Background: an optimization exercise with open tools, aiming at small area, a short achievable clock period and few clock cycles. Do not read the settings as production practice.
Function was checked by simulation only, so behaviour that the tests miss may differ from the original.
Not every run is shown, and edits may drop behaviour that the tests do not exercise.

### PDN straps and rails, run 1

(1 px per µm) Pins as bars on the die edge. Tap cells in grey.
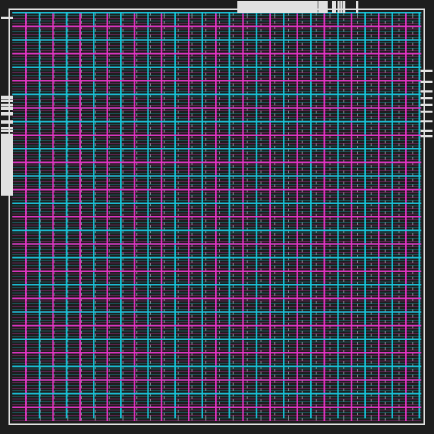
### Placement by cell class, run 1

(1 px per µm)
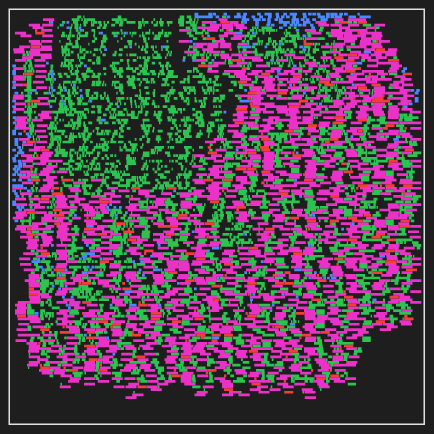
### Routed clock nets over the placement, run 1

(1 px per µm)
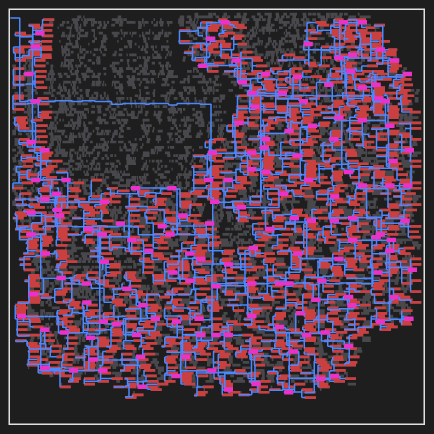
==> design.v <==
`timescale 1ns / 1ps
module fetch(
    input wire [31:0]next_pc,
    input wire clk,
    input wire en,
    input wire reset,
    output wire [31:0]imem_addr,
    input wire [31:0]imem_rdata,
    output reg [31:0]ir,
    output reg [31:0]pc1
    );
    assign imem_addr = next_pc;
    always@(posedge clk) if (en) begin
       ir <= imem_rdata;
        pc1 <= next_pc;
    end
endmodule
`timescale 1ns / 1ps
module decoder(
    input wire [31:0] ir,            
    input wire clk,
    input wire en,
    input wire [31:0] pc1,
    output reg [4:0] srcreg1_num,   
    output reg [4:0] srcreg2_num,   
    output reg [4:0] dstreg_num,    
    output reg signed [31:0] imm,           
    output reg [3:0] alucode,       
    output reg using_r2,   
    output reg using_pc,   
    output reg write_reg,        
    output reg [2:0] info_load,       
    output reg [1:0] info_store,      
    output reg [3:0] info_branch,     
    output reg [31:0] pc2
    );
    always @(posedge clk) if (en) begin
        pc2 <= pc1;
        case(ir[6:0])
        7'b0010011:begin
            if(ir[13:12]==2'b01)imm <= {{28{ir[24]}},ir[23:20]};
            else imm <={{20{ir[31]}},ir[31:20]};
            using_r2 <= 1'b0;  
            using_pc <= 1'b0;
            write_reg <=1'b1;
            info_load <= 3'b111;
            info_store <= 2'b00;
            info_branch <= 4'b0000;
            srcreg1_num <= ir[19:15];
            srcreg2_num <= 5'b00000;
            dstreg_num <= ir[11:7];
            case(ir[14:12])
                3'b000 : alucode<=4'b0000;
                3'b010 : alucode<=4'b0010;
                3'b011 : alucode<=4'b0011;
                3'b100 : alucode <= 4'b1001;
                3'b110 : alucode <= 4'b1000;
                3'b111 :alucode <= 4'b0111;
                3'b001 :alucode <= 4'b0100;
                3'b101 :alucode <= ir[30]?4'b0110:4'b0101;
                default:alucode <=4'b1011;
            endcase
        end
        7'b0110011:begin
            imm <= {32{1'b0}}; 
            using_r2 <= 1'b1;  
            using_pc <= 1'b0;
            write_reg <= 1'b1;
            info_load <= 3'b111;
            info_store <= 2'b00;
            info_branch <= 4'b0000;
            srcreg1_num <= ir[19:15];
            srcreg2_num <= ir[24:20];
            dstreg_num <= ir[11:7];
            case(ir[14:12])
                3'b000:begin
                    alucode<=ir[30]?4'b0001:4'b0000;
                end
                3'b010 : alucode<=4'b0010;
                3'b011 : alucode<=4'b0011;
                3'b100 : alucode <= 4'b1001;
                3'b110 : alucode <= 4'b1000;
                3'b111 :alucode <= 4'b0111;
                3'b001 :alucode <= 4'b0100;
                3'b101 :begin
                    alucode <= ir[30]?4'b0110:4'b0101;
                 end
                default:alucode <=4'b1011;
            endcase
        end
        7'b0110111:begin
            imm <= {ir[31:12],{12{1'b0}}};
            using_r2 <= 1'b0;  
            using_pc <= 1'b0;
            write_reg <= 1'b1;
            info_load <= 3'b111;
            info_store <= 2'b00;
            info_branch <= 4'b0000;
            srcreg1_num <= 5'b00000;
            srcreg2_num <= 5'b00000;
            dstreg_num <= ir[11:7];
            alucode <=4'b1010;
        end
        7'b0010111:begin
            imm <= {ir[31:12],{12{1'b0}}};
            using_r2 <= 1'b0;  
            using_pc <= 1'b1;
            write_reg <= 1'b1;
            info_load <= 3'b111;
            info_store <= 2'b00;
            info_branch <= 4'b0000;
            srcreg1_num <= 5'b00000;
            srcreg2_num <= 5'b00000;
            dstreg_num <= ir[11:7];
            alucode <=4'b0000; 
        end
        7'b1101111:begin
            imm <= {{12{ir[31]}},ir[19:12],ir[20],ir[30:21],{1'b0}};
            using_r2 <= 1'b0;  
            using_pc <= 1'b1;
            write_reg <= 1'b1;
            info_load <= 3'b111;
            info_store <= 2'b00;
            info_branch <= 4'b0111;
            srcreg1_num <= 5'b00000;
            srcreg2_num <= 5'b00000;
            dstreg_num <= ir[11:7];
            alucode <=4'b0000; 
        end
        7'b1100111:begin
            imm <= {{20{ir[31]}},ir[31:20]};
            using_r2 <= 1'b0;  
            using_pc <= 1'b0;
            write_reg <= 1'b1;
            info_load <= 3'b111;
            info_store <= 2'b00;
            info_branch <= 4'b0101;
            srcreg1_num <= ir[19:15];
            srcreg2_num <= 5'b00000;
            dstreg_num <= ir[11:7];
            alucode <= 4'b0000; 
        end
        7'b1100011:begin
            imm <= {{20{ir[31]}},ir[7],ir[30:25],ir[11:8],{1'b0}};
            using_r2 <= 1'b0;  
            using_pc <= 1'b1;
            write_reg <=1'b0;
            info_load <= 3'b111;
            info_store <= 2'b00;
            srcreg1_num <= ir[19:15];
            srcreg2_num <= ir[24:20];
            dstreg_num <= 5'b00000;
            alucode <= 4'b0000; 
            case(ir[14:12])
                3'b000: info_branch <=4'b0001; 
                3'b001: info_branch <=4'b0011;
                3'b100: info_branch <=4'b1001;
                3'b101: info_branch <= 4'b1011;
                3'b110:info_branch <= 4'b1101;
                3'b111:info_branch <= 4'b1111;
                default: info_branch <= 4'b0000;
            endcase
        end
        7'b0100011:begin
            imm <= {{20{ir[31]}},ir[31:25],ir[11:7]};
            using_r2 <= 1'b0;  
            using_pc <= 1'b0;
            write_reg <= 1'b0;
            info_load <= 3'b111;
            info_branch <= 4'b0000;
            srcreg1_num <= ir[19:15];
            srcreg2_num <= ir[24:20];
            dstreg_num <= 5'b00000;
            alucode <= 4'b0000; 
            case(ir[14:12])
                3'b000: info_store <=2'b01;
                3'b001: info_store <= 2'b10;
                3'b010:info_store <= 2'b11;
                default: info_store <= 2'b00;
            endcase
        end
        7'b0000011:begin
            imm <= {{20{ir[31]}},ir[31:20]};
            using_r2 <= 1'b0;  
            using_pc <= 1'b0;
            write_reg <= 1'b1;
            info_store <= 2'b00;
            info_branch <= 4'b0000;
            srcreg1_num <= ir[19:15];
            srcreg2_num <= 5'b00000;
            dstreg_num <= ir[11:7];
            alucode <=4'b0000; 
            info_load <= ir[14:12];
        end
        default:begin
            imm <= {{32{1'b0}}};
            using_r2 <= 1'b0;  
            using_pc <=1'b0;
            write_reg <= 1'b0;
            info_load <= 3'b111;
            info_store <= 2'b00;
            info_branch <= 4'b0000;
            alucode <= 4'b1011;
            srcreg1_num <= ir[19:15];
            srcreg2_num <= ir[24:20];
            dstreg_num <= ir[11:7];
        end
        endcase
    end
endmodule
`timescale 1ns / 1ps
module execute(
    input wire clk,
    input wire en,
    input wire [31:0]r1_data,
    input wire [31:0]r2_data,
    input wire [31:0]imm,  
    input wire [31:0]pc,
    input wire [3:0]alucode,
    input wire using_r2, 
    input wire using_pc, 
    input wire write_reg,
    input wire [2:0]info_load,
    input wire [1:0]info_store,
    input wire [3:0]info_branch,
    input wire [4:0]dstreg_addr,
    output reg [31:0] alu_result,
    output reg [31:0] next_pc,
    output reg [31:0]rs2E,
    output reg write_regE,
    output reg [2:0]info_loadE,
    output reg [1:0]info_storeE,
    output reg [4:0]dstreg_addrE
    );
    wire [31:0] ans;
    wire signal;
    wire [31:0]notbranch;
    wire [31:0]npc;
    assign notbranch = pc+4; 
    alu alu0(
        .r1(r1_data),
        .r2(r2_data),
        .imm(imm),
        .pc(pc),
        .alucode(alucode),
        .using_pc(using_pc),
        .using_r2(using_r2),
        .alu_result(ans)
    );
    gen_branch_signal gen_branch_signal0 (
        .info_branch(info_branch),
        .reg1(r1_data),
        .reg2(r2_data),
        .branch_signal(signal)
    );
    sequencer sequencer0 (
        .branch_signal(signal),
        .branch(ans),
        .notbranch(notbranch),
        .npc(npc)
    );
    always@(posedge clk) if (en) begin
        case(info_branch)
            4'b0111,4'b0101:alu_result <= notbranch;
            default:alu_result <= ans;
        endcase
        next_pc <= npc;
        rs2E <= r2_data;
        write_regE <= write_reg;
        info_loadE <= info_load;
        info_storeE <= info_store;
        dstreg_addrE <= dstreg_addr;
    end
endmodule
`timescale 1ns / 1ps
module alu(
    input wire [31:0]r1,
    input wire [31:0]r2,
    input wire [31:0]imm,  
    input wire [31:0]pc,
    input wire [3:0]alucode,
    input wire using_r2, 
    input wire using_pc, 
    output wire [31:0] alu_result
    );
    wire[31:0] x,y;
    assign x = using_pc ? pc : r1; 
    assign y = using_r2 ? r2 : imm; 
    assign alu_result = ans(x,y,alucode);
    function [31:0]ans;
        input [31:0] x,y;
        input [3:0]alucode;
        case(alucode)
            4'b0000: ans = x+y;
            4'b0001: ans= x-y;
            4'b0010: ans= ($signed(x) < $signed(y));
            4'b0011: ans = $unsigned(x)<$unsigned(y);
            4'b0100: ans = x<<y[4:0];
            4'b0101: ans = x>>y[4:0];
            4'b0110: ans = $signed(x)>>>$signed(y[4:0]); 
            4'b0111: ans = x&y;
            4'b1000: ans = x|y;
            4'b1001: ans = x^y;
            4'b1010: ans = y;
            default: ans = {32{1'b1}};
        endcase
    endfunction
endmodule
`timescale 1ns / 1ps
module gen_branch_signal(
    input wire [3:0]info_branch,
    input wire [31:0] reg1,
    input wire [31:0] reg2,
    output wire branch_signal
    );
    wire eq;
    wire sl;
    wire slu;
    assign eq = (reg1 == reg2);
    assign sl = ($signed(reg1)<$signed(reg2));
    assign slu = ($unsigned(reg1)<$unsigned(reg2));
    assign branch_signal = gen_signal(info_branch,eq,sl,slu);
    function gen_signal;
        input [3:0]info_branch;
        input eq;
        input sl;
        input slu;
        case(info_branch)
            4'b0001: gen_signal = eq;
            4'b0011: gen_signal = ~eq;
            4'b1001: gen_signal = sl;
            4'b1011: gen_signal = ~sl;
            4'b1101: gen_signal = slu;
            4'b1111: gen_signal = ~slu;
            4'b0111,4'b0101: gen_signal = 1'b1;
            default: gen_signal = 1'b0;
        endcase
    endfunction
endmodule
`timescale 1ns / 1ps
module sequencer(
    input wire branch_signal,
    input wire [31:0]branch,
    input wire [31:0]notbranch,
    output wire [31:0]npc
    );
    assign npc = branch_signal ? branch : notbranch;
endmodule
`timescale 1ns / 1ps
module datamem(
    input wire clk,
    input wire en,
    input wire [31:0]next_pc,
    input wire[2:0]info_load,
    input wire[1:0]info_store,
    input wire[31:0]alu_result,
    input wire[31:0]rs2,
    input wire write_reg,
    input wire [4:0]dst_addr,
    output wire [31:0]dmem_addr,
    input wire [31:0]dmem_rdata,
    output wire dmem_we,
    output reg [3:0]dmem_wmask,
    output reg [31:0]dmem_wdata,
    output reg [31:0]next_pcD,
    output reg [31:0]rd_data,
    output reg w_reg,
    output reg [31:0]branchD,
    output reg [4:0]dst_addrD
    );
    wire [1:0]addr_rem;  
    wire [31:0]addr_data;
    wire [31:0]load_data;
    assign addr_rem = alu_result[1:0]; 
    assign addr_data = dmem_rdata;
    assign dmem_addr = alu_result;
    assign dmem_we = en && (info_store != 2'b00);
    load load0(
        .addr_data(addr_data),
        .addr_rem(addr_rem),
        .alu_result(alu_result),
        .info_load(info_load),
        .data(load_data)
    );
    always @(*) begin
        dmem_wmask = 4'b0000;
        dmem_wdata = rs2;
        case(info_store)
            2'b01:begin
                case(addr_rem)
                    2'b00:begin dmem_wmask = 4'b0001; dmem_wdata = {24'h0, rs2[7:0]}; end
                    2'b01:begin dmem_wmask = 4'b0010; dmem_wdata = {16'h0, rs2[7:0], 8'h0}; end
                    2'b10:begin dmem_wmask = 4'b0100; dmem_wdata = {8'h0, rs2[7:0], 16'h0}; end
                    2'b11:begin dmem_wmask = 4'b1000; dmem_wdata = {rs2[7:0], 24'h0}; end
                    default:begin end
                endcase
            end
            2'b10:begin
                case(addr_rem)
                    2'b00:begin dmem_wmask = 4'b0011; dmem_wdata = {16'h0, rs2[15:0]}; end
                    2'b01:begin dmem_wmask = 4'b0110; dmem_wdata = {8'h0, rs2[15:0], 8'h0}; end
                    2'b10:begin dmem_wmask = 4'b1100; dmem_wdata = {rs2[15:0], 16'h0}; end
                    default:begin end
                endcase
            end
            2'b11:begin dmem_wmask = 4'b1111; dmem_wdata = rs2; end
            default:begin end
        endcase
    end
    always@(posedge clk) if (en) begin
        rd_data <= load_data;
        w_reg <= write_reg;
        branchD <= alu_result;
        dst_addrD<=dst_addr;
        next_pcD <= next_pc;
    end
endmodule
`timescale 1ns / 1ps
module load(
    input wire [31:0]addr_data,
    input wire [1:0]addr_rem,
    input wire [2:0]info_load,
    input wire [31:0]alu_result,
    output wire [31:0]data
    );
    assign data = load_data(addr_data,addr_rem,info_load,alu_result);
    function [31:0]load_data;
        input [31:0]data;
        input [1:0]mod_4;
        input [2:0]info_load;
        input [31:0]alu_result;
        case(info_load)
            3'b000:begin
                case(mod_4)
                    2'b00:load_data = {{24{data[7]}},data[7:0]};
                    2'b01: load_data = {{24{data[15]}},data[15:8]};
                    2'b10:load_data = {{24{data[23]}},data[23:16]};
                    2'b11:load_data = {{24{data[31]}},data[31:24]};
                    default:load_data = {{24{data[7]}},data[7:0]};
                endcase    
            end
            3'b100:begin
                case(mod_4)
                    2'b00:load_data = {{24{1'b0}},data[7:0]};
                    2'b01:load_data = {{24{1'b0}},data[15:8]};
                    2'b10:load_data = {{24{1'b0}},data[23:16]};
                    2'b11:load_data = {{24{1'b0}},data[31:24]};
                    default:load_data = {{24{data[7]}},data[7:0]};
                endcase
            end
            3'b001:begin
                case(mod_4)
                    2'b00:load_data = {{16{data[15]}},data[15:0]};
                    2'b01:load_data = {{16{data[23]}},data[23:8]};
                    2'b10:load_data = {{16{data[31]}},data[31:16]};
                    default:load_data = {{24{data[7]}},data[7:0]};
                endcase
            end
            3'b101:begin
                case(mod_4)
                    2'b00:load_data = {{16{1'b0}},data[15:0]};
                    2'b01:load_data = {{16{1'b0}},data[23:8]};
                    2'b10:load_data = {{16{1'b0}},data[31:16]};
                    default:load_data = {{24{data[7]}},data[7:0]};
                endcase
            end
            3'b010:load_data = data;
            default:load_data = alu_result;
        endcase
    endfunction
endmodule
`timescale 1ns / 1ps
module writeback(
    input wire clk,
    input wire en,
    input wire reset,
    input wire [31:0]branch,
    input wire w_reg,
    input wire [31:0]rd_data,
    input wire [4:0]dst_addr,
    input wire [31:0]next_pcD,
    output reg [31:0]next_pc,
    output reg [4:0]dstreg_addr,
    output reg write_reg,
    output reg [31:0]dstreg_data
    );
    always@(posedge clk) if (en) begin
        write_reg <= w_reg;
        dstreg_data <= rd_data;
        dstreg_addr <= dst_addr;
    end
    always@(posedge clk or negedge reset)begin
        if (reset==1'b0) next_pc <= 32'h00008000;
        else if (en) next_pc <= next_pcD;
    end
endmodule
`timescale 1ns / 1ps
module regfile(
        input wire clk,
        input wire [4:0] reg1_addr,
        input wire [4:0] reg2_addr,
        input wire [4:0] dstreg_addr,
        input wire write_reg,
        input wire [31:0] dstreg_data,
        output wire [31:0]reg1_data,
        output wire [31:0]reg2_data
    );
    reg [31:0]register[31:0];
    assign reg1_data = (reg1_addr == 5'b00000) ? 32'h00000000 : register[reg1_addr];
    assign reg2_data = (reg2_addr == 5'b00000) ? 32'h00000000 : register[reg2_addr];
    always@(posedge clk)begin
        if(write_reg)begin
            if(dstreg_addr==5'b00000)begin
            end
            else register[dstreg_addr]<=dstreg_data;
        end
        else begin end
    end
endmodule
`timescale 1ns / 1ps
module cpu(
    input wire sysclk,
    input wire cpu_resetn,
    output wire [31:0] imem_addr,
    input wire [31:0] imem_rdata,
    output wire [31:0] dmem_addr,
    input wire [31:0] dmem_rdata,
    output wire dmem_we,
    output wire [3:0] dmem_wmask,
    output wire [31:0] dmem_wdata
    );
    reg fclk,dclk,eclk,mclk,wclk;
    always@(posedge sysclk or negedge cpu_resetn)begin
        if(cpu_resetn==1'b0)begin
            fclk<=0;
            dclk<=0;
            eclk<=0;
            mclk<=0;
            wclk<=1;
        end
        else if(fclk==1)begin
            dclk <=1;
            fclk <= 0;
        end 
        else if(dclk==1)begin
            dclk <= 0;
            eclk <= 1;
        end
        else if(eclk==1)begin
            eclk<=0;
            mclk<=1;
        end
        else if(mclk ==1)begin
            mclk<=0;
            wclk<=1;
        end
        else begin
            wclk<=0;
            fclk<=1;
        end
    end
    wire f_en = ~(fclk | dclk | eclk | mclk);
    wire d_en = fclk;
    wire e_en = dclk;
    wire m_en = eclk;
    wire w_en = mclk;
    wire [31:0]next_pc;
    wire [31:0]ir;
    wire [31:0]pc1;
    fetch fetch0(
        .clk(sysclk),
        .en(f_en),
        .reset(cpu_resetn),
        .next_pc(next_pc),
        .imem_addr(imem_addr),
        .imem_rdata(imem_rdata),
        .ir(ir),
        .pc1(pc1)
    );
    wire [4:0]reg1_addr;
    wire [4:0]reg2_addr;
    wire [4:0]dstreg_addr;
    wire [31:0]imm;
    wire [3:0]alucode;
    wire using_r2;
    wire using_pc;
    wire write_reg;
    wire [2:0] info_load;
    wire [1:0] info_store;
    wire [3:0] info_branch;
    wire [31:0] pc2;
    decoder decoder0(
        .clk(sysclk),
        .en(d_en),
        .ir(ir),
        .pc1(pc1),
        .srcreg1_num(reg1_addr),
        .srcreg2_num(reg2_addr),
        .dstreg_num(dstreg_addr),
        .imm(imm),
        .alucode(alucode),
        .using_r2(using_r2),
        .using_pc(using_pc),
        .write_reg(write_reg),
        .info_load(info_load),
        .info_store(info_store),
        .info_branch(info_branch),
        .pc2(pc2)
    );
    wire [31:0]r1_data;
    wire [31:0]r2_data;
    wire [31:0]alu_result;
    wire [31:0]rs2E;
    wire write_regE;
    wire [2:0] info_loadE;
    wire [1:0] info_storeE;
    wire [4:0] dstreg_addrE;
    wire [31:0] next_pcE;
    execute execute0(
        .clk(sysclk),
        .en(e_en),
        .r1_data(r1_data),
        .r2_data(r2_data),
        .imm(imm),
        .pc(pc2),
        .alucode(alucode),
        .using_r2(using_r2),
        .using_pc(using_pc),
        .write_reg(write_reg), 
        .info_load(info_load), 
        .info_store(info_store), 
        .info_branch(info_branch), 
        .dstreg_addr(dstreg_addr),
        .alu_result(alu_result),
        .next_pc(next_pcE),
        .rs2E(rs2E), 
        .write_regE(write_regE), 
        .info_loadE(info_loadE), 
        .info_storeE(info_storeE), 
        .dstreg_addrE(dstreg_addrE)
    );
    wire [31:0]next_pcD;
    wire w_regD;
    wire [31:0]rd_dataD;
    wire [31:0]branchD;
    wire [4:0]dst_addrD;
    datamem datamem0(
        .clk(sysclk),
        .en(m_en),
        .info_load(info_loadE),
        .info_store(info_storeE),
        .alu_result(alu_result),
        .rs2(rs2E),
        .write_reg(write_regE), 
        .dst_addr(dstreg_addrE),
        .next_pc(next_pcE),
        .dmem_addr(dmem_addr),
        .dmem_rdata(dmem_rdata),
        .dmem_we(dmem_we),
        .dmem_wmask(dmem_wmask),
        .dmem_wdata(dmem_wdata),
        .next_pcD(next_pcD),
        .w_reg(w_regD),
        .rd_data(rd_dataD),
        .branchD(branchD), 
        .dst_addrD(dst_addrD)
    );
    wire [4:0]dstreg_addrW;
    wire w_regW;
    wire [31:0]dst_dataW;
    writeback writeback0(
        .reset(cpu_resetn),
        .clk(sysclk),
        .en(w_en),
        .branch(branchD),
        .w_reg(w_regD),
        .rd_data(rd_dataD),
        .dst_addr(dst_addrD),
        .next_pcD(next_pcD),
        .next_pc(next_pc),
        .dstreg_addr(dstreg_addrW),
        .write_reg(w_regW),
        .dstreg_data(dst_dataW)
    );
    regfile regfile0(
        .clk(sysclk),
        .reg1_addr(reg1_addr), 
        .reg2_addr(reg2_addr), 
        .dstreg_addr(dstreg_addrW),
        .write_reg(w_regW),
        .dstreg_data(dst_dataW),
        .reg1_data(r1_data), 
        .reg2_data(r2_data) 
    );
endmodule
==> run.sh <==
#!/bin/bash
# synth_recipe.tcl (not shown) runs the flow's synth.tcl, then flattens the netlist and writes it again
# the make line also repeats each setting of config.mk as NAME=value (left out here)
make -C /OpenROAD-flow-scripts/flow DESIGN_CONFIG=/design/flow/config.mk WORK_HOME=/design/flow/orfs CLKGATE_MAP_FILE= SYNTH_SCRIPT=/design/flow/synth_recipe.tcl finish
==> config.mk <==
export PLATFORM = sky130hd
export DESIGN_NAME = cpu
export DESIGN_NICKNAME = cpu
export VERILOG_FILES = /design/flow/design.v
export SDC_FILE = /design/flow/constraint.sdc
export NUM_CORES = 4
export LEC_CHECK = 0
export CAP_MARGIN = 20
export CORE_MARGIN = 2
export CORE_UTILIZATION = 45
export PLACE_DENSITY = 0.6
export SLEW_MARGIN = 20
==> constraint.sdc <==
create_clock -name core_clock -period 12.0 [get_ports {sysclk}]
set_input_delay 2.4000 -clock core_clock [delete_from_list [all_inputs] [get_ports {sysclk}]]
set_output_delay 2.4000 -clock core_clock [all_outputs]
set_load 0.01 [all_outputs]
==> results.txt, run 1 <==
- Dividing the synthesized area by the synthesized cell count gives 14.3 µm².
- The H-tree generated during clock tree synthesis spans 4 levels.
- In the final design, more cell area goes to registers than to any other class.
- The clock-pin slew reported for the worst setup and hold paths after clock tree synthesis is 0.06 ns.
- The register bank with the most flops is regfile0.register.
- Clock buffers in the final layout number 193.
- The synthesis warning total is 10.
- The iteration-0 DRC count of the detailed router is 8402.
- The initial antenna violation count came to 14.
- The arrival time of the worst setup path is 8.57 ns.
- The count of buffers added on input and output ports is ~170.
- The sequential cell area is 0.0431 mm².
- The placed instance count is around 7.5k.
- Dividing the final minimum period by the clock period gives 0.673.
- The path with the worst hold slack has its endpoint at writeback0.dstreg_data[13].
- The layout contains a multi-input combinational cell count of 3339.
- The register share of the cell area is 0.507.
- The share of synthesized area occupied by flip-flops and latches is 0.571.
- The met2 global-route usage is 0.487.
- The routed length on met3 is 36400 µm.
- The number of remaining DRC errors is 0.
- The fraction of synthesized area in multiplexers is 0.202.
- Setup violations remaining at the end of the flow were counted as 0.
- The flow inserted 2204 tap cells.
- In the layout the commonest cells are 1398 x edfxtp_1, 565 x mux2i_1, 368 x mux4_2.
- For this block, wires on met1 add up to approximately 120000 µm.
- The number of diodes added for antenna fixing is 5.
- At the pin with the least slew margin, the transition time is approximately 1.3 ns.
- The depth of the worst hold-timing path is 0.
- The number of sequential cells in the layout is 1444.
- The cell area that synthesis handed to floorplanning was 0.0755 mm².
- In the post-route analysis, the smallest setup slack over all paths is ~3.9 ns.
- Across all hold checks on the routed design, the worst slack comes to 0.413 ns.
- The total CTS buffers is 153.
- The setup check on the worst reg-to-reg path leaves a slack of 3.92 ns.
- Global routing finished with a remaining overflow of 0.
- The final design utilization is 0.510.
- Counting instances in the post-synthesis netlist gives the leading cell types as 1398 x edfxtp_1, 565 x mux2i_1, 368 x mux4_2.
- The signal on the critical path passes through buf_4 -> mux4_2 -> mux4_2 -> mux2i_1 -> nor2_1 -> mux2i_1 -> inv_1 -> ha_1 -> or4_1 -> or4_1 -> a211oi_1 -> a211o_1 -> a21oi_1 -> nor2_1 -> or3_1 -> a32oi_1 -> nor4_1 -> mux2i_1.
- The maximum clock insertion buffer count is 3.
- The class of the tightest hold or removal check is flip-flop to flip-flop.
- The number of sinks on the clock net is roughly 1.4k.
- TritonCTS built the clock tree.
- The floorplan die width is 414 µm.
- Of the cells placed in the final design, the portion with a size suffix greater than 1 is 0.174.
- The post-route clock skew is ~0.052 ns.
- The met1 demand-to-capacity share in global routing is 0.475.
- The die covers approximately 0.17 mm².
- For this run, the top clock speed supported by timing is 124 MHz.
- The xor and xnor area share after synthesis is 0.00429.
- The number of slew-limit violations in the final report came to 0.
- The cell repeated most along the worst path is mux2i_1.
- The synthesized-area fraction occupied by ao, oa, aoi and oai cells is 0.103.
- Summed over all failing endpoints, the final setup total negative slack is 0 ns.
- The worst setup path is captured at a flip-flop.
- The run finished with no timing, DRC or antenna violations.
- The final critical-path required period is 8.08 ns.
- Across every metal layer, demand over resource in global routing totals 0.337.
- Detailed placement finished with a half-perimeter wire length of between 150000 and 200000 µm.
- The worst pin sits at a relative slew slack of 0.135.
Testbench counts for the RTL of run 1, summed over its fixed seeds: cycles 424,906.
About 'PDN straps and rails':
[cyan] VDD
[magenta] VSS
met4 straps: 30
tap cells: 2204
met5 straps: 30
signal pins: 167
rows: 150

About 'Placement by cell class':
[green] remaining logic cells | cells: 3490
[red] clock drivers and dummy loads | cells: 278
[magenta] registers | cells: 1444
[blue] remaining buffers and delay cells | cells: 323

About 'Routed clock nets over the placement':
[red] flip-flops | count: 1444
[magenta] clock-net drivers | count: 153
[blue] clock wires | length: 17300 µm
routed clock nets: 154

### Wiring by layer, run 1

(1 px per µm) Two of the layers only.
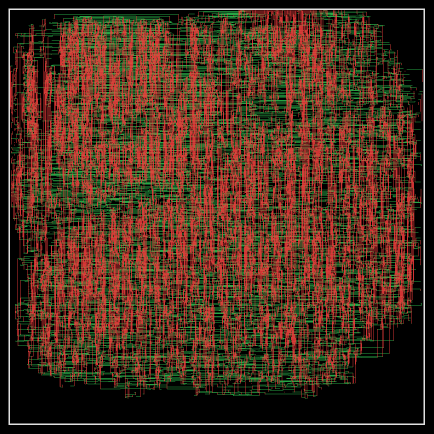

--- run 2 (changed files replaced; the others as in run 1) ---
==> design.v <==
`timescale 1ns / 1ps
module cpu(
    input wire sysclk,
    input wire cpu_resetn,
    output wire [31:0] imem_addr,
    input wire [31:0] imem_rdata,
    output wire [31:0] dmem_addr,
    input wire [31:0] dmem_rdata,
    output wire dmem_we,
    output wire [3:0] dmem_wmask,
    output wire [31:0] dmem_wdata
    );
    reg [31:2] pc;               
    reg        x_wr;             
    reg        x_load;
    reg        x_store;
    reg        x_jump;           
    reg        x_br;             
    reg        x_alu;            
    reg        x_sub;
    reg        x_sra;
    reg        x_xpc;            
    reg        x_xrs;            
    reg        x_yimm;           
    reg        x_cimm;           
    reg        x_fwd1, x_fwd2;   
    reg [2:0]  x_f3;
    reg [4:0]  x_rd;
    reg [31:0] x_rs1v, x_rs2v, x_imm;
    reg [31:2] x_pc;
    reg        m_wr;
    reg        m_load;
    reg [2:0]  m_f3;
    reg [4:0]  m_rd;
    reg [31:0] m_res;
    reg        m_we;
    reg [3:0]  m_wmask;
    reg [31:0] m_wdata;
    assign imem_addr  = {pc, 2'b00};
    assign dmem_addr  = m_res;
    assign dmem_we    = m_we;
    assign dmem_wmask = m_wmask;
    assign dmem_wdata = m_wdata;
    wire [31:0] word = dmem_rdata;
    wire [15:0] half = m_res[1] ? word[31:16] : word[15:0];
    wire [7:0]  bytev = m_res[0] ? half[15:8] : half[7:0];
    wire [31:0] ldata = m_f3[1] ? word :
                        m_f3[0] ? {{16{~m_f3[2] & half[15]}}, half} :
                                  {{24{~m_f3[2] & bytev[7]}}, bytev};
    wire [31:0] wdat = m_load ? ldata : m_res;
    wire [31:0] ir = imem_rdata;
    wire [4:0] rs1 = ir[19:15];
    wire [4:0] rs2 = ir[24:20];
    wire [4:0] rd  = ir[11:7];
    wire [31:0] rf_q [0:31];
    assign rf_q[0] = 32'h0;
    genvar gi;
    generate
        for (gi = 1; gi < 32; gi = gi + 1) begin : g_rf
            reg [31:0] r;
            always @(posedge sysclk)
                if (m_wr && m_rd == gi) r <= wdat;
            assign rf_q[gi] = r;
        end
    endgenerate
    reg [31:0] rd1, rd2;
    integer k;
    always @(*) begin
        rd1 = 32'h0;
        rd2 = 32'h0;
        for (k = 1; k < 32; k = k + 1) begin
            rd1 = rd1 | ({32{rs1 == k}} & rf_q[k]);
            rd2 = rd2 | ({32{rs2 == k}} & rf_q[k]);
        end
    end
    wire byp1 = m_wr && (m_rd == rs1);
    wire byp2 = m_wr && (m_rd == rs2);
    wire [31:0] rs1_val = byp1 ? wdat : rd1;
    wire [31:0] rs2_val = byp2 ? wdat : rd2;
    wire [4:0] op = ir[6:2];
    wire [2:0] f3 = ir[14:12];
    wire op_lui   = (op == 5'b01101);
    wire op_auipc = (op == 5'b00101);
    wire op_jal   = (op == 5'b11011);
    wire op_jalr  = (op == 5'b11001);
    wire op_br    = (op == 5'b11000);
    wire op_load  = (op == 5'b00000);
    wire op_store = (op == 5'b01000);
    wire op_imm   = (op == 5'b00100);
    wire op_reg   = (op == 5'b01100);
    wire use_rs1 = ~(op_lui | op_auipc | op_jal);
    wire use_rs2 = op_br | op_store | op_reg;
    wire writes  = (op_lui | op_auipc | op_jal | op_jalr | op_load | op_imm | op_reg) && (rd != 5'd0);
    wire [31:0] imm_i = {{20{ir[31]}}, ir[31:20]};
    wire [31:0] imm_s = {{20{ir[31]}}, ir[31:25], ir[11:7]};
    wire [31:0] imm_b = {{20{ir[31]}}, ir[7], ir[30:25], ir[11:8], 1'b0};
    wire [31:0] imm_u = {ir[31:12], 12'h000};
    wire [31:0] imm_j = {{12{ir[31]}}, ir[19:12], ir[20], ir[30:21], 1'b0};
    wire [31:0] imm = (op_lui | op_auipc) ? imm_u :
                      op_jal   ? imm_j :
                      op_br    ? imm_b :
                      op_store ? imm_s : imm_i;
    wire [31:0] xa = x_fwd1 ? m_res : x_rs1v;    
    wire [31:0] xb = x_fwd2 ? m_res : x_rs2v;    
    wire [31:0] opx = ({32{x_xrs}} & xa) | ({32{x_xpc}} & {x_pc, 2'b00});
    wire [31:0] opy = x_yimm ? x_imm : xb;
    wire [31:0] sum = opx + (opy ^ {32{x_sub}}) + {31'h0, x_sub};
    wire [31:0] cb = x_cimm ? x_imm : xb;
    wire eq  = (xa == cb);
    wire ltu = (xa < cb);
    wire lt  = (xa[31] ^ cb[31]) ? xa[31] : ltu;
    wire [4:0] sh = opy[4:0];
    wire left = ~x_f3[2];
    function [31:0] rev32;
        input [31:0] v;
        integer i;
        for (i = 0; i < 32; i = i + 1) rev32[i] = v[31 - i];
    endfunction
    wire [31:0] shin = left ? rev32(xa) : xa;
    wire fill = x_sra & xa[31] & ~left;
    wire [63:0] shx = {{32{fill}}, shin} >> sh;
    wire [31:0] shout = left ? rev32(shx[31:0]) : shx[31:0];
    reg [31:0] alu_res;
    always @(*) begin
        case (x_f3)
            3'b000: alu_res = sum;
            3'b001: alu_res = shout;
            3'b010: alu_res = {31'h0, lt};
            3'b011: alu_res = {31'h0, ltu};
            3'b100: alu_res = xa ^ opy;
            3'b101: alu_res = shout;
            3'b110: alu_res = xa | opy;
            default: alu_res = xa & opy;
        endcase
    end
    wire [31:0] x_result = x_alu ? alu_res : x_jump ? {pc, 2'b00} : sum;
    wire bcond = x_f3[2] ? (x_f3[1] ? ltu : lt) : eq;
    wire redirect = x_jump | (x_br & (bcond ^ x_f3[0]));
    wire stall = x_load & x_wr & ((use_rs1 & (rs1 == x_rd)) | (use_rs2 & (rs2 == x_rd)));
    wire bubble = redirect | stall;
    wire [3:0] smask = x_f3[1] ? 4'b1111 :
                       x_f3[0] ? (sum[1] ? 4'b1100 : 4'b0011) :
                                 (4'b0001 << sum[1:0]);
    wire [31:0] sdata = x_f3[1] ? xb :
                        x_f3[0] ? {2{xb[15:0]}} : {4{xb[7:0]}};
    always @(posedge sysclk or negedge cpu_resetn) begin
        if (!cpu_resetn) begin
            pc <= 30'h00002000;
            x_wr <= 1'b0;
            x_load <= 1'b0;
            x_store <= 1'b0;
            x_jump <= 1'b0;
            x_br <= 1'b0;
            m_wr <= 1'b0;
            m_we <= 1'b0;
        end else begin
            if (redirect) pc <= sum[31:2];
            else if (!stall) pc <= pc + 30'd1;
            x_wr    <= ~bubble & writes;
            x_load  <= ~bubble & op_load;
            x_store <= ~bubble & op_store;
            x_jump  <= ~bubble & (op_jal | op_jalr);
            x_br    <= ~bubble & op_br;
            m_wr <= x_wr;
            m_we <= x_store;
        end
    end
    always @(posedge sysclk) begin
        x_alu  <= op_imm | op_reg;
        x_sub  <= op_reg & ir[30] & (f3 == 3'b000);
        x_sra  <= ir[30];
        x_xpc  <= op_auipc | op_jal | op_br;
        x_xrs  <= ~(op_lui | op_auipc | op_jal | op_br);
        x_yimm <= ~op_reg;
        x_cimm <= op_imm;
        x_fwd1 <= x_wr & (rs1 == x_rd);
        x_fwd2 <= x_wr & (rs2 == x_rd);
        x_f3   <= f3;
        x_rd   <= rd;
        x_rs1v <= rs1_val;
        x_rs2v <= rs2_val;
        x_imm  <= imm;
        x_pc   <= pc;
        m_load  <= x_load;
        m_f3    <= x_f3;
        m_rd    <= x_rd;
        m_res   <= x_result;
        m_wmask <= smask;
        m_wdata <= sdata;
    end
endmodule
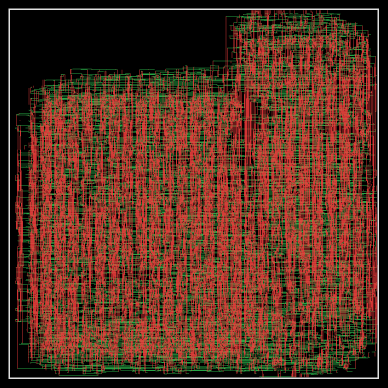
*Wiring by layer, run 2*
(1 px per µm) Two of the layers only.
[red] M2 | wire length: 122 mm
[green] M1 | wire length: 99.2 mm

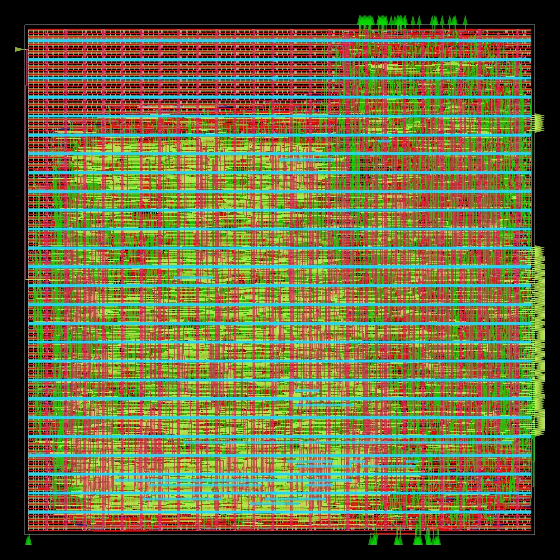
*Top view of the die, run 2*
die extent in x: 368 µm
Post-Layout Cell Count: 6836
final wirelength: 302000 µm
post-route cell area: 0.0688 mm²
die area: 0.135 mm²

==> run 2 against run 1 <==
Die area shrank 21%. Still clean on timing, DRC and antenna. Non-clock buffer count grew 20. Clock skew grew 0.0021 ns. First-iteration DRC count grew 32%. Synthesized cell count shrank 8.2%. Sequential share of layout area grew 0.33 points. Clock-buffer cell count shrank 13.
==> results.txt, run 2 <==
- The peak per-stage delay on the critical path is just over 0.9 ns.
- The startpoint identified for the worst register-to-register timing path is x_yimm.
- The number of sinks on the clock net was 1249 (-14%).
- The cell with the most instances after synthesis is edfxtp_1.
- The depth of the worst hold-timing path is 0 (unchanged).
- The layout clock buffer count was 180 (-6.7%).
- The register with the most flip-flops in the final layout is g_rf.r.
- The worst-case register-to-register setup slack is 5.58 ns (+1.66 ns).
- The routed length on met3 was 51500 µm (+42%).
- The leading register cell type out of synthesis is edfxtp_1.
- The number of cells on the worst reg-to-reg path is 16.
- The share of cells above drive strength 1 came to 0.126 (-0.0485).
- Measured on the final layout, buffering overhead outside the clock network stands at 0.0435.
- The flow ran to the end and the layout has no timing, DRC or antenna violations.
- The path class of the tightest hold or removal check is flip-flop to flip-flop.
- The sequential cell area is 0.0351 mm² (-19%).
- The layout has 108 inverters outside the clock class.
- The netlist area before placement came to 0.0595 mm² (-21%).
- The total setup buffers inserted after CTS is 0.
- The highest attainable clock frequency is 156 MHz (+26%).
- Yosys mapped the design onto 90 distinct sky130hd cell types.
- In this run the most critical hold path is launched from x_store.
- The number of hold buffers added after CTS was 0.
- The insertion delay of the later-clocked pin in the worst-skew pair is around 0.8 ns.
- After global routing, the most crowded layer is met2.
- The post-route worst hold slack is 0.352 ns (-0.0604 ns).
- The number of global-route vias before repair is 48.9k.
- The class of the most critical setup path is flip-flop to flip-flop.
- Of the post-synthesis cell area, the dominant cell type holds 0.501.
- The congestion estimate from routability-driven global placement came to around 1.0.
- The fraction of area in clock buffers and inverters is 0.0662.
- The share of synthesized area occupied by flip-flops and latches is 0.590 (+0.0194).
- The fraction of synthesized area in multiplexers is 0.0568 (-0.145).
- The number of diodes added for antenna fixing was 10 (+5).
- The remaining max-slew budget at the tightest pin is 0.161 (+0.0259).
- The total cell area at the placement stage is 0.0642 mm².
- The synthesized area per cell is 12.3 µm² (-14%).
- The global-route wire length before repair is 404000 µm.
- The capturing element of the worst setup path is m_res[24].
- The final critical-path required period came to 6.42 ns (-1.66 ns).
- The global-route total usage across every layer is 0.433 (+0.0960).
- Ranked by instance count, the synthesized netlist is headed by 992 x edfxtp_1, 438 x a22oi_1, 326 x nor2_1.
- In the final routed layout, each cell accounts on average for between 40 and 50 µm.
- The worst min-delay path endpoint is m_we.
- The number of stages on the worst setup path is 16.
- The xor and xnor area share after synthesis came to 0.0165 (+0.0122).
- The maximum clock insertion buffer count is 3 (unchanged).
- The synthesized instance count is slightly below 5k.
- The number of buffer cells added on primary ports was 162 (-2.4%).
- The setup total negative slack was 0 ns (unchanged).
- The routed metal-1 wirelength is 99200 µm (-14%).
- The iteration-0 DRC count of the detailed router is 11.1k (+32%).
- The initial antenna violation count came to 9 (-5).
- Of the total standard cell area in the layout, the multi-input combinational portion is 0.342.
- The overflow left after global routing was 0 (unchanged).
- Max-cap violations in this run came to 0.
- The final design utilization is 0.524 (+0.0146).
- After synthesis the netlist holds a flip-flop and latch count of 1249.
- The slew at the pin closest to its max-slew limit is 1.22 ns (-0.0558 ns).
- STA classifies the critical path endpoint as a flip-flop.
- The synthesis warning total is 1 (-9).
- The combined buffer and inverter count along the critical path is 4.
- The arrival time of the worst setup path came to 7.11 ns (-1.46 ns).
- The total of fill cells in the finished design is 11.1k.
- The count of flip-flops with a built-in enable after synthesis is 992.
- The met1 demand-to-capacity share in global routing is 0.524 (+0.0486).
- The multi-input combinational cell count is 3119 (-6.6%).
- The placed instance count is 6574 (-12%).
- The tree is rooted in a clkbuf_16.
- Setup repair after global routing left no endpoint under its margin.
- The final setup violation count is 0 (unchanged).
- The number of placed I/O pins is between 150 and 200.
- The sum of net half-perimeters after detailed placement is 172000 µm (-12%).
- The global routing met3 resource utilization is 0.191.
- Sorting the synthesized cells by area gives the leading types as edfxtp_1 50%, dfxtp_1 7.4%, a22oi_1 5.5%, a221oi_1 3.7%, a22o_1 3.5%.
- Leaving out fill and tap cells, the most frequent cells in the layout are 992 x edfxtp_1, 438 x a22oi_1, 254 x a221oi_1.
- The routed via count divided by cell count is 7.71.
- The flip-flop count of the largest register after layout is a little under 1k.
- The slack of the critical path is 5.58 ns (+1.66 ns).
- The total of cells resized after clock tree synthesis is 0.
- At the end of the flow, the number of nets in the layout was 5152.
- The well-tap cell count is 1755 (-20%).
- The post-route clock skew is 0.0538 ns (+0.00211 ns).
- The total CTS buffers came to 137 (-10%).
- Entering global routing, the biggest net connects 53 pins.
- The number of placement rows is 133.
- The register share of the cell area is 0.510 (+0.00327).
- The first detailed-routing pass ran for 15 iterations.
- The synthesized-area fraction occupied by ao, oa, aoi and oai cells is 0.199 (+0.0955).
- The cell kind with the greatest summed area is registers.
- The number of sequential cells in the layout was 1249 (-14%).
- The met2 global-route usage came to 0.614 (+0.127).
- The number of slew-limit violations in the final report is 0 (unchanged).
- The post-route fraction of the period consumed by the critical path was 0.535 (-0.138).
- The leading cell type in the layout, fill and taps excluded is edfxtp_1.
- The CTS tree is yes.
- The total area inside the core boundary comes to 0.131 mm².
- Compared with the post-synthesis result, the final layout area differs by 15.7%.
- The number of remaining DRC errors is 0 (unchanged).
- The number of H-tree branching levels came to 4 (unchanged).
- The critical path goes through clkinv_1 -> buf_4 -> mux2i_4 -> buf_4 -> inv_2 -> xnor2_1 -> ha_1 -> nor2b_1 -> o31a_1 -> o211a_1 -> nor2_1 -> o22ai_1 -> o41ai_1 -> or4b_2 -> o211a_1 -> o21ai_0.
- The clock-pin slew reported for the worst setup and hold paths after clock tree synthesis is 0.06 ns (about the same).
- The fraction of the mapped netlist area in adder cells is 0.0270.
Testbench counts for the RTL of run 2, summed over its fixed seeds: cycles 94,921.
### PDN straps and rails, run 2

(1 px per µm) Pins as bars on the die edge. Tap cells in grey.
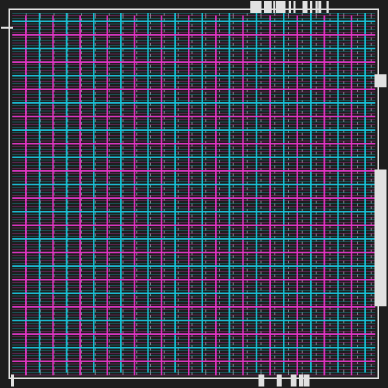

==> run 3: changes to the inputs <==
==> flow/run.sh (new file) <==
#!/bin/bash
# Standard ORFS layout (standard.sh, unchanged synthesis), with the
# timing repair asked to leave extra setup slack so that the layout is
# optimised for speed, not merely to meet the 12 ns constraint, and a
# sparser placement for faster detailed routing.
set -euo pipefail
bash standard.sh SETUP_SLACK_MARGIN=8.0 CORE_UTILIZATION=35 PLACE_DENSITY=0.5 finish > standard.log 2>&1
==> standard.sh (new file) <==
#!/bin/bash
# synth_recipe.tcl (not shown) runs the flow's synth.tcl, then flattens the netlist and writes it again
# the make line also repeats each setting of config.mk as NAME=value (left out here)
make -C /OpenROAD-flow-scripts/flow DESIGN_CONFIG=/design/flow/config.mk WORK_HOME=/design/flow/orfs CLKGATE_MAP_FILE= SYNTH_SCRIPT=/design/flow/synth_recipe.tcl "${@:-finish}"
--- a/config.mk
+++ b/config.mk
@@ -7,6 +7,6 @@
 export LEC_CHECK = 0
 export CAP_MARGIN = 20
 export CORE_MARGIN = 2
-export CORE_UTILIZATION = 45
-export PLACE_DENSITY = 0.6
+export CORE_UTILIZATION = 35
+export PLACE_DENSITY = 0.5
 export SLEW_MARGIN = 20
removed: run.sh
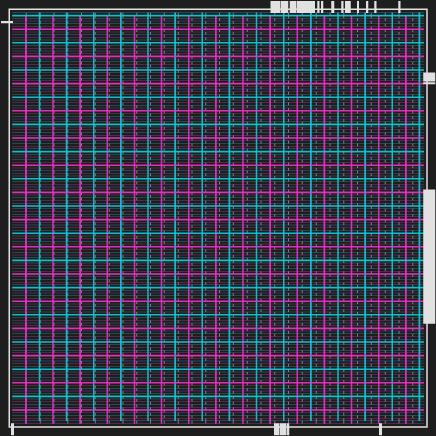
*PDN straps and rails, run 3*
(1 px per µm) Pins as bars on the die edge. Tap cells in grey.
[cyan] VDD
[magenta] VSS
rows: 151
met4 straps: 30
met5 straps: 30

==> run 3 against run 2 <==
Critical path depth decreased by 7. Worst setup slack improved by 2.3 ns. Fmax increased by 56%. Sequential share of layout area decreased by 3.4 points. Highest routed layer unchanged.
==> results.txt, run 3 <==
- The run finished with no timing, DRC or antenna violations.
- The final critical-path required period came to 4.10 ns (-2.31 ns).
- The placed instance count is 7039 (+7.1%).
- The number of diodes added for antenna fixing came to 14 (+4).
- The slack of the critical path came to 7.90 ns (+2.31 ns).
- The cell with the most instances after synthesis is edfxtp_1.
- The multi-input combinational cell count is 3124 (+0.16%).
- The highest attainable clock frequency came to 244 MHz (+56%).
- The synthesized instance count is 4830 (unchanged).
- The area growth from synthesis to layout is 24.4%.
- The synthesis-stage register bit count came to 1249 (unchanged).
- The depth of the worst hold-timing path is 0 (unchanged).
- The leading cell type in the layout, fill and taps excluded is edfxtp_1.
- The sequential cell area was 0.0353 mm² (+0.42%).
- In the post-synthesis netlist, the biggest area contributors are edfxtp_1 50%, dfxtp_1 7.4%, a22oi_1 5.5%, a221oi_1 3.7%, a22o_1 3.5%.
- The share of cells above drive strength 1 came to 0.220 (+0.0939).
- The reg-to-reg startpoint is x_fwd1.
- The number of buffer cells added on primary ports is 162 (unchanged).
- The post-route clock skew is 0.0559 ns (+0.00206 ns).
- The final standard cell count with taps included and fillers excluded was 7571 (+11%).
- The fraction of synthesized area in multiplexers is 0.0568 (unchanged).
- The wire length after detailed routing was 339000 µm (+12%).
- The start point of the worst hold path is x_store.
- The register with the most flip-flops in the final layout is g_rf.r.
- The peak per-stage delay on the critical path came to 0.38 ns (-0.55 ns).
- The finished layout cell area is 0.0740 mm² (+7.6%).
- The xor and xnor area share after synthesis is 0.0165 (unchanged).
- The combined buffer and inverter count along the critical path came to 3 (-1).
- The final setup violation count is 0 (unchanged).
- The final-stage net count is 5417 (+5.1%).
- The global routing stage identified its most utilized layer as met2.
- The routed metal-1 wirelength is 122000 µm (+23%).
- The number of slew-limit violations in the final report came to 0 (unchanged).
- The overflow left after global routing is 0 (unchanged).
- The setup total negative slack is 0 ns (unchanged).
- The floorplan die width came to 416 µm (+13%).
- The die outline area is 0.173 mm² (+28%).
- The maximum number of pins on one net before global-route repair was 50 (-5.7%).
- The total CTS buffers is 137 (unchanged).
- The post-route fraction of the period consumed by the critical path is 0.342 (-0.193).
- The class of the tightest hold or removal check is flip-flop to flip-flop.
- The top cell types in the final layout, fill and taps aside, are 992 x edfxtp_1, 438 x a22oi_1, 318 x buf_4.
- The number of placement rows is 151 (+14%).
- The fraction of the mapped netlist area in adder cells is 0.0270 (unchanged).
- The leading register cell type out of synthesis is edfxtp_1.
- The layout clock buffer count was 184 (+2.2%).
- The biggest slice of the area belongs to registers.
- After synthesis, the most frequently instantiated cells are 992 x edfxtp_1, 438 x a22oi_1, 326 x nor2_1.
- The placer congestion estimate came to 0.996 (-3.4%).
- TritonCTS built the clock tree.
- The number of unique standard cell types used by synthesis came to 90 (unchanged).
- The count of flip-flops with a built-in enable after synthesis is 992 (unchanged).
- The first-pass iteration count of the detailed router was 12 (-3).
- The layout buffering overhead excluding clock cells is 0.0803 (+0.0368).
- The number of stages on the worst setup path is 9 (-7).
- The number of remaining DRC errors is 0 (unchanged).
- The count of non-CTS inverters in the layout is 112 (+3.7%).
- The global-route total usage across every layer is 0.376 (-0.0570).
- The flip-flop count of the largest register after layout came to 992 (unchanged).
- The remaining max-slew budget at the tightest pin is 0.152 (-0.00870).
- The iteration-0 DRC count of the detailed router is 10.9k (-1.5%).
- The capturing element of the worst setup path is x_rs2v[23].
- The insertion delay of the later-clocked pin in the worst-skew pair came to 0.83 ns (about the same).
- The netlist area before placement is 0.0595 mm² (unchanged).
- The area share of the largest cell type after synthesis was 0.501 (unchanged).
- The synthesized-area fraction occupied by ao, oa, aoi and oai cells is 0.199 (unchanged).
- The number of sinks on the clock net is 1249 (unchanged).
- The share of cell area taken by multi-input logic gates is 0.336 (-0.00564).
- The number of global-route vias before repair came to 49.6k (+1.3%).
- The routed via count divided by cell count is 7.18 (-6.9%).
- The post-route worst hold slack is 0.343 ns (-0.00898 ns).
- The number of placed I/O pins is 167 (unchanged).
- The number of cells on the worst reg-to-reg path is 18 (+2).
- The total of fill cells in the finished design is 15.5k (+40%).
- The global routing met3 resource utilization came to 0.157 (-0.0343).
- The synthesis warning total is 1 (unchanged).
- The core area is 0.169 mm² (+29%).
- The critical path is of the input pin to flip-flop type.
- The clock-pin slew reported for the worst setup and hold paths after clock tree synthesis is 0.06 ns (about the same).
- The total of cells resized after clock tree synthesis came to 579 (+579).
- The share of synthesized area occupied by flip-flops and latches was 0.590 (unchanged).
- The number of H-tree branching levels is 4 (unchanged).
- The maximum clock insertion buffer count is 3 (unchanged).
- The register share of the cell area was 0.476 (-0.0340).
- The sum of net half-perimeters after detailed placement was 186000 µm (+8.2%).
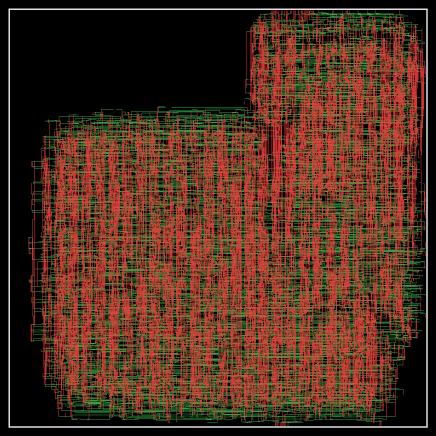
*Wiring by layer, run 3*
(1 px per µm) Two of the layers only.
[green] M1 | wire length: 122 mm
[red] M2 | wire length: 135 mm

### Placement by cell class, run 3

(1 px per µm)
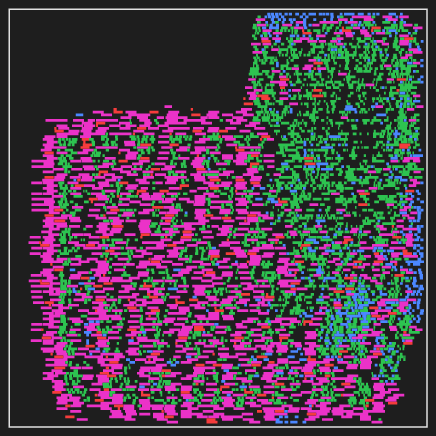

==> run 4: changes to the inputs <==
--- a/design.v
+++ b/design.v
@@ -11,11 +11,14 @@
     output wire [31:0] dmem_wdata
     );
     reg [31:2] pc;               
+    reg        fix;              
+    reg        fix_inc;          
     reg        x_wr;             
     reg        x_load;
     reg        x_store;
     reg        x_jump;           
     reg        x_br;             
+    reg        x_binv;           
     reg        x_alu;            
     reg        x_sub;
     reg        x_sra;
@@ -96,7 +99,14 @@
     wire [31:0] imm_b = {{20{ir[31]}}, ir[7], ir[30:25], ir[11:8], 1'b0};
     wire [31:0] imm_u = {ir[31:12], 12'h000};
     wire [31:0] imm_j = {{12{ir[31]}}, ir[19:12], ir[20], ir[30:21], 1'b0};
-    wire [31:0] imm = (op_lui | op_auipc) ? imm_u :
+    wire bpred = op_br & ir[31] & ir[30] & ir[7];
+    wire jpred = op_jal & ~ir[31] & ~ir[30] & ~ir[20] & (ir[19:12] == 8'h00);
+    wire fpred = bpred | jpred;
+    wire [8:0]  blo = {1'b0, pc[9:2]} + {1'b0, ir[29:25], ir[3] ? ir[24:22] : ir[11:9]};
+    wire [31:2] btgt = {pc[31:10], blo[7:0]};
+    wire [31:10] pchfix = fix_inc ? pc[31:10] + 22'd1 : pc[31:10] - 22'd1;
+    wire [31:0] imm = fpred ? 32'd4 :
+                      (op_lui | op_auipc) ? imm_u :
                       op_jal   ? imm_j :
                       op_br    ? imm_b :
                       op_store ? imm_s : imm_i;
@@ -135,9 +145,9 @@
     end
     wire [31:0] x_result = x_alu ? alu_res : x_jump ? {pc, 2'b00} : sum;
     wire bcond = x_f3[2] ? (x_f3[1] ? ltu : lt) : eq;
-    wire redirect = x_jump | (x_br & (bcond ^ x_f3[0]));
+    wire redirect = x_jump | (x_br & (bcond ^ x_binv));
     wire stall = x_load & x_wr & ((use_rs1 & (rs1 == x_rd)) | (use_rs2 & (rs2 == x_rd)));
-    wire bubble = redirect | stall;
+    wire bubble = redirect | fix | stall;
     wire [3:0] smask = x_f3[1] ? 4'b1111 :
                        x_f3[0] ? (sum[1] ? 4'b1100 : 4'b0011) :
                                  (4'b0001 << sum[1:0]);
@@ -146,6 +156,8 @@
     always @(posedge sysclk or negedge cpu_resetn) begin
         if (!cpu_resetn) begin
             pc <= 30'h00002000;
+            fix <= 1'b0;
+            fix_inc <= 1'b0;
             x_wr <= 1'b0;
             x_load <= 1'b0;
             x_store <= 1'b0;
@@ -155,11 +167,16 @@
             m_we <= 1'b0;
         end else begin
             if (redirect) pc <= sum[31:2];
-            else if (!stall) pc <= pc + 30'd1;
+            else if (fix) pc <= {pchfix, pc[9:2]};
+            else if (stall) pc <= pc;
+            else if (fpred) pc <= btgt;
+            else pc <= pc + 30'd1;
+            fix <= ~redirect & ~fix & ~stall & fpred & (blo[8] ^ ~ir[3]);
+            fix_inc <= ir[3];
             x_wr    <= ~bubble & writes;
             x_load  <= ~bubble & op_load;
             x_store <= ~bubble & op_store;
-            x_jump  <= ~bubble & (op_jal | op_jalr);
+            x_jump  <= ~bubble & (op_jalr | (op_jal & ~jpred));
             x_br    <= ~bubble & op_br;
             m_wr <= x_wr;
             m_we <= x_store;
@@ -169,6 +186,7 @@
         x_alu  <= op_imm | op_reg;
         x_sub  <= op_reg & ir[30] & (f3 == 3'b000);
         x_sra  <= ir[30];
+        x_binv <= f3[0] ^ bpred;
         x_xpc  <= op_auipc | op_jal | op_br;
         x_xrs  <= ~(op_lui | op_auipc | op_jal | op_br);
         x_yimm <= ~op_reg;
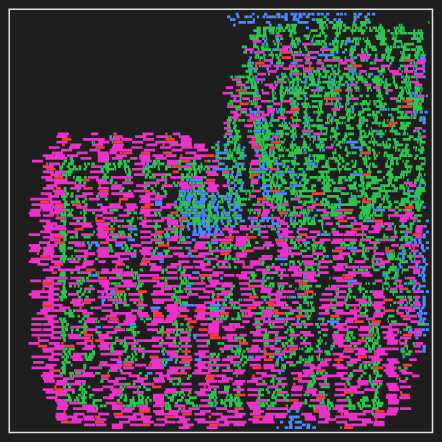
*Placement by cell class, run 4*
(1 px per µm)
[red] clock drivers and dummy loads | cells: 259
[blue] remaining buffers and delay cells | cells: 608
[magenta] registers | cells: 1252
[green] remaining logic cells | cells: 3496

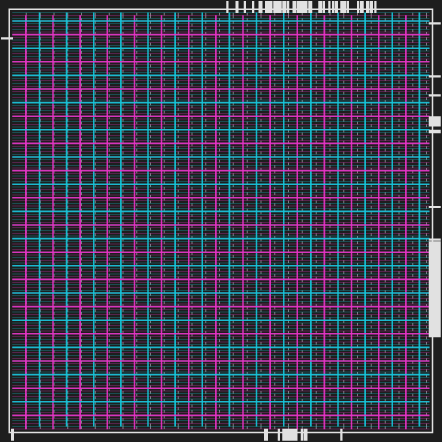
*PDN straps and rails, run 4*
(1 px per µm) Pins as bars on the die edge. Tap cells in grey.
[magenta] VSS
[cyan] VDD
met1 rails: 154
met5 straps: 30
signal pins: 167
tap cells: 2325
met4 straps: 30

==> run 4 against run 3 <==
Sequential share of layout area fell by 1.3 points. Fmax barely moved. Final cell count rose by 5.0%. Wire length rose by 1.9%. Worst setup slack got worse by 0.0011 ns. Critical path type unchanged. Design area rose by 3.1%.
==> results.txt, run 4 <==
- The number of cells on the worst reg-to-reg path is 12 (-6).
- The iteration-0 DRC count of the detailed router is 10.8k (-0.88%).
- The count of flip-flops with a built-in enable after synthesis is 992 (unchanged).
- The critical path in this run is classified as input pin to flip-flop.
- From synthesis to final layout, the design area changed by 25.0%.
- The post-route clock skew came to 0.0305 ns (-0.0254 ns).
- In this run the cell area measured after placement is 0.0667 mm².
- The overflow left after global routing is 0 (unchanged).
- The remaining max-slew budget at the tightest pin was 0.146 (-0.00563).
- The highest metal layer used by the detailed router is met5.
- The netlist area before placement is 0.0611 mm² (+2.7%).
- The total CTS buffers is 139 (+1.5%).
- The global routing stage identified its most utilized layer as met2.
- The total length of routed met2 wires is 141000 µm.
- The maximum number of pins on one net before global-route repair is 59 (+18%).
- The number of diodes added for antenna fixing came to 13 (-1).
- The total of fill cells in the finished design came to 16.0k (+3.1%).
- The capturing element of the worst setup path is x_rs2v[26].
- The synthesized instance count is 5108 (+5.8%).
- The routed metal-1 wirelength is 120000 µm (-1.7%).
- The global routing met3 resource utilization came to 0.161 (+0.00403).
- The final critical-path required period came to 4.10 ns (+0.00109 ns).
- The endpoint kind of the worst setup timing path is a flip-flop.
- Ranked by flip-flop count, first place goes to g_rf.r.
- The number of global-route vias before repair came to 52.4k (+5.6%).
- The setup total negative slack was 0 ns (unchanged).
- The multi-input combinational cell count is 3374 (+8.0%).
- The maximum clock insertion buffer count is 3 (unchanged).
- The combined buffer and inverter count along the critical path is 4 (+1).
- By area the synthesized netlist is led by edfxtp_1 49%, dfxtp_1 7.2%, a22oi_1 5.4%, a221oi_1 3.6%, a22o_1 3.4%.
- The total setup buffers inserted after CTS is between 150 and 200.
- The first global-routing pass estimated 455000 µm of wire.
- The slew at the pin closest to its max-slew limit is 1.28 ns.
- The insertion delay of the later-clocked pin in the worst-skew pair is 0.81 ns (-0.02 ns).
- The flip-flop count of the largest register after layout is 992 (unchanged).
- The wire length after detailed routing is 346000 µm (+1.9%).
- The kind of start point of the critical path is an input pin.
- The number of unique standard cell types used by synthesis came to 91 (+1.1%).
- The share of cells above drive strength 1 is 0.222 (+0.00238).
- For met1 alone, demand over resource in global routing was 0.452.
- In this run, post-CTS hold repair placed 0 buffers.
- By area, the class that comes first in the final layout consists of registers.
- The start point of the worst hold path is x_store.
- The peak per-stage delay on the critical path is 0.45 ns (+0.07 ns).
- The clock-pin slew reported for the worst setup and hold paths after clock tree synthesis is 0.06 ns (about the same).
- The final-stage net count is 5721 (+5.6%).
- The total count of hold-check failures in the final report was 0.
- The worst min-delay path endpoint is m_we.
- The synthesized-area fraction occupied by ao, oa, aoi and oai cells came to 0.207 (+0.00785).
- The post-route worst hold slack is 0.358 ns (+0.0149 ns).
- The fraction of the mapped netlist area in adder cells is 0.0327 (+0.00569).
- The multi-input gate area in the final layout is 0.0268 mm².
- In this run the worst hold path is classified as flip-flop to flip-flop.
- The met2 global-route usage is 0.532.
- The post-route fraction of the period consumed by the critical path is 0.342 (about the same).
- The share of synthesized area occupied by flip-flops and latches is 0.576 (-0.0141).
- The initial antenna violation count came to 16.
- The critical path goes through dlygate4sd2_1 -> buf_8 -> or2_4 -> nor2_4 -> buf_4 -> buf_8 -> a221oi_2 -> nand4_1 -> nor3_1 -> a21oi_1.
- In this run the critical register-to-register path is captured at m_res[4].
- The number of sinks on the clock net is 1252 (+0.24%).
- The library cell used most frequently in the layout, excluding fill and tap cells, is edfxtp_1.
- The synthesis-stage register bit count is 1252 (+0.24%).
- The highest attainable clock frequency is 244 MHz (about the same).
- The largest individual stage delay along the critical path comes from the cell buf_4.
- The finished layout cell area is 0.0763 mm² (+3.1%).
- The number of placed I/O pins is 167 (unchanged).
- The max-cap violation count is 0.
- The number of sequential cells in the layout is 1252.
- Setup repair after global routing could not meet its margin everywhere.
- The area share of the largest cell type after synthesis is 0.488 (-0.0129).
- The well-tap cell count is around 2.3k.
- The cell that appears most often on the critical path is buf_8.
- The biggest fanout along the worst timing path is 18.
- The die outline area is 0.178 mm² (+2.6%).
- TritonCTS built the clock tree.
- The fraction of synthesized area in multiplexers came to 0.0492 (-0.00764).
- For the worst setup path, the data required time is ~13 ns.
- In the layout the commonest cells are 992 x edfxtp_1, 437 x a22oi_1, 337 x buf_4.
- The routed length on met3 is between 50000 and 60000 µm.
- After synthesis, the most frequently instantiated cells are 992 x edfxtp_1, 437 x a22oi_1, 390 x nor2_1.
- By area, the combinational part of the netlist is dominated by compound AO/OA/AOI/OAI gates.
- The floorplan die width is 422 µm (+1.3%).
- The global-route total usage across every layer is 0.373 (-0.00344).
- The number of placement rows is 153 (+1.3%).
- The register share of the cell area is 0.463 (-0.0133).
- The placed instance count came to 7402 (+5.2%).
- The initial core utilization is 0.352.
- The worst-case register-to-register setup slack is between 7 and 8 ns.
- edfxtp_1 is the most common cell in the netlist.
- After layout, the buffer instance count without clock buffers stands at 608.
- The placer congestion estimate is 0.983 (-1.3%).
- The cell type with the largest total area after synthesis is edfxtp_1.
- The startpoint of the most critical setup path is imem_rdata[24].
- The final standard cell count with taps included and fillers excluded came to 7953 (+5.0%).
- The share of cell area taken by multi-input logic gates is 0.351 (+0.0151).
- The count of non-CTS inverters in the layout is 122 (+8.9%).
- The remaining antenna violation count after routing is 0.
- The sum of net half-perimeters after detailed placement came to 191000 µm (+2.3%).
- The core area is 0.174 mm² (+2.7%).
- The run finished with no timing, DRC or antenna violations.
- The slack of the critical path is 7.90 ns (-0.00109 ns).
- The cell sitting at the root of the clock tree is a clkbuf_16.
- The layout buffering overhead excluding clock cells was 0.0787 (-0.00159).
- The final setup violation count came to 0 (unchanged).
- The total of cells resized after clock tree synthesis is 640 (+11%).
- The synthesized area per cell is 12.0 µm².
- The routed via count divided by cell count is 7.11 (-0.95%).
- The layout clock buffer count was 182 (-1.1%).
- In this run the vertical extent of the chip is 422 µm.
- The per-cell routed wire length is between 40 and 50 µm.
- The number of slew-limit violations in the final report came to 0 (unchanged).
- The first-pass iteration count of the detailed router is 11 (-1).
- The leading register cell type out of synthesis is edfxtp_1.
- The number of stages on the worst setup path is 10 (+1).
- The xor and xnor area share after synthesis is 0.0169 (+0.000434).
- The number of buffer cells added on primary ports is 162 (unchanged).
- In this run the critical register-to-register path is launched from x_fwd2.
- The sequential cell area is 0.0354 mm² (+0.22%).
- Prior to clock tree synthesis, the placed netlist has a worst setup slack of 5.38 ns.
- Once layout is complete, the utilization of the core stands at 0.440.
- The number of H-tree branching levels was 4 (unchanged).
- Data on the critical path arrives at its endpoint at 4.77 ns.
- In the synthesized netlist the async set-or-reset flop fraction comes to 0.0312.
- The simple-gate portion of the synthesized area is 0.0875.
- Measured on the final layout, the clock distribution area share stands at 0.0619.
- The depth of the worst hold-timing path came to 0 (unchanged).
- The synthesis warning total is 1 (unchanged).
- The family of cells with the greatest summed delay on the critical path is buffers and inverters.
- The number of remaining DRC errors was 0 (unchanged).
- The via count is 56.6k.
Testbench counts for the RTL of run 4, summed over its fixed seeds: cycles 90,631.
### Routed clock nets over the placement, run 4

(1 px per µm)
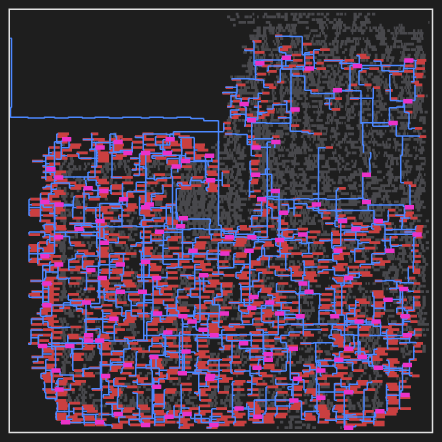

==> run 5: changes to the inputs <==
--- a/design.v
+++ b/design.v
@@ -104,7 +104,10 @@
     wire fpred = bpred | jpred;
     wire [8:0]  blo = {1'b0, pc[9:2]} + {1'b0, ir[29:25], ir[3] ? ir[24:22] : ir[11:9]};
     wire [31:2] btgt = {pc[31:10], blo[7:0]};
-    wire [31:10] pchfix = fix_inc ? pc[31:10] + 22'd1 : pc[31:10] - 22'd1;
+    wire [31:10] hinv = {22{fix & ~fix_inc}};
+    wire [31:2] inc_in = fix ? {pc[31:10] ^ hinv, 8'hff} : pc;
+    wire [31:2] pcinc = inc_in + 30'd1;
+    wire [31:10] pchfix = pcinc[31:10] ^ hinv;
     wire [31:0] imm = fpred ? 32'd4 :
                       (op_lui | op_auipc) ? imm_u :
                       op_jal   ? imm_j :
@@ -170,7 +173,7 @@
             else if (fix) pc <= {pchfix, pc[9:2]};
             else if (stall) pc <= pc;
             else if (fpred) pc <= btgt;
-            else pc <= pc + 30'd1;
+            else pc <= pcinc;
             fix <= ~redirect & ~fix & ~stall & fpred & (blo[8] ^ ~ir[3]);
             fix_inc <= ir[3];
             x_wr    <= ~bubble & writes;
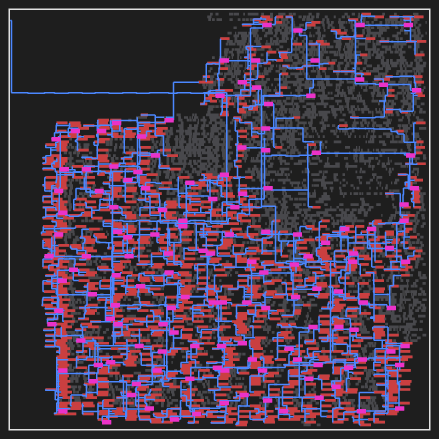
*Routed clock nets over the placement, run 5*
(1 px per µm)
[red] flip-flops | count: 1252
[magenta] clock-net drivers | count: 140
[blue] clock wires | length: 16800 µm
flops lie: widely spread

==> run 5 against run 4 <==
Core utilization fell by 0.12 points. Non-clock buffer count fell by 18. Global-route usage rose by 0.47 points. Critical path depth rose by 3. Clock-buffer cell count rose by 3. Design area fell by 1.6%. Worst hold slack improved by 0.0036 ns. Sequential cell count did not move. Synthesized cell count fell by 3.7%. Synthesized area fell by 1.3%. Wire length fell by 1.2%. Still clean.
==> results.txt, run 5 <==
- The flow ran to the end and the layout has no timing, DRC or antenna violations.
- The depth of the worst hold-timing path is 0 (unchanged).
- The number of sinks on the clock net is 1252 (unchanged).
- The biggest fanout along the worst timing path is 6 (-12).
- Setup repair after global routing could not meet its margin everywhere.
- The total cell area at the placement stage is 0.0657 mm² (-1.5%).
- The core area is 0.171 mm² (-1.3%).
- The netlist area before placement came to 0.0603 mm² (-1.3%).
- The number of unique standard cell types used by synthesis came to 88 (-3.3%).
- The share of cells above drive strength 1 is 0.227 (+0.00444).
- The global-route wire length before repair is 450000 µm (-1.2%).
- The register share of the cell area came to 0.470 (+0.00729).
- The count of non-CTS inverters in the layout is 100 (-18%).
- The insertion delay of the later-clocked pin in the worst-skew pair is 0.83 ns (+0.02 ns).
- The cell kind with the greatest summed area is registers.
- The post-route fraction of the period consumed by the critical path is 0.359 (+0.0173).
- The layout clock buffer count is 185 (+1.6%).
- The initial core utilization came to 0.352 (about the same).
- The routed via count divided by cell count is 7.10 (-0.19%).
- The number of remaining DRC errors is 0 (unchanged).
- The endpoint required time on the critical path is 12.70 ns (+0.03 ns).
- The via count is 54.9k (-3.0%).
- The final standard cell count with taps included and fillers excluded is 7727 (-2.8%).
- The highest attainable clock frequency is 232 MHz (-4.8%).
- The leading register cell type out of synthesis is edfxtp_1.
- The endpoint kind of the worst setup timing path is a flip-flop.
- The count of hold buffers inserted by post-cts repair is 0 (unchanged).
- Yosys attributes the largest share of cell area to edfxtp_1 49%, dfxtp_1 7.3%, a22oi_1 5.6%, a22o_1 3.8%, a221oi_1 3.6%.
- In this run the clock root is driven by a clkbuf_16.
- The routing layer with the top usage in global route is met2.
- The xor and xnor area share after synthesis is 0.0169 (-0.0000627).
- The combined buffer and inverter count along the critical path is 1 (-3).
- Yosys instantiated no cell more often than edfxtp_1.
- The final-stage net count is 5488 (-4.1%).
- The family of cells with the greatest summed delay on the critical path is multiplexers.
- The critical path goes through buf_12 -> mux2_4 -> ha_4 -> fa_2 -> a21o_1 -> a21oi_2 -> nor2b_1 -> o21a_1 -> or3_4 -> a21oi_2 -> a21oi_1 -> mux2_4 -> mux2_4.
- The startpoint of the most critical setup path is imem_rdata[3].
- Sorting the synthesized cells by how often they occur yields 992 x edfxtp_1, 450 x a22oi_1, 351 x nor2_1.
- The peak per-stage delay on the critical path came to 0.37 ns (-0.08 ns).
- The arrival time of the worst setup path is 5.02 ns (+0.25 ns).
- Counting flops per register, the top entry is g_rf.r.
- The post-route clock skew is 0.0590 ns (+0.0285 ns).
- The fraction of area in clock buffers and inverters was 0.0616 (-0.000345).
- The area share of the largest cell type after synthesis is 0.494 (+0.00657).
- The maximum number of pins on one net before global-route repair was 52 (-12%).
- The post-route worst hold slack came to 0.362 ns (+0.00355 ns).
- The initial antenna violation count is 26 (+10).
- The final critical-path required period is 4.31 ns (+0.207 ns).
- Leaving out fill and tap cells, the most frequent cell in the layout is edfxtp_1.
- The synthesized design spends more area on one cell type than any other, namely edfxtp_1.
- The synthesis-stage register bit count is 1252 (unchanged).
- The share of cell area taken by multi-input logic gates is 0.346 (-0.00559).
- The number of ordinary and repair buffers in the finished layout is 590 (-3.0%).
- The class of the tightest hold or removal check is flip-flop to flip-flop.
- The synthesized instance count came to 4920 (-3.7%).
- The total count of hold-check failures in the final report was 0 (unchanged).
- The synthesized-area fraction occupied by ao, oa, aoi and oai cells is 0.201 (-0.00548).
- The number of buffer cells added on primary ports is 162 (unchanged).
- The synthesis warning total is 1 (unchanged).
- The count of flip-flops with a built-in enable after synthesis came to 992 (unchanged).
- The multi-input gate area in the final layout was 0.0260 mm² (-3.1%).
- The routed length on met3 is 51100 µm (-5.0%).
- The number of diodes added for antenna fixing is 18 (+5).
- The total of cells resized after clock tree synthesis is 658 (+2.8%).
- By area, the combinational part of the netlist is dominated by compound AO/OA/AOI/OAI gates.
- The number of cells on the worst reg-to-reg path is 17 (+5).
- The post-placement setup slack was 5.39 ns (+0.0143 ns).
- The total CTS buffers is 140 (+0.72%).
- The sum of net half-perimeters after detailed placement is 188000 µm (-1.3%).
- The number of sequential cells in the layout is 1252 (unchanged).
- The remaining max-slew budget at the tightest pin is 0.156 (+0.00963).
- The met1 demand-to-capacity share in global routing came to 0.462 (+0.0103).
- After detailed routing, no signal wire sits above met5.
- The top cell types in the final layout, fill and taps aside, are 992 x edfxtp_1, 450 x a22oi_1, 318 x buf_4.
- The number of H-tree branching levels is 4 (unchanged).
- The start point of the worst hold path is x_store.
- The final setup violation count is 0 (unchanged).
- The synthesized area per cell is 12.2 µm² (+2.4%).
- The setup total negative slack is 0 ns (unchanged).
- The class of the most critical setup path is input pin to flip-flop.
- The simple-gate portion of the synthesized area was 0.0835 (-0.00405).
- The capturing element of the worst setup path is pc[8].
- The max-cap violation count is 0 (unchanged).
- The well-tap cell count is 2310 (-0.65%).
- The fraction of synthesized area in multiplexers is 0.0552 (+0.00602).
- The total setup buffers inserted after CTS came to 190 (unchanged).
- The slack of the critical path is 7.69 ns (-0.207 ns).
- The first-pass iteration count of the detailed router is 10 (-1).
- The CTS tree is yes.
- The share of synthesized area occupied by flip-flops and latches was 0.584 (+0.00776).
- STA classifies the critical path startpoint as an input pin.
- The worst-case register-to-register setup slack was 7.80 ns (-0.10 ns).
- The number of stages on the worst setup path was 13 (+3).
- The overflow left after global routing is 0 (unchanged).
- The worst min-delay path endpoint is m_we.
- The fraction of the mapped netlist area in adder cells was 0.0287 (-0.00404).
- The finished layout cell area is 0.0751 mm² (-1.6%).
- The global-route total usage across every layer is 0.377 (+0.00465).
- The global routing met3 resource utilization is 0.141 (-0.0198).
- The flip-flop count of the largest register after layout is 992 (unchanged).
- The layout buffering overhead excluding clock cells is 0.0778 (-0.000877).
- Counting stages on the worst path, the most repeated cell is mux2_4.
- The multi-input combinational cell count is 3201 (-5.1%).
- The share of flip-flops with an asynchronous set or reset after synthesis is 0.0312 (unchanged).
- The sequential cell area was 0.0353 mm² (about the same).
- The slew at the pin closest to its max-slew limit is 1.27 ns (-0.0144 ns).
- The total length of routed met2 wires is 141000 µm (-0.26%).
- Relative to the synthesized area, the layout overhead comes to 24.7%.
- The clock-pin slew reported for the worst setup and hold paths after clock tree synthesis is 0.05 ns (about the same).
- The number of placement rows was 152 (-0.65%).
- The number of global-route vias before repair was 50.8k (-2.9%).
- The per-cell routed wire length is 44.2 µm (+1.7%).
- The end of the worst register-to-register path is m_res[15].
- The maximum clock insertion buffer count came to 3 (unchanged).
- The number of placed I/O pins is 167 (unchanged).
- The routed metal-1 wirelength was 118000 µm (-1.1%).
- The remaining antenna violation count after routing is 0 (unchanged).
- The startpoint identified for the worst register-to-register timing path is x_fwd2.
- The cell with the largest stage delay on the worst path is fa_2.
- The placed instance count is 7199 (-2.7%).
- The iteration-0 DRC count of the detailed router was 10.8k (-0.72%).
- The number of slew-limit violations in the final report is 0 (unchanged).
- The total of fill cells in the finished design is 15.8k (-1.5%).
- The met2 global-route usage was 0.548 (+0.0159).
- The placer congestion estimate is 1.02 (+4.2%).
Testbench counts for the RTL of run 5, summed over its fixed seeds: cycles 90,631.
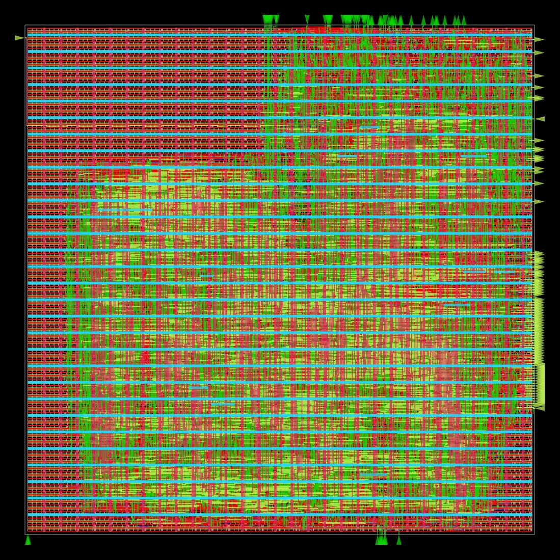
*Top view of the die, run 5*
die area: 0.176 mm²
utilization of the core after routing: 0.438
die extent in x: 419 µm
final wirelength: 342000 µm
vertical die dimension: 419 µm

### Wiring by layer, run 5

(1 px per µm) Two of the layers only.
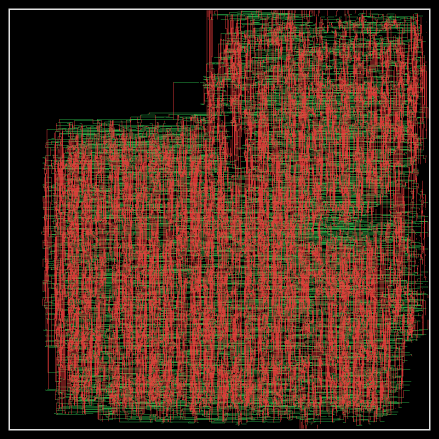

==> run 6: changes to the inputs <==
--- a/design.v
+++ b/design.v
@@ -104,10 +104,7 @@
     wire fpred = bpred | jpred;
     wire [8:0]  blo = {1'b0, pc[9:2]} + {1'b0, ir[29:25], ir[3] ? ir[24:22] : ir[11:9]};
     wire [31:2] btgt = {pc[31:10], blo[7:0]};
-    wire [31:10] hinv = {22{fix & ~fix_inc}};
-    wire [31:2] inc_in = fix ? {pc[31:10] ^ hinv, 8'hff} : pc;
-    wire [31:2] pcinc = inc_in + 30'd1;
-    wire [31:10] pchfix = pcinc[31:10] ^ hinv;
+    wire [31:10] pchfix = fix_inc ? pc[31:10] + 22'd1 : pc[31:10] - 22'd1;
     wire [31:0] imm = fpred ? 32'd4 :
                       (op_lui | op_auipc) ? imm_u :
                       op_jal   ? imm_j :
@@ -173,7 +170,7 @@
             else if (fix) pc <= {pchfix, pc[9:2]};
             else if (stall) pc <= pc;
             else if (fpred) pc <= btgt;
-            else pc <= pcinc;
+            else pc <= pc + 30'd1;
             fix <= ~redirect & ~fix & ~stall & fpred & (blo[8] ^ ~ir[3]);
             fix_inc <= ir[3];
             x_wr    <= ~bubble & writes;
==> flow/run.sh (replaced) <==
#!/bin/bash
# Standard ORFS layout (standard.sh, unchanged synthesis), with the
# timing repair asked to leave extra setup slack so that the layout is
# optimised for speed, not merely to meet the 12 ns constraint, a sparser
# placement for faster detailed routing, and larger clock-tree sink
# clusters (fewer clock buffers).
set -euo pipefail
bash standard.sh SETUP_SLACK_MARGIN=8.0 CORE_UTILIZATION=35 PLACE_DENSITY=0.5 \
    CTS_CLUSTER_SIZE=30 CTS_CLUSTER_DIAMETER=80 finish > standard.log 2>&1
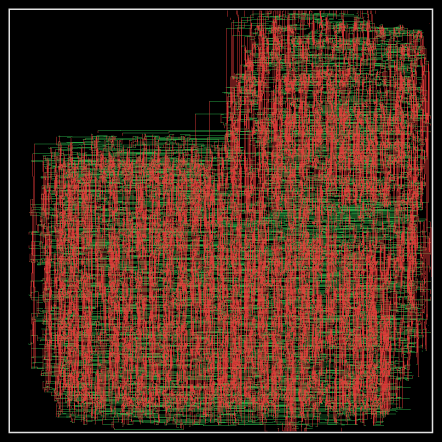
*Wiring by layer, run 6*
(1 px per µm) Two of the layers only.
average detailed-routed wire length per instance: 43.9 µm
final wirelength: 345000 µm
aggregate global-route resource usage: 0.369

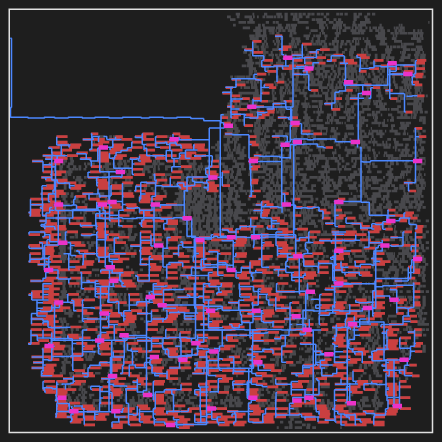
*Routed clock nets over the placement, run 6*
(1 px per µm)
[magenta] clock-net drivers | count: 75
[blue] clock wires | length: 15000 µm
[red] flip-flops | count: 1252
flops lie: widely spread
routed clock nets: 76

==> run 6 against run 5 <==
Synthesized area grew 1.3%. Design area shrank 0.47%. Wire length grew 0.94%. Fmax increased by 3.8%. Critical path type unchanged.
==> results.txt, run 6 <==
- The class of the most critical setup path is input pin to flip-flop.
- The final standard cell count with taps included and fillers excluded is 7862 (+1.7%).
- The die outline area is 0.178 mm² (+1.3%).
- Sorting the synthesized cells by how often they occur yields 992 x edfxtp_1, 437 x a22oi_1, 390 x nor2_1.
- The placed instance count is 7402 (+2.8%).
- The number of stages on the worst setup path is 9 (-4).
- In this run the worst hold path is classified as flip-flop to flip-flop.
- The synthesized instance count came to 5108 (+3.8%).
- The total count of hold-check failures in the final report is 0 (unchanged).
- The total CTS buffers was 75 (-46%).
- The setup total negative slack is 0 ns (unchanged).
- The area share of the largest cell type after synthesis came to 0.488 (-0.00657).
- The remaining antenna violation count after routing is 0 (unchanged).
- The synthesized area per cell came to 12.0 µm² (-2.4%).
- Setup repair after global routing could not meet its margin everywhere.
- The flip-flop count of the largest register after layout came to 992 (unchanged).
- The signal on the critical path passes through buf_4 -> nand2b_4 -> buf_4 -> nor2_4 -> buf_8 -> a221oi_1 -> nand4_1 -> nor3_4 -> a21oi_4.
- The post-route worst hold slack is 0.366 ns (+0.00408 ns).
- The netlist area before placement is 0.0611 mm² (+1.3%).
- The leading register cell type out of synthesis is edfxtp_1.
- In this design, the critical path's most frequently occurring cell is buf_4.
- The total cell area at the placement stage came to 0.0667 mm² (+1.5%).
- The global-route wire length before repair is 452000 µm (+0.42%).
- The via count was 55.8k (+1.8%).
- The initial core utilization is 0.352 (about the same).
- By area the synthesized netlist is led by edfxtp_1 49%, dfxtp_1 7.2%, a22oi_1 5.4%, a221oi_1 3.6%, a22o_1 3.4%.
- The startpoint of the most critical setup path is imem_rdata[15].
- The global routing met3 resource utilization is 0.151 (+0.00977).
- The number of sinks on the clock net is 1252 (unchanged).
- The slew at the pin closest to its max-slew limit is 1.28 ns (+0.00983 ns).
- The biggest fanout along the worst timing path is 24 (+18).
- The initial antenna violation count is 16 (-38%).
- The final critical-path required period is 4.16 ns (-0.157 ns).
- The number of diodes added for antenna fixing was 9 (-9).
- The leading cell type in the layout, fill and taps excluded is edfxtp_1.
- The xor and xnor area share after synthesis is 0.0169 (+0.0000627).
- The multi-input gate area in the final layout is 0.0268 mm² (+3.3%).
- The maximum number of pins on one net before global-route repair is 59 (+13%).
- The slack of the critical path is 7.84 ns (+0.157 ns).
- The number of remaining DRC errors was 0 (unchanged).
- The post-route clock skew was 0.0733 ns (+0.0143 ns).
- The cell kind with the greatest summed area is registers.
- The multi-input combinational cell count came to 3375 (+5.4%).
- The number of unique standard cell types used by synthesis is 91 (+3.4%).
- The total of cells resized after clock tree synthesis is 660 (+0.30%).
- The arrival time of the worst setup path is 4.77 ns (-0.25 ns).
- The remaining max-slew budget at the tightest pin is 0.149 (-0.00655).
- The routed length on met3 is 53900 µm (+5.6%).
- The worst min-delay path endpoint is m_we.
- The register with the most flip-flops in the final layout is g_rf.r.
- The cell type with the largest total area after synthesis is edfxtp_1.
- The number of global-route vias before repair is 51.7k (+1.8%).
- The total setup buffers inserted after CTS is 190 (unchanged).
- The count of hold buffers inserted by post-cts repair is 0 (unchanged).
- The run finished with no timing, DRC or antenna violations.
- The total of fill cells in the finished design is 16.1k (+2.3%).
- The met1 demand-to-capacity share in global routing is 0.452 (-0.0101).
- The kind of start point of the critical path is an input pin.
- The sequential cell area was 0.0354 mm² (about the same).
- The peak per-stage delay on the critical path is 0.45 ns (+0.08 ns).
- The number of H-tree branching levels came to 3 (-1).
- The iteration-0 DRC count of the detailed router is 10.8k (+0.59%).
- The fraction of area in clock buffers and inverters is 0.0378 (-0.0237).
- The well-tap cell count was 2325 (+0.65%).
- The finished layout cell area is 0.0748 mm² (-0.47%).
- The number of ordinary and repair buffers in the finished layout is 640 (+8.5%).
- The combined buffer and inverter count along the critical path was 3 (+2).
- The insertion delay of the later-clocked pin in the worst-skew pair is 0.79 ns (-0.04 ns).
- The count of non-CTS inverters in the layout was 122 (+22%).
- The CTS tree is yes.
- The post-route fraction of the period consumed by the critical path is 0.346 (-0.0130).
- The routed via count divided by cell count is 7.10 (about the same).
- The placer congestion estimate is 0.983 (-4.1%).
- The share of synthesized area occupied by flip-flops and latches came to 0.576 (-0.00776).
- The die boundary height is 422 µm (+0.66%).
- The share of cells above drive strength 1 is 0.217 (-0.00963).
- The number of slew-limit violations in the final report came to 0 (unchanged).
- The final-stage net count is 5690 (+3.7%).
- The count of flip-flops with a built-in enable after synthesis came to 992 (unchanged).
- The number of placed I/O pins was 167 (unchanged).
- The synthesis-stage register bit count is 1252 (unchanged).
- The most critical setup path has its endpoint at x_rs1v[0].
- The met2 global-route usage was 0.529 (-0.0186).
- Leaving out fill and tap cells, the most frequent cells in the layout are 992 x edfxtp_1, 437 x a22oi_1, 361 x buf_4.
- The clock-pin slew reported for the worst setup and hold paths after clock tree synthesis is 0.10 ns (+0.05 ns).
- By instance count, the leading cell after synthesis is edfxtp_1.
- The post-placement setup slack is 5.38 ns (-0.0143 ns).
- The max-cap violation count was 0 (unchanged).
- The share of cell area taken by multi-input logic gates is 0.359 (+0.0132).
- The fraction of the mapped netlist area in adder cells came to 0.0327 (+0.00404).
- The floorplan die width is 422 µm (+0.66%).
- The end of the worst register-to-register path is m_res[31].
- The final setup violation count is 0 (unchanged).
- Among cell families on the critical path, the largest total delay comes from simple AND/OR/NAND/NOR gates.
- The total length of routed met2 wires is 139000 µm (-0.81%).
- The number of sequential cells in the layout is 1252 (unchanged).
- The fraction of synthesized area in multiplexers came to 0.0492 (-0.00602).
- The reg-to-reg startpoint is x_fwd2.
- The overflow left after global routing was 0 (unchanged).
- The largest family of logic cells by synthesized area is compound AO/OA/AOI/OAI gates.
- The synthesis warning total is 1 (unchanged).
- The routed metal-1 wirelength is 119000 µm (+0.77%).
- The number of buffer cells added on primary ports is 162 (unchanged).
- The layer flagged by global routing as most heavily used is met2.
- The core area is 0.174 mm² (+1.3%).
- The number of placement rows is 153 (+0.66%).
- The maximum clock insertion buffer count is 3 (unchanged).
- The simple-gate portion of the synthesized area was 0.0875 (+0.00405).
- The root buffer cell chosen for the clock tree is clkbuf_16.
- The cell with the largest stage delay on the worst path is buf_8.
- The final design utilization is 0.431 (-0.00777).
- The synthesized-area fraction occupied by ao, oa, aoi and oai cells is 0.207 (+0.00548).
- The highest metal layer carrying signal wires in the routed design is met5.
- The highest attainable clock frequency is 241 MHz (+3.8%).
- In this run the most critical hold path is launched from x_store.
- The worst-case register-to-register setup slack is 7.87 ns (+0.07 ns).
- The register share of the cell area was 0.473 (+0.00240).
- The area growth from synthesis to layout is 22.4%.
- The share of flip-flops with an asynchronous set or reset after synthesis is 0.0312 (unchanged).
- The layout clock buffer count is 81 (-56%).
- The depth of the worst hold-timing path is 0 (unchanged).
- The endpoint required time on the critical path is 12.62 ns (-0.08 ns).
- The layout buffering overhead excluding clock cells is 0.0846 (+0.00686).
- The sum of net half-perimeters after detailed placement is 191000 µm (+1.3%).
- The endpoint kind of the worst setup timing path is a flip-flop.
- The first-pass iteration count of the detailed router is 13 (+3).
- The number of cells on the worst reg-to-reg path was 16 (-1).
Testbench counts for the RTL of run 6, summed over its fixed seeds: cycles 90,631.

static timing again, ports no longer ideal:
No port has a modelled driver above. Below, the same layouts with a new extraction and two added sets of constraints. Step 1 assumes that a clkbuf_16 drives the clock port and a buf_2 every other input. Step 2 times the ports against the registers' clock, not the clock port: input delays grow and output delays shrink by t, the midpoint of the rising clock arrivals with the driver on. Slacks: ideal ports / drivers / drivers and shift; pairs: ideal ports / drivers.
run	shift t [ns]	setup slack, ns	worst setup path at the end
run 1	0.879	3.924 / 3.924 / 3.924	register to register
run 2	0.873	5.584 / 5.584 / 5.368	input to register
run 3	0.879	7.897 / 7.945 / 7.073	input to register
run 4	0.876	7.896 / 7.826 / 6.950	input to register
run 5	0.883	7.688 / 7.716 / 6.833	input to register
run 6	0.837	7.845 / 7.718 / 6.881	input to register
After both steps every run listed still meets setup and hold. For run 6, which loses most, drivers alone change the setup slack by -0.127 ns; drivers and shift together by -0.964 ns.
